This design comes from an exercise in tuning for small area on the open sky130 flow, not from production work. The RTL was checked by simulation tests, not by an equivalence proof against the original design. Some runs may be left out. An edit can pass the tests and still lose a function that they never use. No activity file was given, so power comes from the tool's default toggle rates.

==> constraint.sdc <==
create_clock -name core_clock -period 10.0 [get_ports {i_clk}]
set_input_delay 2.0000 -clock core_clock [delete_from_list [all_inputs] [get_ports {i_clk}]]
set_output_delay 2.0000 -clock core_clock [all_outputs]
set_load 0.01 [all_outputs]
==> config.mk <==
export PLATFORM = sky130hd
export DESIGN_NAME = Hash_locating
export DESIGN_NICKNAME = Hash_locating
export VERILOG_FILES = /design/flow/design.v
export SDC_FILE = /design/flow/constraint.sdc
export NUM_CORES = 4
export LEC_CHECK = 0
export CAP_MARGIN = 20
export CORE_MARGIN = 2
export CORE_UTILIZATION = 45
export PLACE_DENSITY = 0.6
export SLEW_MARGIN = 20
==> run.sh <==
#!/bin/bash
# synth_recipe.tcl (not shown) runs the flow's synth.tcl, then flattens the netlist and writes it again
# the make line also repeats each setting of config.mk as NAME=value (left out here)
make -C /OpenROAD-flow-scripts/flow DESIGN_CONFIG=/design/flow/config.mk WORK_HOME=/design/flow/orfs CLKGATE_MAP_FILE= SYNTH_SCRIPT=/design/flow/synth_recipe.tcl finish
==> design.v <==
`timescale 1ns / 1ps
module CRC32_64bKEEP(
  input             i_clk       ,
  input             i_rst       ,
  input             i_en        ,
  input  [7 :0]     i_data      ,
  input  [7 :0]     i_data_1    ,
  input  [7 :0]     i_data_2    ,
  input  [7 :0]     i_data_3    ,
  input  [7 :0]     i_data_4    ,
  input  [7 :0]     i_data_5    ,
  input  [7 :0]     i_data_6    ,
  input  [7 :0]     i_data_7    ,
  output [31:0]     o_crc_8     , 
  output [31:0]     o_crc_1     , 
  output [31:0]     o_crc_2     , 
  output [31:0]     o_crc_3     , 
  output [31:0]     o_crc_4     , 
  output [31:0]     o_crc_5     , 
  output [31:0]     o_crc_6     , 
  output [31:0]     o_crc_7       
);
    wire [7 :0] d[0:7];
    wire [31:0] c[0:7];
    wire [31:0] newcrc[0:7];
    reg  [31:0] ro_crc[0:7];
    assign o_crc_8 = ro_crc[7];
    assign o_crc_1 = ro_crc[0];
    assign o_crc_2 = ro_crc[1];
    assign o_crc_3 = ro_crc[2];
    assign o_crc_4 = ro_crc[3];
    assign o_crc_5 = ro_crc[4];
    assign o_crc_6 = ro_crc[5];
    assign o_crc_7 = ro_crc[6];
    assign d[0] = {i_data[0],i_data[1],i_data[2],i_data[3],i_data[4],i_data[5],i_data[6],i_data[7]}; 
    assign d[1] = {i_data_1[0],i_data_1[1],i_data_1[2],i_data_1[3],i_data_1[4],i_data_1[5],i_data_1[6],i_data_1[7]};
    assign d[2] = {i_data_2[0],i_data_2[1],i_data_2[2],i_data_2[3],i_data_2[4],i_data_2[5],i_data_2[6],i_data_2[7]};
    assign d[3] = {i_data_3[0],i_data_3[1],i_data_3[2],i_data_3[3],i_data_3[4],i_data_3[5],i_data_3[6],i_data_3[7]};
    assign d[4] = {i_data_4[0],i_data_4[1],i_data_4[2],i_data_4[3],i_data_4[4],i_data_4[5],i_data_4[6],i_data_4[7]};
    assign d[5] = {i_data_5[0],i_data_5[1],i_data_5[2],i_data_5[3],i_data_5[4],i_data_5[5],i_data_5[6],i_data_5[7]};
    assign d[6] = {i_data_6[0],i_data_6[1],i_data_6[2],i_data_6[3],i_data_6[4],i_data_6[5],i_data_6[6],i_data_6[7]};
    assign d[7] = {i_data_7[0],i_data_7[1],i_data_7[2],i_data_7[3],i_data_7[4],i_data_7[5],i_data_7[6],i_data_7[7]};
    assign c[0]  = 32'hffffffff;
genvar i ;
generate for(i = 0 ; i < 8 ; i = i + 1)
begin
    assign newcrc[i][0]  = i_en ? d[i][6] ^ d[i][0] ^ c[i][24] ^ c[i][30] : 'd0;
    assign newcrc[i][1]  = i_en ? d[i][7] ^ d[i][6] ^ d[i][1] ^ d[i][0] ^ c[i][24] ^ c[i][25] ^ c[i][30] ^ c[i][31]: 'd0;
    assign newcrc[i][2]  = i_en ? d[i][7] ^ d[i][6] ^ d[i][2] ^ d[i][1] ^ d[i][0] ^ c[i][24] ^ c[i][25] ^ c[i][26] ^ c[i][30] ^ c[i][31]: 'd0;
    assign newcrc[i][3]  = i_en ? d[i][7] ^ d[i][3] ^ d[i][2] ^ d[i][1] ^ c[i][25] ^ c[i][26] ^ c[i][27] ^ c[i][31]: 'd0;
    assign newcrc[i][4]  = i_en ? d[i][6] ^ d[i][4] ^ d[i][3] ^ d[i][2] ^ d[i][0] ^ c[i][24] ^ c[i][26] ^ c[i][27] ^ c[i][28] ^ c[i][30]: 'd0;
    assign newcrc[i][5]  = i_en ? d[i][7] ^ d[i][6] ^ d[i][5] ^ d[i][4] ^ d[i][3] ^ d[i][1] ^ d[i][0] ^ c[i][24] ^ c[i][25] ^ c[i][27] ^ c[i][28] ^ c[i][29] ^ c[i][30] ^ c[i][31]: 'd0;
    assign newcrc[i][6]  = i_en ? d[i][7] ^ d[i][6] ^ d[i][5] ^ d[i][4] ^ d[i][2] ^ d[i][1] ^ c[i][25] ^ c[i][26] ^ c[i][28] ^ c[i][29] ^ c[i][30] ^ c[i][31]: 'd0;
    assign newcrc[i][7]  = i_en ? d[i][7] ^ d[i][5] ^ d[i][3] ^ d[i][2] ^ d[i][0] ^ c[i][24] ^ c[i][26] ^ c[i][27] ^ c[i][29] ^ c[i][31]: 'd0;
    assign newcrc[i][8]  = i_en ? d[i][4] ^ d[i][3] ^ d[i][1] ^ d[i][0] ^ c[i][0] ^ c[i][24] ^ c[i][25] ^ c[i][27] ^ c[i][28]: 'd0;
    assign newcrc[i][9]  = i_en ? d[i][5] ^ d[i][4] ^ d[i][2] ^ d[i][1] ^ c[i][1] ^ c[i][25] ^ c[i][26] ^ c[i][28] ^ c[i][29]: 'd0;
    assign newcrc[i][10] = i_en ? d[i][5] ^ d[i][3] ^ d[i][2] ^ d[i][0] ^ c[i][2] ^ c[i][24] ^ c[i][26] ^ c[i][27] ^ c[i][29]: 'd0;
    assign newcrc[i][11] = i_en ? d[i][4] ^ d[i][3] ^ d[i][1] ^ d[i][0] ^ c[i][3] ^ c[i][24] ^ c[i][25] ^ c[i][27] ^ c[i][28]: 'd0;
    assign newcrc[i][12] = i_en ? d[i][6] ^ d[i][5] ^ d[i][4] ^ d[i][2] ^ d[i][1] ^ d[i][0] ^ c[i][4] ^ c[i][24] ^ c[i][25] ^ c[i][26] ^ c[i][28] ^ c[i][29] ^ c[i][30]: 'd0;
    assign newcrc[i][13] = i_en ? d[i][7] ^ d[i][6] ^ d[i][5] ^ d[i][3] ^ d[i][2] ^ d[i][1] ^ c[i][5] ^ c[i][25] ^ c[i][26] ^ c[i][27] ^ c[i][29] ^ c[i][30] ^ c[i][31]: 'd0;
    assign newcrc[i][14] = i_en ? d[i][7] ^ d[i][6] ^ d[i][4] ^ d[i][3] ^ d[i][2] ^ c[i][6] ^ c[i][26] ^ c[i][27] ^ c[i][28] ^ c[i][30] ^ c[i][31]: 'd0;
    assign newcrc[i][15] = i_en ? d[i][7] ^ d[i][5] ^ d[i][4] ^ d[i][3] ^ c[i][7] ^ c[i][27] ^ c[i][28] ^ c[i][29] ^ c[i][31]: 'd0;
    assign newcrc[i][16] = i_en ? d[i][5] ^ d[i][4] ^ d[i][0] ^ c[i][8] ^ c[i][24] ^ c[i][28] ^ c[i][29]: 'd0;
    assign newcrc[i][17] = i_en ? d[i][6] ^ d[i][5] ^ d[i][1] ^ c[i][9] ^ c[i][25] ^ c[i][29] ^ c[i][30]: 'd0;
    assign newcrc[i][18] = i_en ? d[i][7] ^ d[i][6] ^ d[i][2] ^ c[i][10] ^ c[i][26] ^ c[i][30] ^ c[i][31]: 'd0;
    assign newcrc[i][19] = i_en ? d[i][7] ^ d[i][3] ^ c[i][11] ^ c[i][27] ^ c[i][31]: 'd0;
    assign newcrc[i][20] = i_en ? d[i][4] ^ c[i][12] ^ c[i][28]: 'd0;
    assign newcrc[i][21] = i_en ? d[i][5] ^ c[i][13] ^ c[i][29]: 'd0;
    assign newcrc[i][22] = i_en ? d[i][0] ^ c[i][14] ^ c[i][24]: 'd0;
    assign newcrc[i][23] = i_en ? d[i][6] ^ d[i][1] ^ d[i][0] ^ c[i][15] ^ c[i][24] ^ c[i][25] ^ c[i][30]: 'd0;
    assign newcrc[i][24] = i_en ? d[i][7] ^ d[i][2] ^ d[i][1] ^ c[i][16] ^ c[i][25] ^ c[i][26] ^ c[i][31]: 'd0;
    assign newcrc[i][25] = i_en ? d[i][3] ^ d[i][2] ^ c[i][17] ^ c[i][26] ^ c[i][27]: 'd0;
    assign newcrc[i][26] = i_en ? d[i][6] ^ d[i][4] ^ d[i][3] ^ d[i][0] ^ c[i][18] ^ c[i][24] ^ c[i][27] ^ c[i][28] ^ c[i][30]: 'd0;
    assign newcrc[i][27] = i_en ? d[i][7] ^ d[i][5] ^ d[i][4] ^ d[i][1] ^ c[i][19] ^ c[i][25] ^ c[i][28] ^ c[i][29] ^ c[i][31]: 'd0;
    assign newcrc[i][28] = i_en ? d[i][6] ^ d[i][5] ^ d[i][2] ^ c[i][20] ^ c[i][26] ^ c[i][29] ^ c[i][30]: 'd0;
    assign newcrc[i][29] = i_en ? d[i][7] ^ d[i][6] ^ d[i][3] ^ c[i][21] ^ c[i][27] ^ c[i][30] ^ c[i][31]: 'd0;
    assign newcrc[i][30] = i_en ? d[i][7] ^ d[i][4] ^ c[i][22] ^ c[i][28] ^ c[i][31]: 'd0;
    assign newcrc[i][31] = i_en ? d[i][5] ^ c[i][23] ^ c[i][29]: 'd0;
    if(i > 0) begin
        assign c[i] = newcrc[i - 1];
    end
always@(posedge i_clk)
begin
  if(i_rst)
    ro_crc[i] <= 'd0;
  else 
    ro_crc[i] <= ~{
                  newcrc[i][0],newcrc[i][1],newcrc[i][2],newcrc[i][3],newcrc[i][4],newcrc[i][5],newcrc[i][6],newcrc[i][7],
                  newcrc[i][8],newcrc[i][9],newcrc[i][10],newcrc[i][11],newcrc[i][12],newcrc[i][13],newcrc[i][14],newcrc[i][15],
                  newcrc[i][16],newcrc[i][17],newcrc[i][18],newcrc[i][19],newcrc[i][20],newcrc[i][21],newcrc[i][22],newcrc[i][23],
                  newcrc[i][24],newcrc[i][25],newcrc[i][26],newcrc[i][27],newcrc[i][28],newcrc[i][29],newcrc[i][30],newcrc[i][31]
                  };
end
end
endgenerate
endmodule
`timescale 1ns / 1ps
module Hash_locating#(
    parameter       P_OUTPORT_WIDTH = 4     ,
    parameter       P_TABLE_DEPTH   = 16    ,
    parameter       P_MYTOR_ADDR    = 0     
)(
    input                           i_clk               ,
    input                           i_rst               ,
    input  [47:0]                   i_update_dest_mac   ,
    input  [P_OUTPORT_WIDTH - 1:0]  i_update_outport    ,
    input                           i_update_flag       ,
    input                           i_update_valid      ,
    input                           i_seek_valid        ,
    input  [47:0]                   i_seek_dest_mac     ,
    input  [2 :0]                   i_seek_id           ,
    output [P_OUTPORT_WIDTH - 1:0]  o_seek_outport      ,
    output [2 + 1 :0]               o_seek_id           ,
    output                          o_seek_flag         ,
    output                          o_seek_valid        
);
reg                             ri_seek_valid    ;
reg  [47:0]                     ri_seek_dest_mac ;
reg  [2 :0]                     ri_seek_id       ;
reg  [P_OUTPORT_WIDTH - 1:0]    ro_seek_outport ;
reg  [2 :0]                     ro_seek_id      ;
reg                             ro_seek_flag    ;
reg                             ro_seek_valid   ;
reg  [4*(48 + 1 + P_OUTPORT_WIDTH) - 1 : 0] mac_addr_table  [P_TABLE_DEPTH - 1 : 0];
reg  [2 : 0] mac_addr_num  [P_TABLE_DEPTH - 1 : 0];
integer i;
reg  [47:0]                     ri_update_dest_mac ;
reg  [P_OUTPORT_WIDTH - 1:0]    ri_update_outport  ;
reg                             ri_update_valid    ;
reg                             ri_update_flag     ; 
wire [31:0]     w_crc32_result  ;
wire [3 :0]     w_hash_addr     ;
wire [47:0]     w_crc_mac       ;
assign w_hash_addr = w_crc32_result[3 :0]   ;
assign w_crc_mac =  i_update_valid ? i_update_dest_mac : 
                    i_seek_valid ? i_seek_dest_mac : 'd0;
assign o_seek_outport  = ro_seek_outport ;
assign o_seek_id       = {ro_seek_id,ro_seek_flag};
assign o_seek_flag     = ro_seek_flag    ;
assign o_seek_valid    = ro_seek_valid   ;
CRC32_64bKEEP CRC32_64bKEEP_u0(
  .i_clk            (i_clk              ),
  .i_rst            (i_rst              ),
  .i_en             (i_update_valid || i_seek_valid),
  .i_data           (w_crc_mac[47:40]   ),
  .i_data_1         (w_crc_mac[39:32]   ),
  .i_data_2         (w_crc_mac[31:24]   ),
  .i_data_3         (w_crc_mac[23:16]   ),
  .i_data_4         (w_crc_mac[15: 8]   ),
  .i_data_5         (w_crc_mac[7 : 0]   ),
  .i_data_6         (8'd0),
  .i_data_7         (8'd0),
  .o_crc_8          (), 
  .o_crc_1          (), 
  .o_crc_2          (), 
  .o_crc_3          (), 
  .o_crc_4          (), 
  .o_crc_5          (), 
  .o_crc_6          (w_crc32_result             ), 
  .o_crc_7          ()  
);
always @(posedge i_clk) begin
    if(i_rst)
        ri_update_valid    <= 'd0;
    else if(i_update_valid)begin
        ri_update_dest_mac <= i_update_dest_mac     ;
        ri_update_outport  <= i_update_outport      ;
        ri_update_valid    <= i_update_valid        ;
        ri_update_flag     <= i_update_flag         ;
    end
    else begin
        ri_update_dest_mac <= ri_update_dest_mac    ;
        ri_update_outport  <= ri_update_outport     ;
        ri_update_valid    <= 0       ;
        ri_update_flag     <= ri_update_flag        ;
    end
end
always @(posedge i_clk) begin
    if(i_rst)begin
        for(i = 0; i < P_TABLE_DEPTH; i = i + 1)
            mac_addr_num[i] <= 'd0;
    end
    else if(ri_update_valid)
        mac_addr_num[w_hash_addr] <= mac_addr_num[w_hash_addr] + 1'd1;
    else
        mac_addr_num[w_hash_addr] <= mac_addr_num[w_hash_addr];
end
always @(posedge i_clk) begin
    if(i_rst)begin
        for(i = 0; i < P_TABLE_DEPTH; i = i + 1)
            mac_addr_table[i] <= 'd0;
    end
    else if(ri_update_valid)begin
        case(mac_addr_num[w_hash_addr])
            0 : mac_addr_table[w_hash_addr][0 +: (48 + 1 + P_OUTPORT_WIDTH)] <= {ri_update_outport,ri_update_flag,ri_update_dest_mac};
            1 : mac_addr_table[w_hash_addr][1*(48 + 1 + P_OUTPORT_WIDTH) +: (48 + 1 + P_OUTPORT_WIDTH)] <= {ri_update_outport,ri_update_flag,ri_update_dest_mac};
            2 : mac_addr_table[w_hash_addr][2*(48 + 1 + P_OUTPORT_WIDTH) +: (48 + 1 + P_OUTPORT_WIDTH)] <= {ri_update_outport,ri_update_flag,ri_update_dest_mac};
            3 : mac_addr_table[w_hash_addr][3*(48 + 1 + P_OUTPORT_WIDTH) +: (48 + 1 + P_OUTPORT_WIDTH)] <= {ri_update_outport,ri_update_flag,ri_update_dest_mac};
            default : mac_addr_table[w_hash_addr] <=  mac_addr_table[w_hash_addr];
        endcase
    end
    else
        mac_addr_table[w_hash_addr] <= mac_addr_table[w_hash_addr];
end
always @(posedge i_clk) begin
    if(i_rst)
        ri_seek_valid    <= 'd0;
    else if(i_seek_valid)begin
        ri_seek_valid    <= i_seek_valid   ;
        ri_seek_dest_mac <= i_seek_dest_mac;
        ri_seek_id       <= i_seek_id      ;        
    end
    else begin
        ri_seek_valid    <= 0               ;
        ri_seek_dest_mac <= ri_seek_dest_mac;
        ri_seek_id       <= ri_seek_id      ;   
    end
end
always @(posedge i_clk) begin
    if(i_rst)begin
        ro_seek_flag    <= 'd0;
        ro_seek_outport <= 'd0;
        ro_seek_id      <= 'd0;
        ro_seek_valid   <= 'd0;
    end
    else if(ri_seek_valid)begin
        if(mac_addr_table[w_hash_addr][0 +: 48] == ri_seek_dest_mac)begin
            ro_seek_flag    <= mac_addr_table[w_hash_addr][48 +: 1];
            ro_seek_outport <= mac_addr_table[w_hash_addr][48 + 1 +: P_OUTPORT_WIDTH];
            ro_seek_id      <= ri_seek_id;
            ro_seek_valid   <= 'd1;
        end
        else if(mac_addr_table[w_hash_addr][1 * (48 + 1 + P_OUTPORT_WIDTH)  +: 48] == ri_seek_dest_mac)begin
            ro_seek_flag    <= mac_addr_table[w_hash_addr][1 * (48 + 1 + P_OUTPORT_WIDTH) + 48 +: 1];
            ro_seek_outport <= mac_addr_table[w_hash_addr][1 * (48 + 1 + P_OUTPORT_WIDTH) + 48 + 1 +: P_OUTPORT_WIDTH];
            ro_seek_id      <= ri_seek_id;
            ro_seek_valid   <= 'd1;
        end
        else if(mac_addr_table[w_hash_addr][2 * (48 + 1 + P_OUTPORT_WIDTH)  +: 48] == ri_seek_dest_mac)begin
            ro_seek_flag    <= mac_addr_table[w_hash_addr][2 * (48 + 1 + P_OUTPORT_WIDTH) + 48 +: 1];
            ro_seek_outport <= mac_addr_table[w_hash_addr][2 * (48 + 1 + P_OUTPORT_WIDTH) + 48 + 1 +: P_OUTPORT_WIDTH];
            ro_seek_id      <= ri_seek_id;
            ro_seek_valid   <= 'd1;
        end
        else if(mac_addr_table[w_hash_addr][3 * (48 + 1 + P_OUTPORT_WIDTH)  +: 48] == ri_seek_dest_mac)begin
            ro_seek_flag    <= mac_addr_table[w_hash_addr][3 * (48 + 1 + P_OUTPORT_WIDTH) + 48 +: 1];
            ro_seek_outport <= mac_addr_table[w_hash_addr][3 * (48 + 1 + P_OUTPORT_WIDTH) + 48 + 1 +: P_OUTPORT_WIDTH];
            ro_seek_id      <= ri_seek_id;
            ro_seek_valid   <= 'd1;
        end
        else begin
            ro_seek_flag    <= 'd0;
            ro_seek_outport <= 'd0;
            ro_seek_id      <= 'd0;
            ro_seek_valid   <= 'd0;
        end
    end
    else begin
        ro_seek_flag    <= 'd0;
        ro_seek_outport <= 'd0;
        ro_seek_id      <= 'd0;
        ro_seek_valid   <= 'd0;
    end
end
endmodule
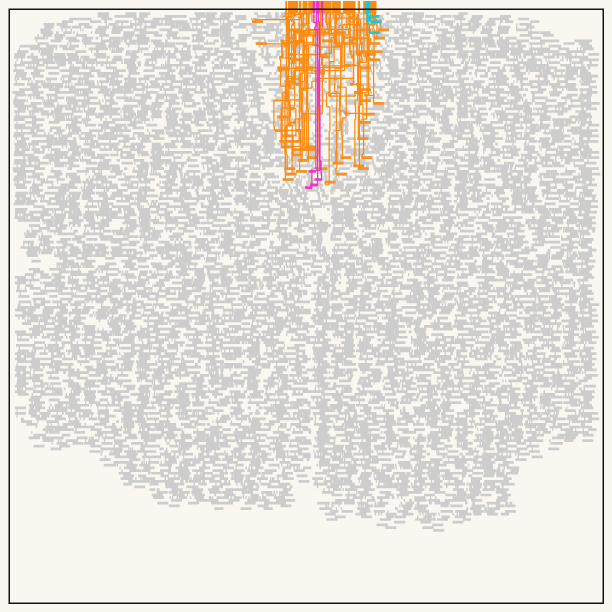
(run_1/port_trees.png)
(1 px per um)
[`i_seek_id`] cyan | bits: 3 | direction: input | edge: north | end cells: 3 | wire: 58.4 um
[`i_update_dest_mac`] orange | bits: 48 | direction: input | edge: north | end cells: 119 | wire: 6,640 um
[`o_seek_outport`] magenta | bits: 4 | direction: output | edge: north | end cells: 4 | wire: 703 um
I/O Buffers: 117
I/O Pins: 118

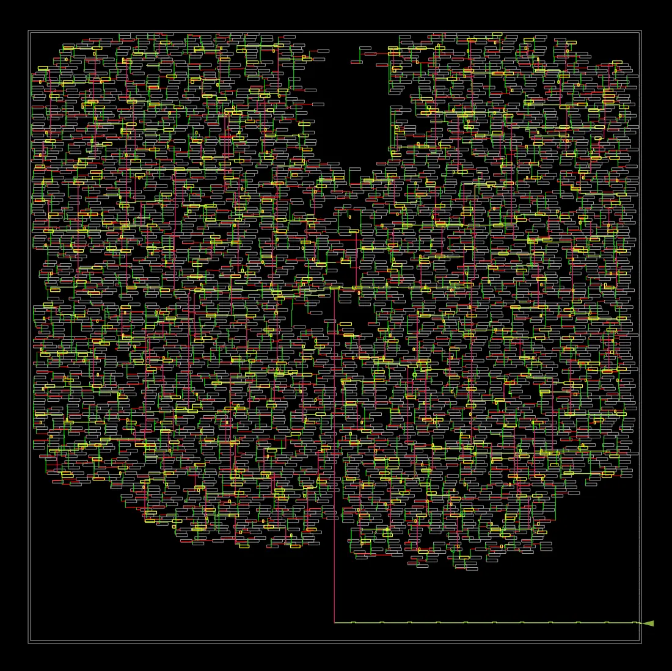
(run_1/clock_nets.png)
seq_cells: 3,559
cts bufs inserted: 367
Worst Clk Skew: 0.0568 ns
number of clock buffers in the layout: 464

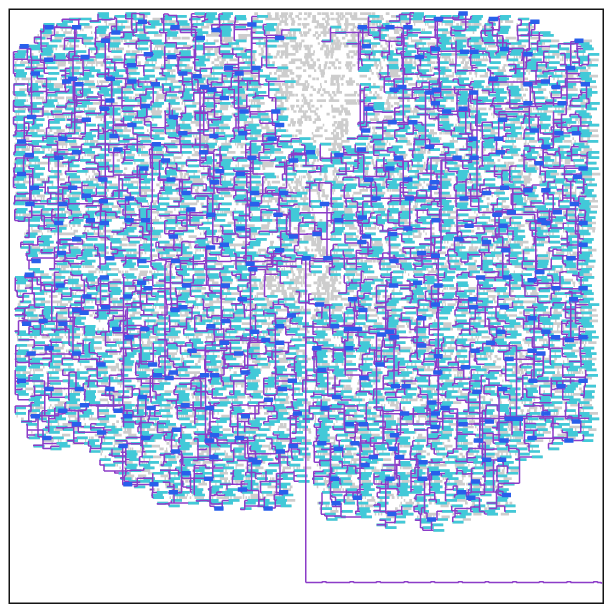
(run_1/clock_wires.png)
(1 px per um)
[clock wires] purple | length: 42.3 mm
[clock-net drivers] blue | count: 367
[flip-flops] cyan | count: 3,559
routed clock nets: 368
part of the total power dissipated in the clock network: 27.9%
latest clock arrival within the worst-skew pair: 0.98 ns
Clk. pwr: 13.4 mW

==> summary.txt, run 1 <==
The highest clock frequency the design can meet is between 0.1 and 0.15 GHz. Of the total synthesized cell area, the portion taken by XOR and XNOR cells is 2.78%. In this run the core area contains between 200 and 250 standard-cell rows. Across the run, the number of max-cap violations was 0. The critical path capture point type is a register. The path category of the worst min-delay check is register to register. The power per cell area came out at approximately 280 nW/um2. The worst slew margin relative to its limit is around 13%. The final-report setup violation count is 0. The routed length per placed instance is about 35 um.

Ranked by total cell area, the synthesized netlist is headed by sky130_fd_sc_hd__edfxtp_1, sky130_fd_sc_hd__mux4_2, sky130_fd_sc_hd__nor2_1, sky130_fd_sc_hd__xnor2_1, sky130_fd_sc_hd__a22oi_1. The proportion of synthesized chip area in sequential cells came out at about two thirds. The count of H-tree levels built during CTS is 5. The basic-gate share of the synthesized area counting and, or, nand and nor cells is around a tenth. The mux cell area share after synthesis came out at between 10% and 20%. By area, the combinational part of the netlist is dominated by multiplexers. The chip width is slightly below 600 um. The maximum fanout encountered on the critical timing path is ~80. Global routing consumed, over all layers together, between 30% and 40% of the routing resources. Summing the areas of all compound-gate instances in the mapped netlist gives ~2.6% of the synthesized area.

Counting instances, the worst hold path has a depth of 1. The routed length on met2 is 244,000 um. The count of buffers added by post-CTS timing repair for setup is 0. The placer congestion estimate came out at 0.903.

The filler cells instantiated in the layout total between 20,000 and 30,000. No sink is reached through more buffers than the 4 on the longest clock path. The flow ran to the end and the layout has no timing, DRC or antenna violations. The worst path required time came out at about 11 ns. The global routing stage identified its most utilized layer as met2. The worst supply voltage drop on vdd is 0.210 mV. The final critical path takes up about two thirds of the cycle. The multi-input combinational cell area came out at between 40,000 and 50,000 um2. Global routing consumed, on the met1 layer, between 30 and 40% of the routing resources. The core area came out at around 350,000 um2. In the synthesized netlist, the cells that appear most often are sky130_fd_sc_hd__edfxtp_1, sky130_fd_sc_hd__nor2_1, sky130_fd_sc_hd__mux4_2. The starting density of the core is a little under half. The quantity of gates resized following cts came out at 0. The library cell used as clock root buffer is sky130_fd_sc_hd__clkbuf_16.

Summed over all instances, the cell type with the most area after synthesis is sky130_fd_sc_hd__edfxtp_1.
-- run 1: registers in the layout, indices dropped and copies added, names as in the netlist, 3 cells and up --
signal and flops:
mac_addr_table 3392, mac_addr_num 48, ri_seek_dest_mac 48, ri_update_dest_mac 48, ri_update_outport 4, ro_seek_outport 4
w_hash_addr 4, ri_seek_id 3, ro_seek_id 3
-- run 1: metrics by stage --
step / cell area (um2) / hold slack, ns / std cells / util [%] / setup WS, ns
after global placement: 162000 / 0.439 / 14438 / 46.9 / 3.44
final: 174000 / 0.459 / 15114 / 50.4 / 3.27
after detailed placement: 162000 / 0.442 / 14442 / 46.9 / 3.34
after global routing: 174000 / 0.469 / 15105 / 50.4 / 2.99
after CTS: 174000 / 0.461 / 15095 / 50.2 / 3.32
after floorplan: 156000 / 0.420 / 10405 / - / 4.06
-- run 1: area by class of cell --
type,instances,area share [%]
sequential,3559,61.3
multi-input combinational,5893,26.7
clock buffer,464,5.63
tap,4578,3.29
timing repair buffer,407,2.02
clock inverter,189,0.951
inverter,10,0.0216
antenna,14,0.0201
-- run 1: worst paths after layout --
| path | start | slack [ns] | endpoint |
|---|---|---|---|
| setup / recovery | w_hash_addr[0] | 3.27 | ro_seek_id[0] |
| hold / removal | ri_seek_id[0] | 0.46 | ro_seek_id[0] |
| setup reg to reg | w_hash_addr[0] | 3.27 | ro_seek_id[0] |
| hold reg to reg | ri_seek_id[0] | 0.46 | ro_seek_id[0] |
-- run 1: power by group --
part	switching, mW	leakage, nW	internal (mW)
registers	0.520	36.8	18.2
logic	10.3	16.2	5.63
clock network	5.79	5.59	7.62
total	16.6	58.6	31.5
-- run 1: critical path, cell delays in order (launching register included) --
cell and delay [ns]:
sky130_fd_sc_hd__dfxtp_4 0.87, sky130_fd_sc_hd__buf_12 0.56, sky130_fd_sc_hd__buf_4 0.81, sky130_fd_sc_hd__mux4_2 0.59
sky130_fd_sc_hd__mux4_2 0.53, sky130_fd_sc_hd__xnor2_1 0.16, sky130_fd_sc_hd__nand4_1 0.11, sky130_fd_sc_hd__nor4_1 1.03
sky130_fd_sc_hd__nand3_1 0.87, sky130_fd_sc_hd__nand3_1 0.27, sky130_fd_sc_hd__o21bai_1 0.23, sky130_fd_sc_hd__inv_1 0.20
sky130_fd_sc_hd__and2_1 0.14
==> run_1/placed.png <==
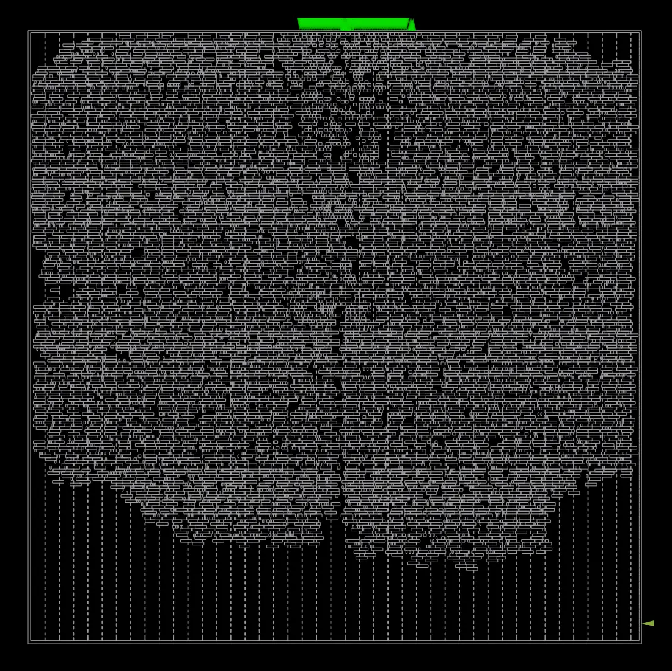

--- run 2 (changed files replaced; the others as in run 1) ---
==> design.v <==
`timescale 1ns / 1ps
module CRC32_64bKEEP(
  input  [47:0] i_mac ,
  output [3 :0] o_hash
);
  assign o_hash[0] = ^(i_mac & 48'h1b48df01d104) ^ 1'b1;
  assign o_hash[1] = ^(i_mac & 48'h3690be03a209) ^ 1'b1;
  assign o_hash[2] = ^(i_mac & 48'h6d207d074413);
  assign o_hash[3] = ^(i_mac & 48'hda40fa0e8826);
endmodule
`timescale 1ns / 1ps
module Hash_locating#(
    parameter       P_OUTPORT_WIDTH = 4     ,
    parameter       P_TABLE_DEPTH   = 16    ,
    parameter       P_MYTOR_ADDR    = 0
)(
    input                           i_clk               ,
    input                           i_rst               ,
    input  [47:0]                   i_update_dest_mac   ,
    input  [P_OUTPORT_WIDTH - 1:0]  i_update_outport    ,
    input                           i_update_flag       ,
    input                           i_update_valid      ,
    input                           i_seek_valid        ,
    input  [47:0]                   i_seek_dest_mac     ,
    input  [2 :0]                   i_seek_id           ,
    output [P_OUTPORT_WIDTH - 1:0]  o_seek_outport      ,
    output [2 + 1 :0]               o_seek_id           ,
    output                          o_seek_flag         ,
    output                          o_seek_valid
);
localparam W  = 44;                      
localparam PW = P_OUTPORT_WIDTH + 1;     
localparam SW = W + PW;                  
wire [3:0] w_hash_upd, w_hash_seek;
CRC32_64bKEEP crc_upd (.i_mac(i_update_dest_mac), .o_hash(w_hash_upd ));
CRC32_64bKEEP crc_seek(.i_mac(i_seek_dest_mac  ), .o_hash(w_hash_seek));
wire [3:0] w_bucket = i_update_valid ? w_hash_upd : w_hash_seek;
reg            ri_update_valid;
reg  [15:0]    ri_bsel;          
reg  [SW-1:0]  ri_update_entry;  
reg  [W-1:0]   ri_seek_key;      
reg  [2:0]     ri_seek_id;
reg            ri_seek_hit_ok;   
reg            ri_seek_zero;     
always @(posedge i_clk) begin
    ri_update_valid <= !i_rst && i_update_valid;
    ri_seek_hit_ok  <= !i_rst && i_seek_valid &&
                       (!i_update_valid || w_hash_upd == w_hash_seek);
    ri_seek_zero    <= !i_rst && i_seek_valid && i_seek_dest_mac == 48'd0;
    ri_bsel         <= 16'd1 << w_bucket;
    ri_update_entry <= {i_update_outport, i_update_flag,
                        i_update_dest_mac[47:12], i_update_dest_mac[7:0]};
    ri_seek_key     <= {i_seek_dest_mac[47:12], i_seek_dest_mac[7:0]};
    ri_seek_id      <= i_seek_id;
end
reg  [2:0]    r_num   [0:15];    
reg           r_full  [0:15];    
reg           r_wr_n  [0:15];    
wire [4*SW-1:0] w_bucket_data [0:15];
genvar gb, gs;
generate for (gb = 0; gb < 16; gb = gb + 1) begin : g_bucket
    wire w_upd = ri_update_valid && ri_bsel[gb];
    always @(posedge i_clk) begin
        if (i_rst) begin
            r_num[gb]  <= 3'd0;
            r_full[gb] <= 1'b0;
            r_wr_n[gb] <= 1'b1;
        end else if (w_upd) begin
            r_num[gb]  <= r_num[gb] + 3'd1;
            r_wr_n[gb] <= !(r_num[gb] + 3'd1 >= 3'd4);
            if (r_num[gb] == 3'd3)
                r_full[gb] <= 1'b1;
        end
    end
    for (gs = 0; gs < 4; gs = gs + 1) begin : g_slot
        reg  [SW-1:0] r_slot;
        wire w_at   = (r_num[gb][1:0] == gs);
        wire w_we   = w_upd && w_at && !r_num[gb][2];
        wire w_hold = !(w_upd && w_at && r_wr_n[gb]);
        always @(posedge i_clk)
            r_slot <= (r_slot & {SW{w_hold}}) | (ri_update_entry & {SW{w_we}});
        assign w_bucket_data[gb][gs*SW +: SW] = r_slot;
    end
end endgenerate
reg [4*SW-1:0] w_rd;
reg [2:0]      w_rd_num;
reg            w_rd_full;
integer k;
always @(*) begin
    w_rd      = {4*SW{1'b0}};
    w_rd_num  = 3'd0;
    w_rd_full = 1'b0;
    for (k = 0; k < 16; k = k + 1) begin
        w_rd      = w_rd      | ({4*SW{ri_bsel[k]}} & w_bucket_data[k]);
        w_rd_num  = w_rd_num  | ({3{ri_bsel[k]}} & r_num[k]);
        w_rd_full = w_rd_full | (ri_bsel[k] & r_full[k]);
    end
end
wire [3:0] w_valid, w_match;
wire [PW-1:0] w_pay [0:3];
generate for (gs = 0; gs < 4; gs = gs + 1) begin : g_cmp
    assign w_valid[gs] = w_rd_full || w_rd_num[2] || (w_rd_num[1:0] > gs);
    assign w_match[gs] = w_valid[gs] ? (w_rd[gs*SW +: W] == ri_seek_key) && ri_seek_hit_ok
                                     : ri_seek_zero;
    assign w_pay[gs]   = w_valid[gs] ? w_rd[gs*SW + W +: PW] : {PW{1'b0}};
end endgenerate
wire          w_hit = |w_match;
wire [PW-1:0] w_hit_pay = w_match[0] ? w_pay[0] :
                          w_match[1] ? w_pay[1] :
                          w_match[2] ? w_pay[2] :
                          w_match[3] ? w_pay[3] : {PW{1'b0}};
reg                          ro_seek_valid;
reg  [2:0]                   ro_seek_id;
reg  [PW-1:0]                ro_pay;
always @(posedge i_clk) begin
    if (i_rst || !w_hit) begin
        ro_seek_valid <= 1'b0;
        ro_seek_id    <= 3'd0;
        ro_pay        <= {PW{1'b0}};
    end else begin
        ro_seek_valid <= 1'b1;
        ro_seek_id    <= ri_seek_id;
        ro_pay        <= w_hit_pay;
    end
end
assign o_seek_outport = ro_pay[PW-1:1];
assign o_seek_flag    = ro_pay[0];
assign o_seek_id      = {ro_seek_id, ro_pay[0]};
assign o_seek_valid   = ro_seek_valid;
endmodule
==> config.mk <==
export PLATFORM = sky130hd
export DESIGN_NAME = Hash_locating
export DESIGN_NICKNAME = Hash_locating
export VERILOG_FILES = /design/flow/design.v
export SDC_FILE = /design/flow/constraint.sdc
export NUM_CORES = 4
export LEC_CHECK = 0
export CAP_MARGIN = 10
export CORE_MARGIN = 2
export CORE_UTILIZATION = 65
export CTS_BUF_LIST = sky130_fd_sc_hd__clkbuf_16
export CTS_CLUSTER_DIAMETER = 80
export CTS_CLUSTER_SIZE = 25
export PLACE_DENSITY = 0.75
export SLEW_MARGIN = 10
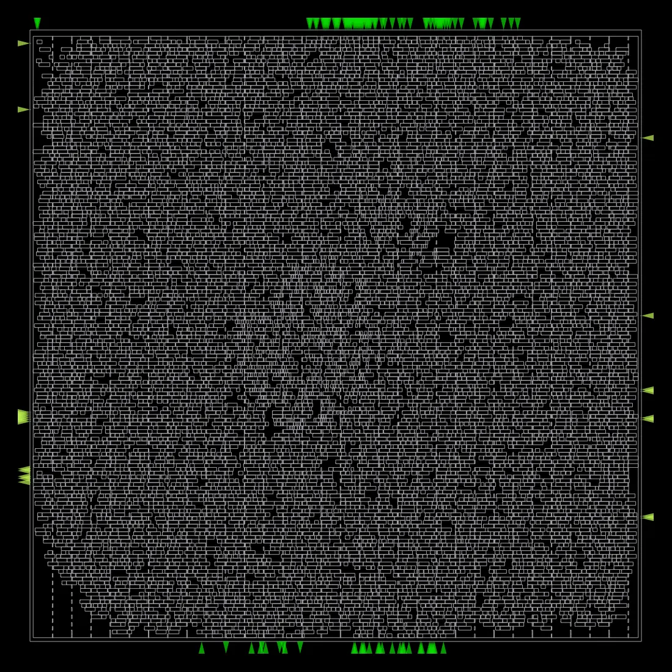
(run_2/placed.png)
layout filler cell count: 13,822
Core Rows: 159

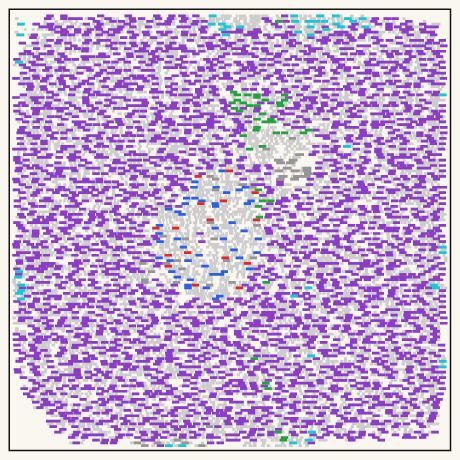
(run_2/ff_map.png)
(1 px per um) Other sequential cells in the stronger gray, the rest of the logic in the fainter gray.
[`r_wr_n`] red | flops: 16 | where: center
[`ri_seek_key`] green | flops: 44 | where: a column down the middle
[`ri_update_entry`] cyan | flops: 49 | where: widely spread
[`g_bucket.g_slot.r_slot`] purple | flops: 3,136 | where: widely spread
[`r_num`] blue | flops: 48 | where: center
not colored: 47
register share of the cell area: 52.2%
sequential logic power: 17.2 mW

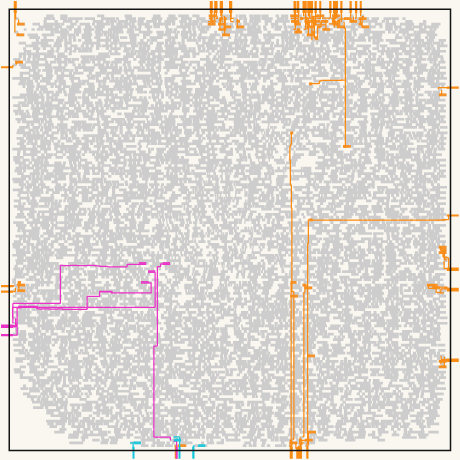
(run_2/port_trees.png)
(1 px per um)
[`i_update_dest_mac`] orange | bits: 48 | direction: input | edge: 29 north, 8 south, 8 east, 3 west | end cells: 69 | wire: 2,180 um
[`i_seek_id`] cyan | bits: 3 | direction: input | edge: south | end cells: 3 | wire: 40.4 um
[`o_seek_outport`] magenta | bits: 4 | direction: output | edge: 3 west, 1 south | end cells: 4 | wire: 836 um

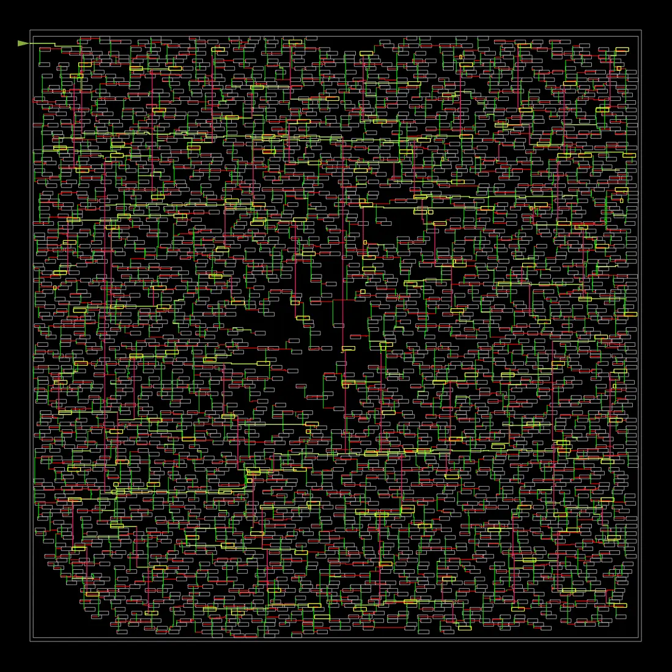
(run_2/clock_nets.png)
cts bufs inserted: 154
number of clock buffers in the layout: 157
seq_cells: 3,340
latest clock arrival within the worst-skew pair: 0.90 ns

==> run 2 against run 1 <==
Against the previous run: now fails the layout checks on max-capacitance violations, max-slew violations; final cell count decreased by 18%; final area fell by 26%; area after synthesis decreased by 21%; sequential share of layout area shrank 9.1 points.
==> summary.txt, run 2 <==
Outcome: complete, but fails checks (was complete, no violations). The layout checks failed on max-capacitance violations, max-slew violations. The share of the core filled with cells in the final layout is 68.2% (was 50.4%). The routed length per placed instance came out at 42.2 um (was 35.4 um). The number of top-level pins was 118 (unchanged).

The library cell used as clock root buffer is sky130_fd_sc_hd__clkbuf_16 (unchanged). The maximum fanout encountered on the critical timing path came to 32 (was 81). The cell taking the most area after synthesis is sky130_fd_sc_hd__dfxtp_1 (was sky130_fd_sc_hd__edfxtp_1). The final period utilization came out at 59.2% (was 67.3%). The area of placed instances came to 124,000 um2 (was 162,000 um2). The starting density of the core was 65.6% (was 45.1%). The quantity of gates resized following cts is 0 (unchanged). The total track usage is 51.9% (was 30.3%). The max-cap violation count is 3 (was 0). Leading post-synthesis cells by cell area: sky130_fd_sc_hd__dfxtp_1, sky130_fd_sc_hd__a22o_1, sky130_fd_sc_hd__a221oi_1, sky130_fd_sc_hd__clkbuf_1, sky130_fd_sc_hd__nand4_1 (was sky130_fd_sc_hd__edfxtp_1, sky130_fd_sc_hd__mux4_2, sky130_fd_sc_hd__nor2_1, sky130_fd_sc_hd__xnor2_1, sky130_fd_sc_hd__a22oi_1). The proportion of synthesized chip area in sequential cells is 54.2% (was 68.5%). The worst path setup slack after routing is 4.08 ns (was 3.27 ns). The final worst hold slack came out at 0.425 ns (was 0.459 ns).

The count of buffers added by post-CTS timing repair for setup was 0 (unchanged). The count of H-tree levels built during CTS was 4 (was 5). The worst supply voltage drop on vdd came out at 0.239 mV (was 0.210 mV).

The worst path required time came to 10.80 ns (was 10.90 ns). The critical path capture point type is a register (unchanged). The core area came out at 188,000 um2 (was 345,000 um2).

The number of flip-flops under the largest register name came out at 3,136 (was 3,392). The worst setup skew after layout is 0.0474 ns (was 0.0568 ns). The worst slew margin relative to its limit was -4.62% (was 12.6%). The final-report setup violation count came out at 0 (unchanged). The highest clock frequency the design can meet is 0.169 GHz (was 0.149 GHz). The final max-slew violation count came to 16 (was 0). The launch instance of the worst min-delay path is ri_seek_id[0] (unchanged). The non-filler instance count after layout is 12,390 (was 15,114).
## run 2: cell count changes after synthesis, moves of 224 or more
cell,previous run,this run
sky130_fd_sc_hd__a221oi_1,0,664
sky130_fd_sc_hd__a22o_1,4,3901
sky130_fd_sc_hd__a22oi_1,285,61
sky130_fd_sc_hd__clkbuf_1,528,944
sky130_fd_sc_hd__dfxtp_1,15,3340
sky130_fd_sc_hd__edfxtp_1,3544,0
sky130_fd_sc_hd__mux4_2,946,0
sky130_fd_sc_hd__nor2_1,3467,149
sky130_fd_sc_hd__xnor2_1,362,125
## run 2: cell type report
class	instances	area share (%)
multi-input cells	5895	39.3
clock inverters	21	0.133
flip-flops and latches	3340	52.2
well taps	2495	2.43
diodes	15	0.0292
inverters	76	0.222
repair buffers	391	2.68
clock buffers	157	3.06
## run 2: kinds of logic after synthesis
family                   after synthesis
adder cells (fa/ha/maj)               92
buffers and inverters               1467
XOR/XNOR                             282
flip-flops                          3340
AO/OA/AOI/OAI                       4864
AND/OR/NAND/NOR                      655
multiplexers                           2
## run 2: final timing paths
kind                            slack, ns            end  cells after the start
worst min-delay path                 0.42  ro_seek_id[0]                      2
worst min register to register       0.42  ro_seek_id[0]                      2
worst max register to register       4.08      ro_pay[2]                     12
worst max-delay path                 4.08      ro_pay[2]                     12
## run 2: critical path, stage by stage (launching register included)
cell and delay (ns):
sky130_fd_sc_hd__dfxtp_4 0.73, sky130_fd_sc_hd__buf_4 0.54, sky130_fd_sc_hd__buf_4 0.54, sky130_fd_sc_hd__a22o_1 0.23, sky130_fd_sc_hd__a221oi_1 0.06, sky130_fd_sc_hd__nand4_1 0.22, sky130_fd_sc_hd__xor2_1 0.11, sky130_fd_sc_hd__nor4_1 1.03
sky130_fd_sc_hd__nand4_1 0.82, sky130_fd_sc_hd__nor3_1 0.61, sky130_fd_sc_hd__nor3_1 0.13, sky130_fd_sc_hd__a21o_1 0.50, sky130_fd_sc_hd__a21oi_2 0.24
## run 2: report_power, final
| group | switching [mW] | internal (mW) | leakage, nW |
|---|---|---|---|
| clock | 4.32 | 2.87 | 2.03 |
| combinational | 4.98 | 2.56 | 20.0 |
| sequential | 1.78 | 15.4 | 27.2 |
| total | 11.1 | 20.8 | 49.2 |
## run 2: metal layers
layer | track usage (%) | up-vias
met1 | 65.3 | 50962
met2 | 72.7 | 10850
met3 | 18.1 | 2872
li1 | - | 40365
met5 | 0 | -
met4 | 39.5 | 16
==> run_2/clock_wires.png <==
(1 px per um)
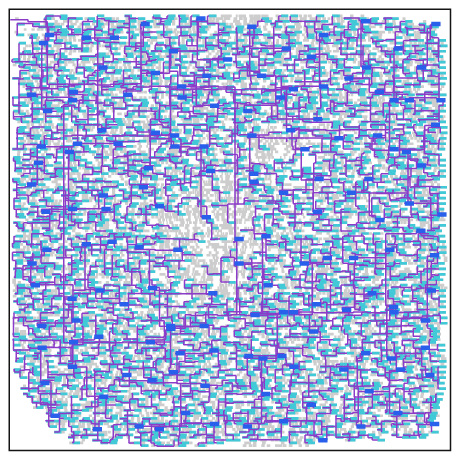

--- run 3 (changed files replaced; the others as in run 2) ---
==> design.v <==
`timescale 1ns / 1ps
module CRC32_64bKEEP(
  input  [47:0] i_mac ,
  output [3 :0] o_hash
);
  assign o_hash[0] = ^(i_mac & 48'h1b48df01d104) ^ 1'b1;
  assign o_hash[1] = ^(i_mac & 48'h3690be03a209) ^ 1'b1;
  assign o_hash[2] = ^(i_mac & 48'h6d207d074413);
  assign o_hash[3] = ^(i_mac & 48'hda40fa0e8826);
endmodule
`timescale 1ns / 1ps
module Hash_locating#(
    parameter       P_OUTPORT_WIDTH = 4     ,
    parameter       P_TABLE_DEPTH   = 16    ,
    parameter       P_MYTOR_ADDR    = 0
)(
    input                           i_clk               ,
    input                           i_rst               ,
    input  [47:0]                   i_update_dest_mac   ,
    input  [P_OUTPORT_WIDTH - 1:0]  i_update_outport    ,
    input                           i_update_flag       ,
    input                           i_update_valid      ,
    input                           i_seek_valid        ,
    input  [47:0]                   i_seek_dest_mac     ,
    input  [2 :0]                   i_seek_id           ,
    output [P_OUTPORT_WIDTH - 1:0]  o_seek_outport      ,
    output [2 + 1 :0]               o_seek_id           ,
    output                          o_seek_flag         ,
    output                          o_seek_valid
);
localparam W  = 44;                      
localparam PW = P_OUTPORT_WIDTH + 1;     
localparam SW = W + PW;                  
wire [3:0] w_hash_upd, w_hash_seek;
CRC32_64bKEEP crc_upd (.i_mac(i_update_dest_mac), .o_hash(w_hash_upd ));
CRC32_64bKEEP crc_seek(.i_mac(i_seek_dest_mac  ), .o_hash(w_hash_seek));
wire [3:0] w_bucket = i_update_valid ? w_hash_upd : w_hash_seek;
reg            r_phase;
reg            ri_update_valid;
reg  [15:0]    ri_bsel;          
reg  [SW-1:0]  ri_update_wr_n;   
reg  [W-1:0]   ri_seek_key;      
reg  [2:0]     ri_seek_id;
reg            ri_seek_hit_ok;   
reg            ri_seek_zero;     
wire [SW-1:0] w_entry = {i_update_outport, i_update_flag,
                         i_update_dest_mac[47:12], i_update_dest_mac[7:0]};
wire [W-1:0]  w_key   = {i_seek_dest_mac[47:12], i_seek_dest_mac[7:0]};
always @(posedge i_clk) begin
    if (i_rst)
        r_phase <= 1'b0;
    else
        r_phase <= !r_phase;
end
always @(posedge i_clk) begin
    ri_update_valid <= !i_rst && i_update_valid;
    ri_seek_hit_ok  <= !i_rst && i_seek_valid &&
                       (!i_update_valid || w_hash_upd == w_hash_seek);
    ri_seek_zero    <= !i_rst && i_seek_valid && i_seek_dest_mac == 48'd0;
    ri_bsel         <= 16'd1 << w_bucket;
    ri_update_wr_n  <= ~(w_entry ^ {SW{r_phase}});
    ri_seek_key     <= ~(w_key   ^ {W{r_phase}});
    ri_seek_id      <= i_seek_id;
end
reg  [2:0]    r_num   [0:15];    
reg           r_full  [0:15];    
wire [4*SW-1:0] w_bucket_data [0:15];
genvar gb, gs, gi;
generate for (gb = 0; gb < 16; gb = gb + 1) begin : g_bucket
    wire w_upd = ri_update_valid && ri_bsel[gb];
    always @(posedge i_clk) begin
        if (i_rst) begin
            r_num[gb]  <= 3'd0;
            r_full[gb] <= 1'b0;
        end else if (w_upd) begin
            r_num[gb]  <= r_num[gb] + 3'd1;
            if (r_num[gb] == 3'd3)
                r_full[gb] <= 1'b1;
        end
    end
    for (gs = 0; gs < 4; gs = gs + 1) begin : g_slot
        reg  [SW-1:0] r_slot;
        wire [SW-1:0] w_next;
        wire w_we = w_upd && r_num[gb] == gs;
        for (gi = 0; gi < SW; gi = gi + 1) begin : g_bit
            Hash_hold_cell u_cell (
                .i_q     (r_slot[gi]),
                .i_we    (w_we),
                .i_wr_n  (ri_update_wr_n[gi]),
                .i_hold  (!w_we),
                .o_next  (w_next[gi])
            );
        end
        always @(posedge i_clk)
            r_slot <= w_next;
        assign w_bucket_data[gb][gs*SW +: SW] = r_slot;
    end
end endgenerate
localparam RW = 4*SW + 4;        
wire [RW-1:0]   w_rd_all;
wire [4*SW-1:0] w_rd      = w_rd_all[4*SW-1:0];
wire [2:0]      w_rd_num  = w_rd_all[4*SW +: 3];
wire            w_rd_full = w_rd_all[4*SW + 3];
generate for (gi = 0; gi < RW; gi = gi + 1) begin : g_rd
    wire [15:0] w_in;
    for (gb = 0; gb < 16; gb = gb + 1) begin : g_in
        if (gi < 4*SW)
            assign w_in[gb] = w_bucket_data[gb][gi];
        else if (gi < 4*SW + 3)
            assign w_in[gb] = r_num[gb][gi - 4*SW];
        else
            assign w_in[gb] = r_full[gb];
    end
    wire [5:0] w_grp_n;
    for (gs = 0; gs < 5; gs = gs + 1) begin : g_grp
        Hash_aoi222 u_aoi (
            .i_a0(ri_bsel[3*gs]),   .i_b0(w_in[3*gs]),
            .i_a1(ri_bsel[3*gs+1]), .i_b1(w_in[3*gs+1]),
            .i_a2(ri_bsel[3*gs+2]), .i_b2(w_in[3*gs+2]),
            .o_y_n(w_grp_n[gs])
        );
    end
    assign w_grp_n[5] = !(ri_bsel[15] && w_in[15]);
    assign w_rd_all[gi] = !(&w_grp_n);
end endgenerate
wire [3:0] w_valid, w_match;
generate for (gs = 0; gs < 4; gs = gs + 1) begin : g_cmp
    assign w_valid[gs] = w_rd_full || w_rd_num[2] || (w_rd_num[1:0] > gs);
    assign w_match[gs] = w_valid[gs] ? (w_rd[gs*SW +: W] == ri_seek_key) && ri_seek_hit_ok
                                     : ri_seek_zero;
end endgenerate
wire          w_hit = |w_match;
wire [1:0]    w_first = w_match[0] ? 2'd0 :
                        w_match[1] ? 2'd1 :
                        w_match[2] ? 2'd2 : 2'd3;
wire [PW-1:0] w_first_pay   = w_rd[w_first*SW + W +: PW];
wire          w_first_valid = w_valid[w_first];
wire [PW-1:0] w_hit_pay     = w_first_valid ? w_first_pay ^ {PW{r_phase}} : {PW{1'b0}};
reg                          ro_seek_valid;
reg  [2:0]                   ro_seek_id;
reg  [PW-1:0]                ro_pay;
always @(posedge i_clk) begin
    if (i_rst || !w_hit) begin
        ro_seek_valid <= 1'b0;
        ro_seek_id    <= 3'd0;
        ro_pay        <= {PW{1'b0}};
    end else begin
        ro_seek_valid <= 1'b1;
        ro_seek_id    <= ri_seek_id;
        ro_pay        <= w_hit_pay;
    end
end
assign o_seek_outport = ro_pay[PW-1:1];
assign o_seek_flag    = ro_pay[0];
assign o_seek_id      = {ro_seek_id, ro_pay[0]};
assign o_seek_valid   = ro_seek_valid;
endmodule
module Hash_hold_cell(
    input  i_q    ,
    input  i_we   ,
    input  i_wr_n ,
    input  i_hold ,
    output o_next
);
assign o_next = !((i_q || i_we) && (i_wr_n || i_hold));
endmodule
module Hash_aoi222(
    input  i_a0, input i_b0,
    input  i_a1, input i_b1,
    input  i_a2, input i_b2,
    output o_y_n
);
assign o_y_n = !(i_a0 && i_b0 || i_a1 && i_b1 || i_a2 && i_b2);
endmodule
==> config.mk <==
export PLATFORM = sky130hd
export DESIGN_NAME = Hash_locating
export DESIGN_NICKNAME = Hash_locating
export VERILOG_FILES = /design/flow/design.v
export SDC_FILE = /design/flow/constraint.sdc
export NUM_CORES = 4
export LEC_CHECK = 0
export CAP_MARGIN = 10
export CORE_MARGIN = 2
export CORE_UTILIZATION = 55
export CTS_BUF_LIST = sky130_fd_sc_hd__clkbuf_16
export CTS_CLUSTER_DIAMETER = 80
export CTS_CLUSTER_SIZE = 25
export PLACE_DENSITY = 0.65
export SLEW_MARGIN = 10
export SYNTH_HIERARCHICAL = 1
export SYNTH_MINIMUM_KEEP_SIZE = 0
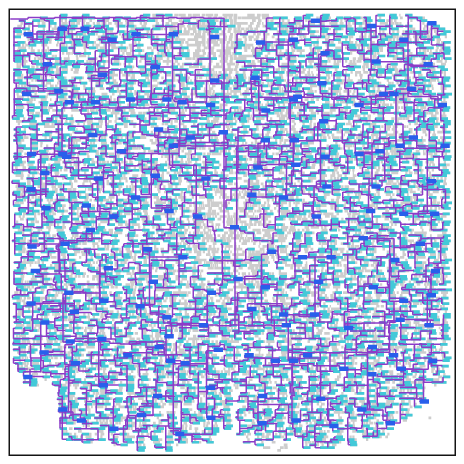
(run_3/clock_wires.png)
(1 px per um)
[flip-flops] cyan | count: 3,325
[clock wires] purple | length: 31.0 mm
[clock-net drivers] blue | count: 154
flops lie: widely spread
routed clock nets: 155
Worst Clk Skew: 0.0452 ns
latest clock arrival within the worst-skew pair: 0.88 ns
part of the total power dissipated in the clock network: 16.3%

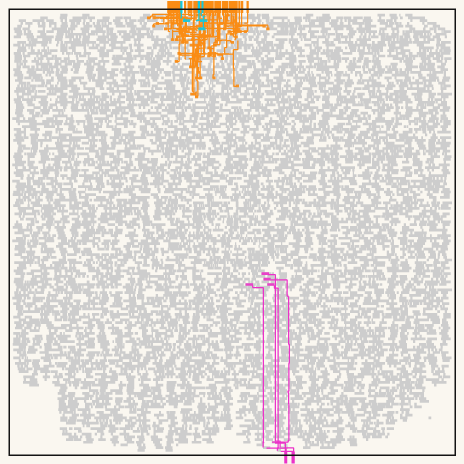
(run_3/port_trees.png)
(1 px per um)
[`o_seek_outport`] magenta | bits: 4 | direction: output | edge: south | end cells: 4 | wire: 806 um
[`i_update_dest_mac`] orange | bits: 48 | direction: input | edge: north | end cells: 64 | wire: 2,740 um
[`i_seek_id`] cyan | bits: 3 | direction: input | edge: north | end cells: 3 | wire: 50.7 um

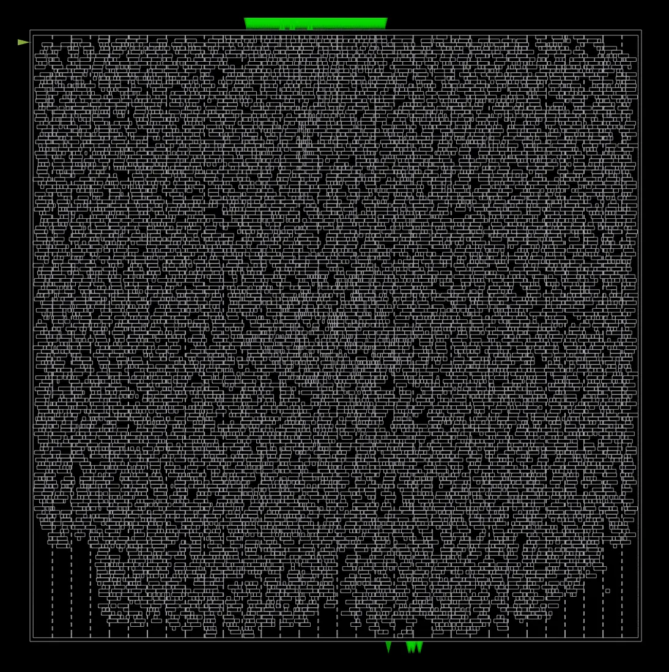
(run_3/placed.png)
register share of the cell area: 56.8%
core region area: 193,000 um2
share of the core filled with cells: 61.0%
Core Rows: 161
seq_cells: 3,325

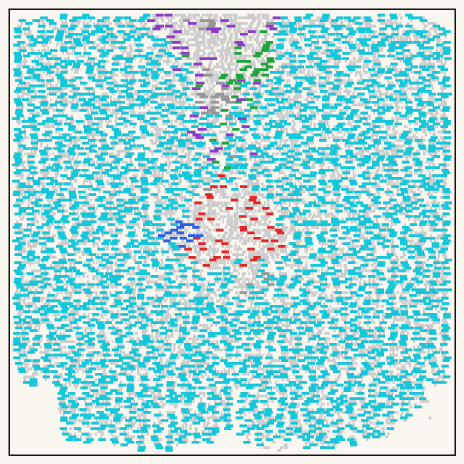
(run_3/ff_map.png)
(1 px per um) Other sequential cells in the stronger gray, the rest of the logic in the fainter gray.
[`r_num`] red | flops: 48 | where: center
[`ri_update_wr_n`] purple | flops: 49 | where: north
[`g_bucket.g_slot.r_slot`] cyan | flops: 3,136 | where: widely spread
[`ri_seek_key`] green | flops: 44 | where: north
[`r_full`] blue | flops: 16 | where: center
not colored: 32
sequential cell area in the final layout: 66,800 um2
sequential logic power: 18.2 mW

==> run 3 against run 2 <==
Against the previous run: the run now finishes clean; power rose by 39%; via count fell by 8.0%; setup slack got worse by 0.31 ns; clock power barely moved; global-route usage fell by 8.6 points; routed wire length fell by 15%; sequential share of layout area rose by 4.6 points; critical endpoint is now ro_pay[4]; largest power group is now combinational logic.
==> summary.txt, run 3 <==
Outcome: complete, no violations (was complete, but fails checks). The met1 track utilization from global routing is 54.7% (was 65.3%). The clock tree buffer depth came out at 3 (unchanged). The proportion of synthesized chip area in sequential cells came out at 62.4% (was 54.2%). The count of buffers added by post-CTS timing repair for setup is 0 (unchanged). The launching element of the worst setup path is ri_bsel[7] (was ri_bsel[6]).

The xor and xnor fraction of the mapped netlist area came out at 3.19% (was 2.00%). The pre-CTS setup slack came out at 4.35 ns (was 4.73 ns). The basic-gate share of the synthesized area counting and, or, nand and nor cells came to 3.07% (was 2.84%).

The maximum fanout encountered on the critical timing path is 38 (was 32). The worst slew margin relative to its limit came out at 3.14% (was -4.62%). The power per cell area came out at 377 nW/um2 (was 248 nW/um2). The cell taking the most area after synthesis is sky130_fd_sc_hd__dfxtp_1 (unchanged). The end point of the critical path is ro_pay[4] (was ro_pay[2]).

The count of buffers from port buffering was 117 (unchanged). The library cell used as clock root buffer is sky130_fd_sc_hd__clkbuf_16 (unchanged). The routed length on met2 is 186,000 um (was 206,000 um). The path category of the worst min-delay check is register to register (unchanged). The final-report setup violation count came to 0 (unchanged). The routing usage on met2 was 62.2% (was 72.7%). The routed length per placed instance was 36.9 um (was 42.2 um). The number of cells on the worst reg-to-reg path is 14 (was 12).

The quantity of gates resized following cts came out at 0 (unchanged). The final period utilization is 62.3% (was 59.2%). Leading post-synthesis cells by cell area: sky130_fd_sc_hd__dfxtp_1, sky130_fd_sc_hd__o22ai_1, sky130_fd_sc_hd__a222oi_1, sky130_fd_sc_hd__xnor2_1, sky130_fd_sc_hd__nand2_1 (was sky130_fd_sc_hd__dfxtp_1, sky130_fd_sc_hd__a22o_1, sky130_fd_sc_hd__a221oi_1, sky130_fd_sc_hd__clkbuf_1, sky130_fd_sc_hd__nand4_1). The chip width is 444 um (was 440 um).

The starting density of the core was 55.4% (was 65.6%). The register containing the most flip-flops in the final layout is g_bucket.g_slot.r_slot (unchanged). The worst path setup slack after routing is 3.77 ns (was 4.08 ns). The number of flip-flops under the largest register name came out at 3,136 (unchanged). Registers with the highest flip-flop counts: g_bucket.g_slot.r_slot (3136), ri_update_wr_n (49), r_num (48) (was g_bucket.g_slot.r_slot (3136), ri_update_entry (49), r_num (48)). The most crowded layer after global routing is met2 (unchanged). The origin of the critical flop-to-flop path is ri_bsel[7] (was ri_bsel[6]).
[run 3: modules after synthesis (local to each module, per instance)]
module	copies in the design	area, um2
Hash_hold_cell	3136	6.26
Hash_aoi222	1000	10.0
Hash_locating	1	76200
CRC32_64bKEEP	2	443
[run 3: how the worst min path moves through the flow]
stage / endpoint / slack, ns / cells after the start
after CTS: g_bucket[10].g_slot[1].r_slot[32] / 0.45 / 1
after detailed placement: ro_seek_id[1] / 0.43 / 1
after floorplan: ro_seek_id[0] / 0.41 / 1
final: g_bucket[8].g_slot[0].r_slot[28] / 0.45 / 1
after global placement: ro_seek_id[1] / 0.42 / 1
after global routing: g_bucket[7].g_slot[2].r_slot[19] / 0.46 / 1
[run 3: through the flow]
| step | power [mW] | instance area (um2) | hold WS (ns) | std cells |
|---|---|---|---|---|
| global route | 45.5 | 117000 | 0.457 | 12112 |
| CTS | 43.3 | 117000 | 0.449 | 12107 |
| detailed placement | 36.3 | 113000 | 0.430 | 11911 |
| global placement | 36.1 | 113000 | 0.418 | 11911 |
| floorplan | 29.3 | 107000 | 0.406 | 9099 |
| finish | 44.3 | 118000 | 0.446 | 12120 |
[run 3: worst max-delay path, cell delays in order, from the launching register on]
cell                       delay (ns)
sky130_fd_sc_hd__dfxtp_4         0.87
sky130_fd_sc_hd__buf_4           0.62
sky130_fd_sc_hd__buf_4           0.56
sky130_fd_sc_hd__a222oi_1        0.18
sky130_fd_sc_hd__nand3_1         0.21
sky130_fd_sc_hd__a211oi_1        0.09
sky130_fd_sc_hd__xnor2_1         0.16
sky130_fd_sc_hd__nor4_1          1.07
sky130_fd_sc_hd__nand4_1         0.41
sky130_fd_sc_hd__nor3_1          0.57
sky130_fd_sc_hd__buf_4           0.22
sky130_fd_sc_hd__a311oi_1        0.05
sky130_fd_sc_hd__a21oi_1         0.48
sky130_fd_sc_hd__o21ai_1         0.37
sky130_fd_sc_hd__a21oi_1         0.26
[run 3: final cells by class]
cell class | count | area (um2)
fill | 15845 | 75100
sequential | 3325 | 66800
multi-input combinational | 5566 | 39500
clock buffer | 163 | 4080
timing repair buffer | 359 | 3180
tap | 2526 | 3160
inverter | 135 | 507
clock inverter | 33 | 265
antenna | 13 | 32.5
[run 3: power breakdown]
group	internal, mW	switching, mW
Sequential	15.8	2.40
Clock	2.99	4.24
Combinational	7.29	11.6
Total	26.1	18.2
==> run_3/clock_nets.png <==
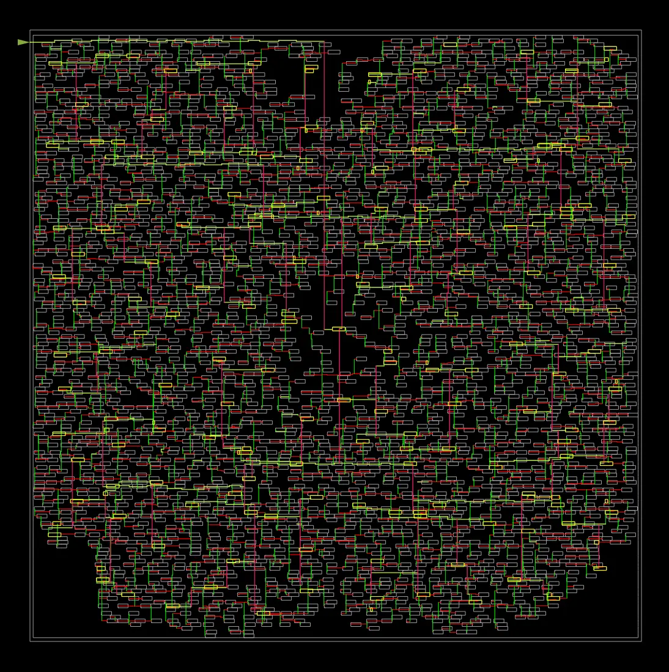

==> inputs of run 4 (changes only) <==
--- a/config.mk
+++ b/config.mk
@@ -5,13 +5,13 @@
 export SDC_FILE = /design/flow/constraint.sdc
 export NUM_CORES = 4
 export LEC_CHECK = 0
-export CAP_MARGIN = 10
+export CAP_MARGIN = 20
 export CORE_MARGIN = 2
 export CORE_UTILIZATION = 55
 export CTS_BUF_LIST = sky130_fd_sc_hd__clkbuf_16
 export CTS_CLUSTER_DIAMETER = 80
 export CTS_CLUSTER_SIZE = 25
 export PLACE_DENSITY = 0.65
-export SLEW_MARGIN = 10
+export SLEW_MARGIN = 20
 export SYNTH_HIERARCHICAL = 1
 export SYNTH_MINIMUM_KEEP_SIZE = 0
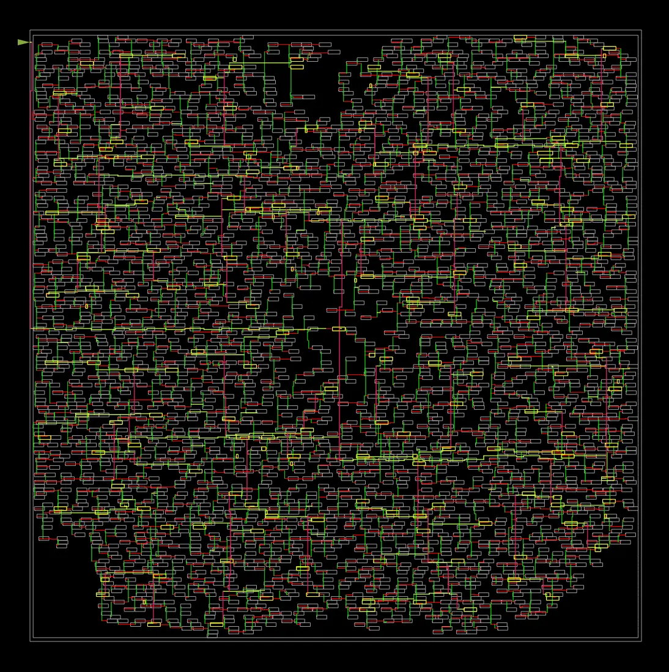
(run_4/clock_nets.png)
number of clock buffers in the layout: 162
Worst Clk Skew: 0.0380 ns

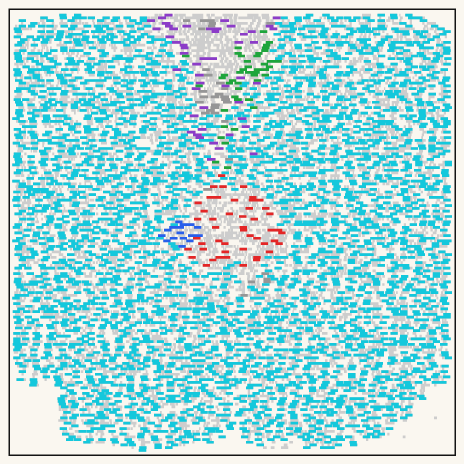
(run_4/ff_map.png)
(1 px per um) Other sequential cells in the stronger gray, the rest of the logic in the fainter gray.
[`ri_update_wr_n`] purple | flops: 49 | where: north
[`r_num`] red | flops: 48 | where: center
[`ri_seek_key`] green | flops: 44 | where: north
[`g_bucket.g_slot.r_slot`] cyan | flops: 3,136 | where: widely spread
[`r_full`] blue | flops: 16 | where: center
share of the core filled with cells: 61.1%
register share of the cell area: 56.7%
sequential cell area in the final layout: 66,800 um2

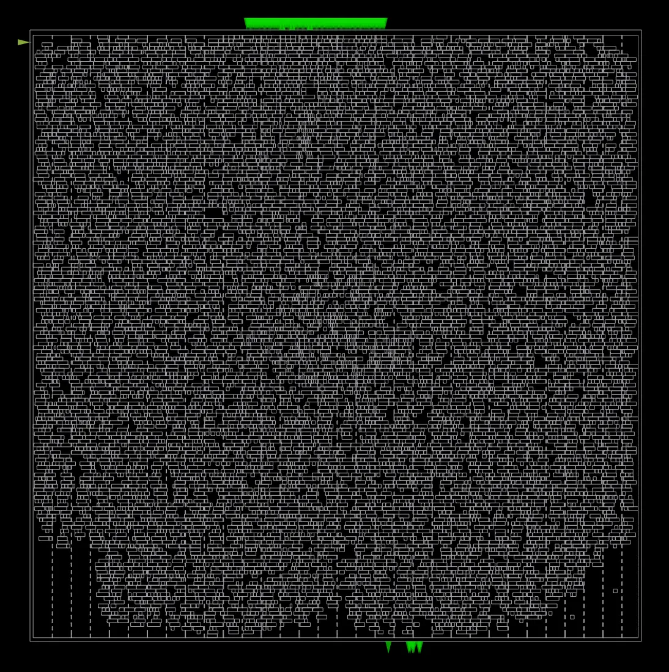
(run_4/placed.png)
Well-Tap Cells: 2,526
non-filler cells, final: 12,127
layout filler cell count: 15,721

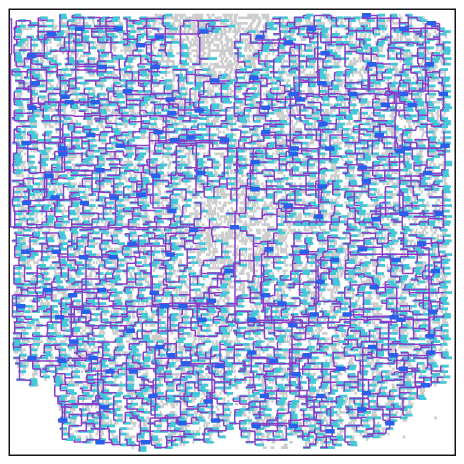
(run_4/clock_wires.png)
(1 px per um)
[clock-net drivers] blue | count: 153
[flip-flops] cyan | count: 3,325
[clock wires] purple | length: 31.2 mm
flops lie: widely spread
routed clock nets: 154
Clk. pwr: 7.24 mW

==> run 4 against run 3 <==
Against the previous run: combinational power about the same; count of clock-buffer cells in the layout decreased by 1; still clean on timing, DRC and antenna; largest cell class unchanged; synthesized cell count unchanged; area after synthesis is the same.
==> summary.txt, run 4 <==
Outcome: complete, no violations (unchanged). The switching share of total power was 41.0% (was 41.1%). The part of the total power dissipated in combinational logic came out at 42.6% (was 42.5%).

The clock network fraction of design power is 16.3% (about the same). The starting density of the core is 55.4% (unchanged). The count of buffers added by post-CTS timing repair for setup is 0 (unchanged). The clock insertion delay at the later pin of the skew report is 0.88 ns (about the same).

The library cell used as clock root buffer is sky130_fd_sc_hd__clkbuf_16 (unchanged). The placer congestion estimate came to 0.950 (unchanged). The maximum fanout encountered on the critical timing path came out at 38 (unchanged). The number of rows in the core area was 161 (unchanged). The cell taking the most area after synthesis is sky130_fd_sc_hd__dfxtp_1 (unchanged).

The power dissipated in sequential cells came to 18.2 mW (about the same). The core area is 193,000 um2 (unchanged). The number of flip-flops under the largest register name came out at 3,136 (unchanged).

The final max-slew violation count is 0 (unchanged). Most used standard cells in the synthesized netlist: sky130_fd_sc_hd__dfxtp_1, sky130_fd_sc_hd__o22ai_1, sky130_fd_sc_hd__a222oi_1 (unchanged). The proportion of synthesized chip area in sequential cells came out at 62.4% (unchanged). The cell repeated most along the worst path is sky130_fd_sc_hd__buf_4 (unchanged). The quantity of gates resized following cts came out at 0 (unchanged).

The routed length per placed instance is 36.9 um (about the same). The cell with the biggest individual delay on the critical path is sky130_fd_sc_hd__dfxtp_4 (was sky130_fd_sc_hd__nor4_1). The clock tree buffer depth is 3 (unchanged). The worst slew margin relative to its limit is 13.1% (was 3.14%). The final period utilization is 61.0% (was 62.3%).
run 4: changes by cell type in the layout (fill, tap and decap cells not counted), moves of 2 or more:
cell / change
sky130_fd_sc_hd__buf_12: +8
sky130_fd_sc_hd__inv_2: -7
sky130_fd_sc_hd__inv_4: +5
sky130_fd_sc_hd__inv_1: -4
sky130_fd_sc_hd__clkinv_1: +3
sky130_fd_sc_hd__clkinv_2: +3
sky130_fd_sc_hd__dfxtp_1: -3
sky130_fd_sc_hd__dfxtp_2: +3
sky130_fd_sc_hd__inv_12: -3
sky130_fd_sc_hd__bufinv_16: +2
sky130_fd_sc_hd__inv_8: +2
run 4: final timing paths:
check                                                          to                              start  slack, ns  cells after the start
worst min register to register  g_bucket[12].g_slot[1].r_slot[43]  g_bucket[12].g_slot[1].r_slot[43]       0.45                      1
worst max-delay path                                    ro_pay[4]                         ri_bsel[7]       3.90                     14
worst max register to register                          ro_pay[4]                         ri_bsel[7]       3.90                     14
worst min-delay path            g_bucket[12].g_slot[1].r_slot[43]  g_bucket[12].g_slot[1].r_slot[43]       0.45                      1
run 4: final cells by class:
type / count / area share (%)
diodes: 13 / 0.0276
inverters: 135 / 0.442
clock buffers: 162 / 3.44
flip-flops and latches: 3325 / 56.7
well taps: 2526 / 2.68
repair buffers: 368 / 2.86
clock inverters: 32 / 0.242
multi-input cells: 5566 / 33.6
run 4: per-stage QoR:
step	power (mW)	hold slack [ns]	cells	worst slack, ns	instance area, um2
global placement	36.1	0.418	11911	4.32	113000
global route	45.6	0.456	12116	4.04	118000
floorplan	29.3	0.406	9099	2.60	107000
finish	44.4	0.446	12127	3.90	118000
CTS	43.3	0.449	12106	4.24	118000
detailed placement	36.3	0.430	11912	4.30	113000
run 4: cells by family (layout without fill, tap and decap cells):
family,after synthesis,count (layout),share of synthesized area [%]
compound gates,4412,4412,29.6
buf+inv,208,697,0.798
simple gates,707,707,3.07
fa+ha+maj,80,80,0.938
mux,5,5,0.0528
other cells,0,13,0
xor+xnor,362,362,3.19
flops,3325,3325,62.4
run 4: layer usage:
| metal | global-route usage, % | up-vias | part of all wire, % |
|---|---|---|---|
| met5 | 0 | - | 0.017 |
| li1 | - | 39742 | - |
| met2 | 62.4 | 7402 | 42 |
| met4 | 31.4 | 12 | 8.1 |
| met1 | 55.3 | 48163 | 36 |
| met3 | 12.9 | 1470 | 14 |
==> run_4/port_trees.png <==
(1 px per um)
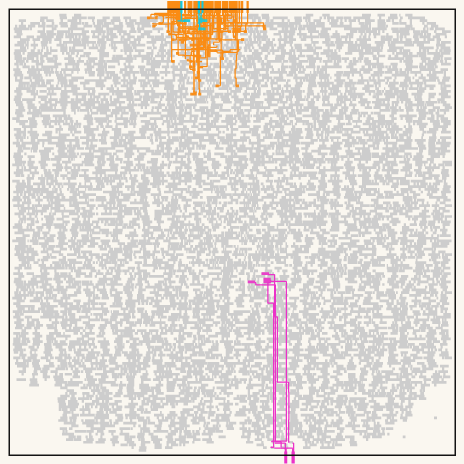

==> inputs of run 5 (changes only) <==
==> flow/run.sh (new file) <==
#!/bin/bash
# The standard layout (standard.sh: ORFS from the standard synthesis to the
# final DEF), with one change: the input and output ports are buffered with
# the smallest buffer, sky130_fd_sc_hd__buf_1, instead of the cell
# buffer_ports picks by default. make's full output goes to standard.log here;
# each ORFS step also keeps its own log under orfs/logs/.
set -uo pipefail
export BUFFER_PORTS_ARGS="-buffer_cell sky130_fd_sc_hd__buf_1"
bash standard.sh > standard.log 2>&1
==> standard.sh (new file) <==
#!/bin/bash
# synth_recipe.tcl (not shown) runs the flow's synth.tcl, then flattens the netlist and writes it again
# the make line also repeats each setting of config.mk as NAME=value (left out here)
make -C /OpenROAD-flow-scripts/flow DESIGN_CONFIG=/design/flow/config.mk WORK_HOME=/design/flow/orfs CLKGATE_MAP_FILE= SYNTH_SCRIPT=/design/flow/synth_recipe.tcl "${@:-finish}"
removed: run.sh
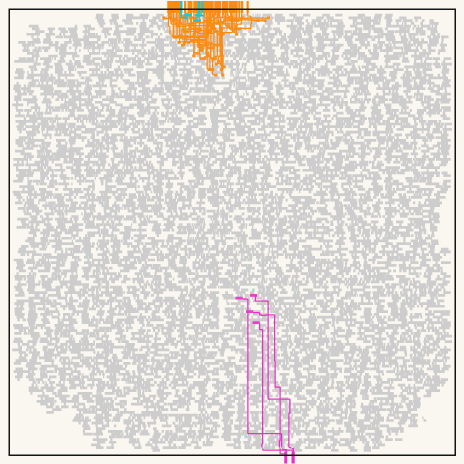
(run_5/port_trees.png)
(1 px per um)
[`o_seek_outport`] magenta | bits: 4 | direction: output | edge: south | end cells: 4 | wire: 732 um
[`i_update_dest_mac`] orange | bits: 48 | direction: input | edge: north | end cells: 64 | wire: 2,320 um
[`i_seek_id`] cyan | bits: 3 | direction: input | edge: north | end cells: 3 | wire: 47.4 um

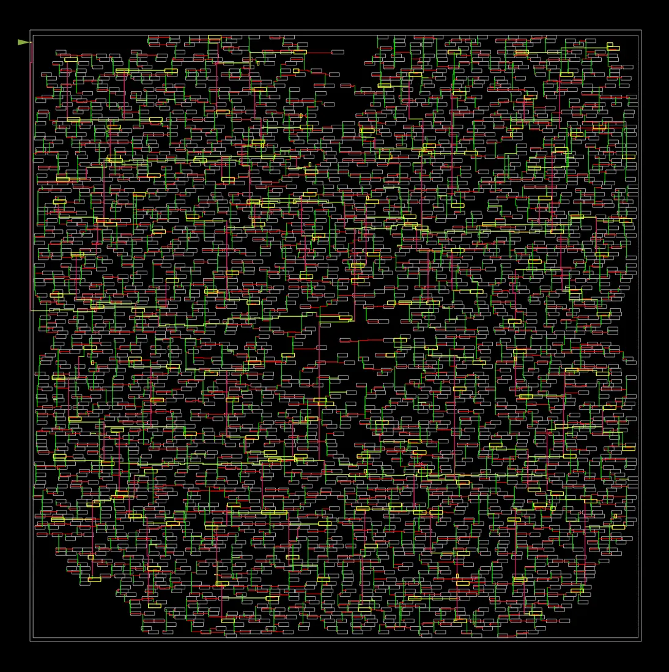
(run_5/clock_nets.png)
Clk. pwr: 7.12 mW
number of clock buffers in the layout: 160
TritonCTS Sinks: 3,325
Worst Clk Skew: 0.0337 ns
cts bufs inserted: 153

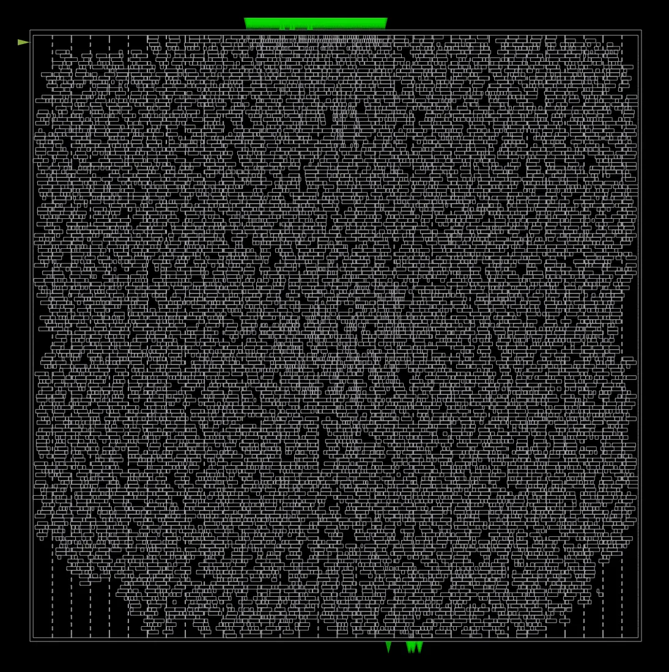
(run_5/placed.png)
share of the core filled with cells: 60.7%
layout filler cell count: 15,814
non-filler cells, final: 12,135

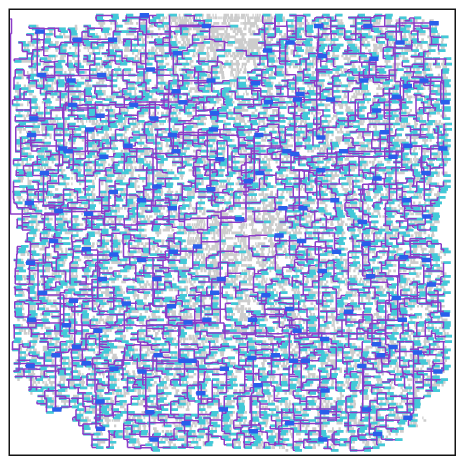
(run_5/clock_wires.png)
(1 px per um)
[clock wires] purple | length: 31.3 mm
[clock-net drivers] blue | count: 153
[flip-flops] cyan | count: 3,325
routed clock nets: 154
flops lie: widely spread
part of the total power dissipated in the clock network: 16.1%

==> run 5 against run 4 <==
Against the previous run: core utilization down 0.46 points; largest cell class unchanged; still clean; maximum frequency up 3.1%; final cell count about the same.
==> summary.txt, run 5 <==
Outcome: complete, no violations (unchanged). The worst path setup slack after routing is 4.08 ns (was 3.90 ns). The proportion of synthesized chip area in sequential cells is 62.4% (unchanged). The clock insertion delay at the later pin of the skew report is 0.88 ns (about the same).

The sequential power share is 41.1% (was 41.0%). The number of rows in the core area came out at 161 (unchanged). The number of top-level pins is 118 (unchanged).

The routed length per placed instance is 37.6 um (was 36.9 um). The power dissipated in sequential cells is 18.1 mW (was 18.2 mW). The number of flip-flops under the largest register name was 3,136 (unchanged).

The core area came out at 193,000 um2 (unchanged). The clock tree buffer depth is 3 (unchanged). The chip width is 444 um (unchanged). The main power-consuming group is combinational logic (unchanged). The number of cells on the worst reg-to-reg path is 13 (was 14). Most used standard cells in the synthesized netlist: sky130_fd_sc_hd__dfxtp_1, sky130_fd_sc_hd__o22ai_1, sky130_fd_sc_hd__a222oi_1 (unchanged). The power attributed to combinational cells was 18.9 mW (about the same). The final worst hold slack is 0.447 ns (was 0.446 ns). The count of H-tree levels built during CTS came out at 4 (unchanged). The design internal power is 26.0 mW (was 26.2 mW).

The starting density of the core is 55.4% (unchanged). The end point of the critical path is ro_pay[0] (was ro_pay[4]). The final-report setup violation count is 0 (unchanged). The worst slew margin relative to its limit is 9.10% (was 13.1%). The count of buffers added by post-CTS timing repair for setup is 0 (unchanged). The final max-slew violation count came out at 0 (unchanged). The worst supply voltage drop on vdd came out at 0.322 mV (was 0.342 mV).
==> run 5: cell counts after synthesis <==
No cell type changed its count.
==> run 5: cells by family (layout without fill, tap and decap cells) <==
group / after synthesis / count (layout) / synth area share (%)
xor+xnor: 362 / 362 / 3.19
compound gates: 4412 / 4412 / 29.6
simple gates: 707 / 707 / 3.07
flops: 3325 / 3325 / 62.4
other cells: 0 / 12 / 0
mux: 5 / 5 / 0.0528
buf+inv: 208 / 706 / 0.798
fa+ha+maj: 80 / 80 / 0.938
==> run 5: worst max-delay path, stage by stage, from the launching register on <==
cell	delay, ns
sky130_fd_sc_hd__dfxtp_4	1.14
sky130_fd_sc_hd__buf_4	0.76
sky130_fd_sc_hd__buf_4	0.62
sky130_fd_sc_hd__a222oi_1	0.14
sky130_fd_sc_hd__nand3_1	0.14
sky130_fd_sc_hd__a211oi_1	0.08
sky130_fd_sc_hd__xor2_1	0.19
sky130_fd_sc_hd__nand4_1	0.27
sky130_fd_sc_hd__or4_1	0.69
sky130_fd_sc_hd__o31ai_4	0.56
sky130_fd_sc_hd__nand2_2	0.17
sky130_fd_sc_hd__a2111oi_0	0.56
sky130_fd_sc_hd__or4_1	0.20
sky130_fd_sc_hd__a21oi_1	0.07
==> run 5: worst min-delay path by stage <==
stage	slack, ns	start	end
floorplan	0.41	ri_seek_id[0]	ro_seek_id[0]
detailed placement	0.41	ri_seek_id[2]	ro_seek_id[2]
finish	0.45	g_bucket[13].g_slot[2].r_slot[46]	g_bucket[13].g_slot[2].r_slot[46]
CTS	0.45	g_bucket[9].g_slot[2].r_slot[14]	g_bucket[9].g_slot[2].r_slot[14]
global route	0.46	g_bucket[13].g_slot[0].r_slot[35]	g_bucket[13].g_slot[0].r_slot[35]
global placement	0.41	ri_seek_id[2]	ro_seek_id[2]
==> run 5: routing by layer <==
metal	track usage, %	vias to the layer above	wire, um
li1	-	39807	-
met1	56.7	48564	165000
met2	62.9	7786	187000
met3	12.8	1613	65200
met4	32.3	9	38900
met5	0.977	-	310
==> run 5: area by class of cell <==
class,instances,area [um2]
Sequential cell,3325,66800
Fill cell,15814,75800
Clock inverter,24,173
Antenna cell,12,30.0
Tap cell,2526,3160
Multi-Input combinational cell,5566,39500
Inverter,135,513
Clock buffer,160,4000
Timing Repair Buffer,387,2660
==> run_5/ff_map.png <==
(1 px per um) Other sequential cells in the stronger gray, the rest of the logic in the fainter gray.
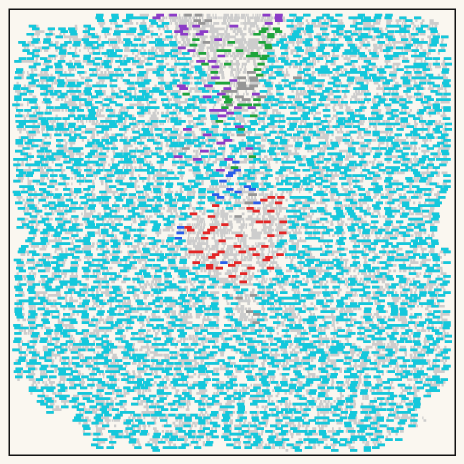

==> inputs of run 6 (changes only) <==
==> flow/run.sh (replaced) <==
#!/bin/bash
# The standard layout (standard.sh: ORFS from the standard synthesis to the
# final DEF), with two changes:
#  - the input and output ports are buffered with the smallest buffer,
#    sky130_fd_sc_hd__buf_1, instead of the cell buffer_ports picks by default;
#  - after global routing, ORFS's power recovery (repair_timing
#    -recover_power) may downsize cells on paths with positive slack.
# make's full output goes to standard.log here; each ORFS step also keeps its
# own log under orfs/logs/.
set -uo pipefail
export BUFFER_PORTS_ARGS="-buffer_cell sky130_fd_sc_hd__buf_1"
export RECOVER_POWER=100
bash standard.sh > standard.log 2>&1
--- a/config.mk
+++ b/config.mk
@@ -5,13 +5,13 @@
 export SDC_FILE = /design/flow/constraint.sdc
 export NUM_CORES = 4
 export LEC_CHECK = 0
-export CAP_MARGIN = 20
+export CAP_MARGIN = 10
 export CORE_MARGIN = 2
 export CORE_UTILIZATION = 55
 export CTS_BUF_LIST = sky130_fd_sc_hd__clkbuf_16
 export CTS_CLUSTER_DIAMETER = 80
 export CTS_CLUSTER_SIZE = 25
 export PLACE_DENSITY = 0.65
-export SLEW_MARGIN = 20
+export SLEW_MARGIN = 10
 export SYNTH_HIERARCHICAL = 1
 export SYNTH_MINIMUM_KEEP_SIZE = 0
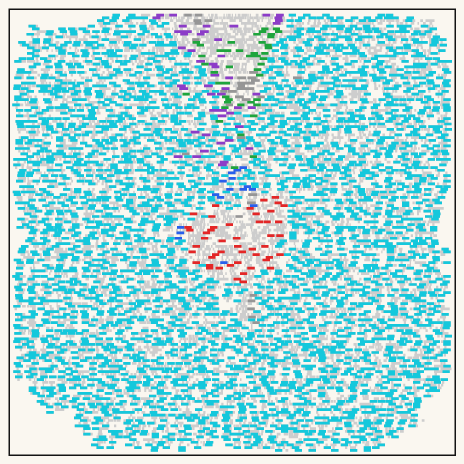
(run_6/ff_map.png)
(1 px per um) Other sequential cells in the stronger gray, the rest of the logic in the fainter gray.
[`r_full`] blue | flops: 16 | where: center
[`g_bucket.g_slot.r_slot`] cyan | flops: 3,136 | where: widely spread
[`ri_seek_key`] green | flops: 44 | where: north
[`r_num`] red | flops: 48 | where: center
[`ri_update_wr_n`] purple | flops: 49 | where: north
sequential cell area in the final layout: 66,700 um2
register share of the cell area: 57.4%
share of the core filled with cells: 60.4%

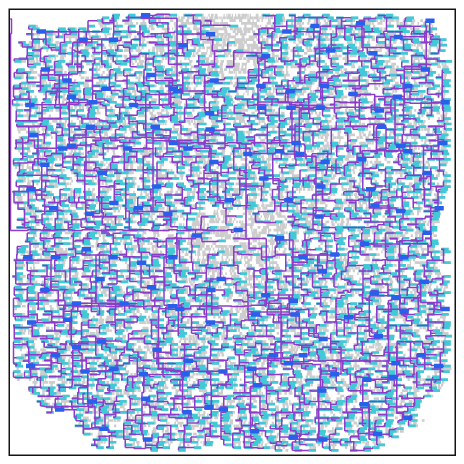
(run_6/clock_wires.png)
(1 px per um)
[clock wires] purple | length: 31.0 mm
[flip-flops] cyan | count: 3,325
[clock-net drivers] blue | count: 153
routed clock nets: 154
flops lie: widely spread
latest clock arrival within the worst-skew pair: 0.89 ns
Worst Clk Skew: 0.0420 ns
Clk. pwr: 7.13 mW

==> run 6 against run 5 <==
Against the previous run: the layout now fails its checks (max-capacitance violations, max-slew violations); setup slack got worse by 2.2 ns; maximum frequency shrank 27%; final area fell by 0.47%; power about the same; sequential cell count unchanged; hold slack got worse by 0.0015 ns; via count shrank 0.19%; synthesized cell count did not move; non-clock buffer count down 3; die area unchanged; critical path type unchanged; largest power group unchanged; register-to-register slack got worse by 2.2 ns.
==> summary.txt, run 6 <==
Outcome: complete, but fails checks (was complete, no violations). The layout checks failed on max-capacitance violations, max-slew violations. The highest cell delay on the worst timing path is 2.54 ns (was 1.14 ns). The endpoint of the worst hold path is g_bucket[4].g_slot[3].r_slot[30] (was g_bucket[13].g_slot[2].r_slot[46]). The worst supply voltage drop on vdd was 0.283 mV (was 0.322 mV).

The design internal power was 26.0 mW (about the same). The placer congestion estimate is 0.956 (unchanged). The count of buffering cells on the critical path with inverters included is 3 (was 2).

The clock network fraction of design power came out at 16.1% (about the same). The sequential power share is 41.1% (about the same). The number of cells on the worst reg-to-reg path is 7 (was 13).

The switching share of total power is 41.0% (was 41.1%). The count of buffers added by post-CTS timing repair for setup came out at 0 (unchanged). The count of H-tree levels built during CTS is 4 (unchanged). The quantity of gates resized following cts is 0 (unchanged).

The maximum fanout encountered on the critical timing path was 50 (was 60). The clock sink count is 3,325 (unchanged). The routing usage on met2 was 63.0% (was 62.9%). The number of top-level pins is 118 (unchanged).

In this design, the critical path's most frequently occurring cell is sky130_fd_sc_hd__clkbuf_1. The complex-gate fraction of the synthesized area is 29.6% (unchanged). The launching element of the worst setup path is ri_update_valid (was ri_bsel[7]). The total track usage is 44.0% (was 44.1%). The mux cell area share after synthesis is 0.0528% (unchanged). The cell taking the most area after synthesis is sky130_fd_sc_hd__dfxtp_1 (unchanged). The fraction of met3 tracks used by global routing came to 13.5% (was 12.8%). The power attributed to combinational cells is 18.9 mW (about the same). The chip width is 444 um (unchanged). The final max-slew violation count came out at 4,295 (was 0). The reg-to-reg setup timing slack is 1.85 ns (was 4.08 ns). The cell with the biggest individual delay on the critical path is sky130_fd_sc_hd__clkbuf_1 (was sky130_fd_sc_hd__dfxtp_4). The basic-gate share of the synthesized area counting and, or, nand and nor cells was 3.07% (unchanged). Leading post-synthesis cells by cell area: sky130_fd_sc_hd__dfxtp_1, sky130_fd_sc_hd__o22ai_1, sky130_fd_sc_hd__a222oi_1, sky130_fd_sc_hd__xnor2_1, sky130_fd_sc_hd__nand2_1 (unchanged). The origin of the critical flop-to-flop path is ri_update_valid (was ri_bsel[7]). The final design area excluding fillers was 116,000 um2 (was 117,000 um2). The number of logic stages on the critical path including buffering is 7 (was 13). The most crowded layer after global routing was met2 (unchanged). The worst slew margin relative to its limit is -173% (was 9.10%).

The reg-to-reg critical path endpoint is g_bucket[5].g_slot[2].r_slot[25] (was ro_pay[0]). The max-cap violation count came out at 101 (was 0). The number of rows in the core area is 161 (unchanged). The power dissipated in sequential cells came to 18.2 mW (was 18.1 mW). The worst path required time is 10.75 ns (was 10.73 ns).
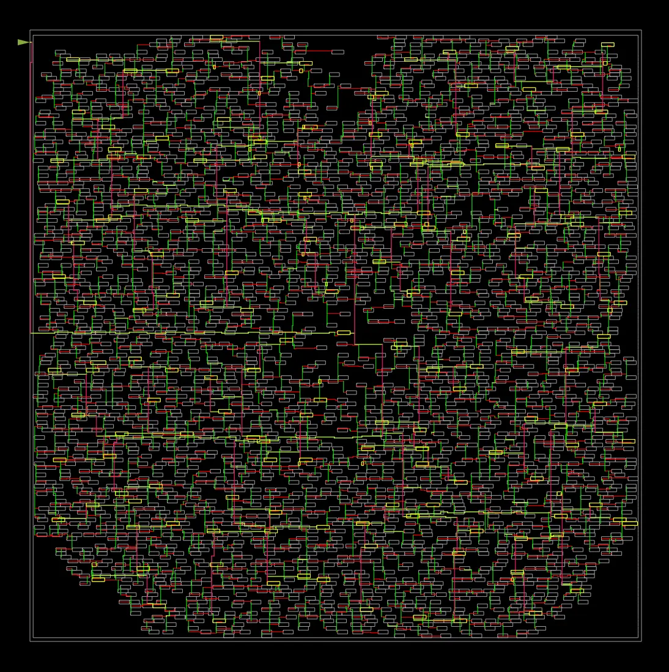
(run_6/clock_nets.png)
number of clock buffers in the layout: 159

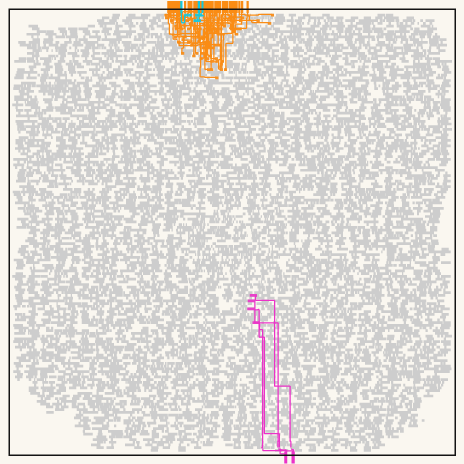
(run_6/port_trees.png)
(1 px per um)
[`i_update_dest_mac`] orange | bits: 48 | direction: input | edge: north | end cells: 64 | wire: 2,390 um
[`o_seek_outport`] magenta | bits: 4 | direction: output | edge: south | end cells: 4 | wire: 716 um
[`i_seek_id`] cyan | bits: 3 | direction: input | edge: north | end cells: 3 | wire: 53.7 um

run 6: cell count changes in the layout (fill, tap and decap cells not counted), moves of 9 or more:
cell                       delta
sky130_fd_sc_hd__clkbuf_1   +111
sky130_fd_sc_hd__buf_4       -96
sky130_fd_sc_hd__nand2_1     +10
sky130_fd_sc_hd__inv_1       +38
sky130_fd_sc_hd__inv_2       -53
sky130_fd_sc_hd__nand3_2      -9
sky130_fd_sc_hd__clkinv_1    +22
sky130_fd_sc_hd__nand3_1      +9
sky130_fd_sc_hd__buf_1       -12
run 6: final cells by class:
type,instances,area (um2)
Clock buffer,159,3980
Antenna cell,11,27.5
Inverter,135,507
Tap cell,2526,3160
Sequential cell,3325,66700
Clock inverter,30,211
Timing Repair Buffer,384,2210
Fill cell,15895,76300
Multi-Input combinational cell,5566,39400
run 6: worst min path at each step:
stage	endpoint	startpoint	slack [ns]
floorplan	ro_seek_id[0]	ri_seek_id[0]	0.41
global placement	ro_seek_id[2]	ri_seek_id[2]	0.41
detailed placement	ro_seek_id[2]	ri_seek_id[2]	0.43
CTS	ro_seek_id[2]	ri_seek_id[2]	0.45
run 6: modules after synthesis, one instance, submodules excluded:
module	area (um2)	times used
Hash_locating	76200	1
CRC32_64bKEEP	443	2
Hash_aoi222	10.0	1000
Hash_hold_cell	6.26	3136
run 6: power by group through the flow:
stage                     Sequential (mW)  Clock [mW]  Combinational (mW)
after CTS                            18.0        7.10                17.9
after detailed placement             18.3           0                17.9
after floorplan                      18.3           0                11.0
after global placement               18.2           0                17.7
run 6: logic make-up after synthesis:
group / after synthesis
DFF: 3325
AOI/OAI and AO/OA: 4412
and+or+nand+nor: 707
adders and majority gates: 80
buffers and inverters: 208
muxes: 5
xor gates and xnor gates: 362
run 6: metal layers:
layer,share of wire [%],routed length (um)
met3,15,66800
met4,8.5,38900
met5,0.013,59
met1,36,164000
met2,41,186000
run 6: metrics by stage:
step / worst slack, ns / hold slack [ns] / util [%]
after floorplan: 2.60 / 0.406 / -
after global placement: 4.39 / 0.408 / 58.4
after detailed placement: 4.48 / 0.425 / 58.4
after CTS: 4.41 / 0.448 / 60.6
after global routing: 2.10 / 0.457 / 60.4
final: 1.85 / 0.446 / 60.4
==> run_6/placed.png <==
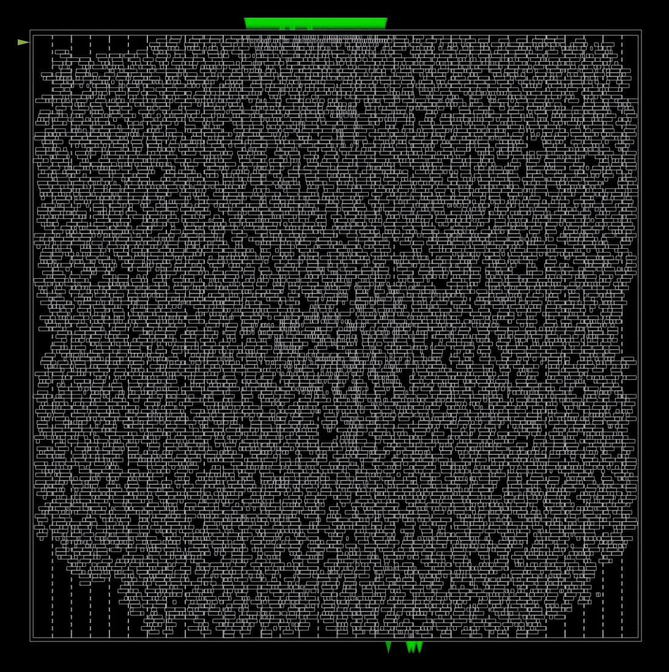

==> inputs of run 7 (changes only) <==
--- a/design.v
+++ b/design.v
@@ -73,7 +73,9 @@
             r_num[gb]  <= 3'd0;
             r_full[gb] <= 1'b0;
         end else if (w_upd) begin
-            r_num[gb]  <= r_num[gb] + 3'd1;
+            r_num[gb]  <= {r_num[gb][2] ^ (r_num[gb][1] & r_num[gb][0]),
+                           r_num[gb][1] ^ r_num[gb][0],
+                           !r_num[gb][0]};
             if (r_num[gb] == 3'd3)
                 r_full[gb] <= 1'b1;
         end
==> flow/run.sh (replaced) <==
#!/bin/bash
set -uo pipefail
export BUFFER_PORTS_ARGS="-buffer_cell sky130_fd_sc_hd__buf_1"
export CTS_ARGS="-sink_clustering_enable -repair_clock_nets -dont_use_dummy_load -sink_clustering_size 25 -sink_clustering_max_diameter 80 -buf_list sky130_fd_sc_hd__clkbuf_16"
bash standard.sh > standard.log 2>&1
--- a/config.mk
+++ b/config.mk
@@ -5,13 +5,13 @@
 export SDC_FILE = /design/flow/constraint.sdc
 export NUM_CORES = 4
 export LEC_CHECK = 0
-export CAP_MARGIN = 10
+export CAP_MARGIN = 20
 export CORE_MARGIN = 2
 export CORE_UTILIZATION = 55
 export CTS_BUF_LIST = sky130_fd_sc_hd__clkbuf_16
 export CTS_CLUSTER_DIAMETER = 80
 export CTS_CLUSTER_SIZE = 25
 export PLACE_DENSITY = 0.65
-export SLEW_MARGIN = 10
+export SLEW_MARGIN = 20
 export SYNTH_HIERARCHICAL = 1
 export SYNTH_MINIMUM_KEEP_SIZE = 0
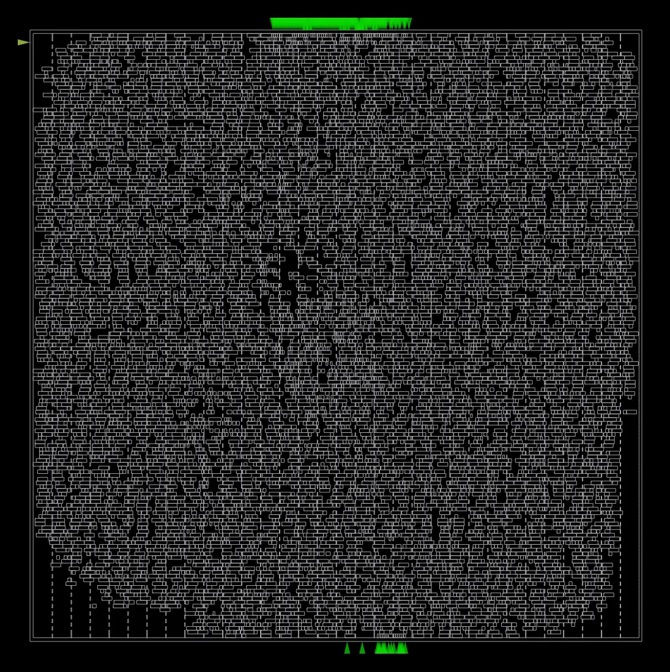
(run_7/placed.png)
Well-Tap Cells: 2,542
register share of the cell area: 56.9%

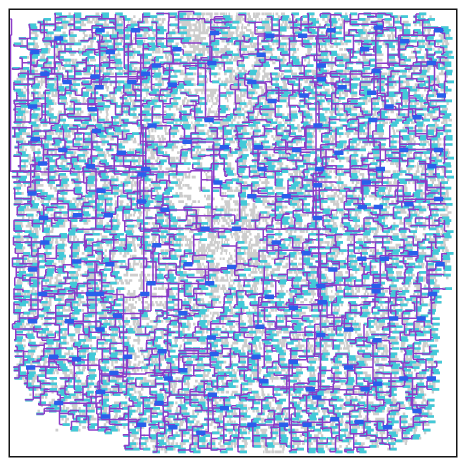
(run_7/clock_wires.png)
(1 px per um)
[clock wires] purple | length: 30.9 mm
[flip-flops] cyan | count: 3,325
[clock-net drivers] blue | count: 154
flops lie: widely spread
part of the total power dissipated in the clock network: 15.2%
Worst Clk Skew: 0.0506 ns
Clk. pwr: 6.87 mW

==> run 7 against run 6 <==
Against the previous run: register-to-register slack better by 1.6 ns; now clean on timing, DRC and antenna; clock power decreased by 3.6%; highest routed layer unchanged; critical endpoint is now ro_pay[4]; final area grew 0.83%; critical path type unchanged; sequential cell count unchanged.
==> summary.txt, run 7 <==
The highest clock frequency the design can meet came out at 0.152 GHz (was 0.123 GHz). The largest delay contributor family on the critical path was compound AO/OA/AOI/OAI gates (was buffers and inverters). The count of buffering cells on the critical path with inverters included is 2 (was 3). The worst slew margin relative to its limit came to 11.8% (was -173%). The max-cap violation count is 0 (was 101). The proportion of synthesized chip area in sequential cells is 62.0% (was 62.4%). The final worst hold slack came to 0.441 ns (was 0.446 ns).

The final period utilization came out at 65.8% (was 81.5%). The worst supply voltage drop on vdd came to 0.315 mV (was 0.283 mV). Registers with the highest flip-flop counts: g_bucket.g_slot.r_slot (3136), ri_update_wr_n (49), r_num (48) (unchanged). The total track usage came out at 44.9% (was 44.0%). The count of H-tree levels built during CTS came out at 4 (unchanged). The number of rows in the core area is 162 (was 161). The worst path required time was 10.72 ns (was 10.75 ns). The clock sink count is 3,325 (unchanged).

The count of buffers added by post-CTS timing repair for setup is 0 (unchanged). The number of flip-flops under the largest register name is 3,136 (unchanged). Outcome: complete, no violations (was complete, but fails checks). The cell with the biggest individual delay on the critical path is sky130_fd_sc_hd__a2111oi_2 (was sky130_fd_sc_hd__clkbuf_1). The origin of the critical flop-to-flop path is ri_bsel[11] (was ri_update_valid).

The cell repeated most along the worst path is sky130_fd_sc_hd__buf_4 (was sky130_fd_sc_hd__clkbuf_1). The core area was 195,000 um2 (was 193,000 um2). The count of buffers from port buffering came out at 117 (unchanged). The maximum fanout encountered on the critical timing path came out at 51 (was 50). The chip width is 446 um (was 444 um). The number of top-level pins came out at 118 (unchanged). The cell taking the most area after synthesis is sky130_fd_sc_hd__dfxtp_1 (unchanged).
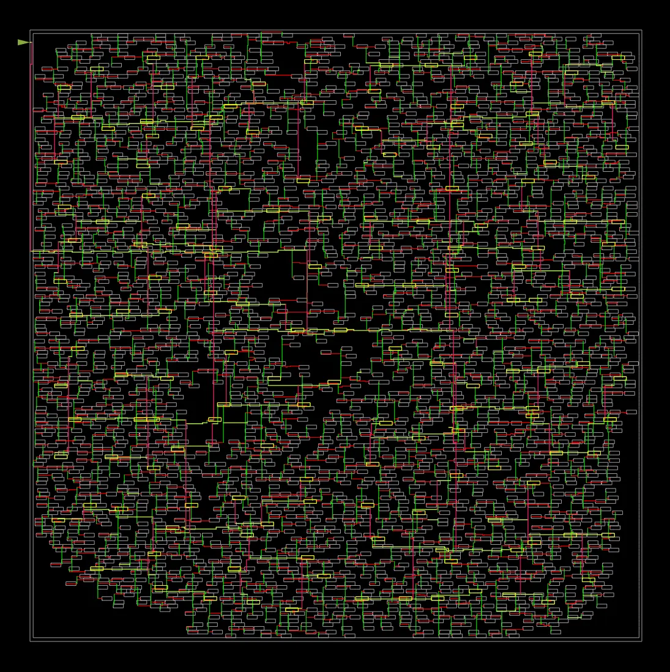
(run_7/clock_nets.png)
cts bufs inserted: 154
number of clock buffers in the layout: 154
latest clock arrival within the worst-skew pair: 0.87 ns

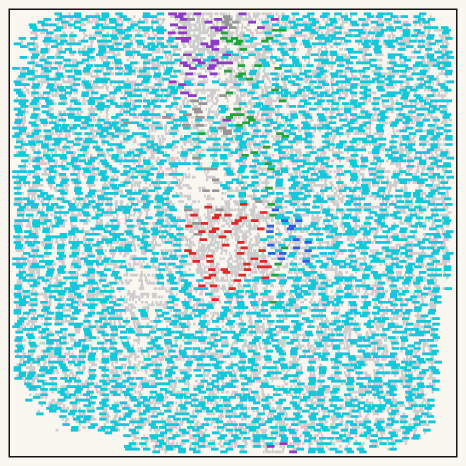
(run_7/ff_map.png)
(1 px per um) Other sequential cells in the stronger gray, the rest of the logic in the fainter gray.
[`ri_seek_key`] green | flops: 44
[`r_num`] red | flops: 48 | where: center
[`g_bucket.g_slot.r_slot`] cyan | flops: 3,136 | where: widely spread
[`r_full`] blue | flops: 16
[`ri_update_wr_n`] purple | flops: 49 | where: north
sequential cell area in the final layout: 66,700 um2
sequential logic power: 18.0 mW
share of the core filled with cells: 60.2%

-- run 7: cell count changes after synthesis, sizes merged, moves of 17 or more --
cell    change
xnor2     -100
and4       +94
nand3      -73
nand4      +72
a211oi     -65
and3       +49
a31o       +47
a21oi      -43
a21boi     +18
clkbuf     -17
o21a       +17
xor2       +17
-- run 7: power by group --
part	internal, mW	switching (mW)
registers	15.8	2.14
clock network	2.76	4.11
logic	7.30	13.0
-- run 7: logic make-up after synthesis --
| kind of cell | synth area share [%] |
|---|---|
| XOR/XNOR | 2.50 |
| buffers and inverters | 0.769 |
| AND/OR/NAND/NOR | 4.38 |
| adder cells (fa/ha/maj) | 0.932 |
| AO/OA/AOI/OAI | 29.4 |
| multiplexers | 0.0524 |
| flip-flops | 62.0 |
-- run 7: worst paths after layout --
check | to | slack, ns | depth (start not counted)
worst max-delay path | ro_pay[4] | 3.42 | 12
worst min-delay path | g_bucket[15].g_slot[1].r_slot[36] | 0.44 | 1
worst max register to register | ro_pay[4] | 3.42 | 12
worst min register to register | g_bucket[15].g_slot[1].r_slot[36] | 0.44 | 1
-- run 7: modules after synthesis (local to each module, per instance) --
module / flip-flops and latches / cells inside / times used
Hash_aoi222: 0 / 1 / 1000
CRC32_64bKEEP: 0 / 37 / 2
Hash_locating: 3325 / 4960 / 1
Hash_hold_cell: 0 / 1 / 3136
-- run 7: per-layer routing --
metal	global-route usage [%]	part of all wire, %	up-vias	wire length (um)
met5	0	0.020	-	94
met4	34.2	8.8	14	40900
met3	14.2	14	1622	65900
met2	63.5	41	7826	192000
met1	56.9	36	49074	166000
li1	-	-	40348	-
-- run 7: area by class of cell --
cell class / instances / area (um2) / share of cell area (%)
Inverter: 124 / 480 / 0.410
Tap cell: 2542 / 3180 / 2.71
Sequential cell: 3325 / 66700 / 56.9
Antenna cell: 27 / 67.6 / 0.0576
Multi-Input combinational cell: 5651 / 40200 / 34.3
Clock buffer: 154 / 3850 / 3.29
Timing Repair Buffer: 393 / 2680 / 2.29
-- run 7: stage by stage --
step                instances  total power [mW]  cell area (um2)  setup slack, ns
detailed placement      12030              37.2           113000             4.23
floorplan                9170              29.1           107000             2.83
finish                  12216              45.1           117000             3.42
CTS                     12184              43.8           117000             4.20
global route            12196              46.3           117000             3.74
global placement        12028              37.0           113000             3.27

what the ideal ports hide:
The results above use ideal ports. As a check the final layouts listed here were re-extracted and re-timed, cells and wires unchanged. Step 1 (the two cells are an assumption about what drives the block):
set clk [get_ports {i_clk}]
set_driving_cell -lib_cell sky130_fd_sc_hd__clkbuf_16 $clk
set_driving_cell -lib_cell sky130_fd_sc_hd__buf_2 [delete_from_list [all_inputs] $clk]
Step 2 times the ports against the registers' clock, not the clock port: input delays grow and output delays shrink by t, the midpoint of the rising clock arrivals with the driver on. Slacks: ideal ports / drivers / drivers and shift; pairs: ideal ports / drivers.
| run | t (ns) | setup WS [ns] | worst setup path after step 2 | worst register clock-pin slew, ns | worst data-port slew with drivers (ns) |
|---|---|---|---|---|---|
| run 1 | 1.062 | 3.269 / 3.269 / 3.269 | register to register | 0.07 / 0.07 | 0.08 |
| run 2 | 0.981 | 4.079 / 4.079 / 4.079 | register to register | 0.11 / 0.11 | 0.23 |
| run 3 | 0.954 | 3.770 / 3.770 / 3.770 | register to register | 0.11 / 0.11 | 0.14 |
| run 4 | 0.954 | 3.904 / 3.904 / 3.904 | register to register | 0.11 / 0.11 | 0.12 |
| run 5 | 0.958 | 4.085 / 4.085 / 4.085 | register to register | 0.10 / 0.10 | 0.07 |
| run 6 | 0.959 | 1.847 / 1.847 / 1.847 | register to register | 0.10 / 0.10 | 0.06 |
| run 7 | 0.941 | 3.418 / 3.418 / 3.418 | register to register | 0.10 / 0.10 | 0.10 |
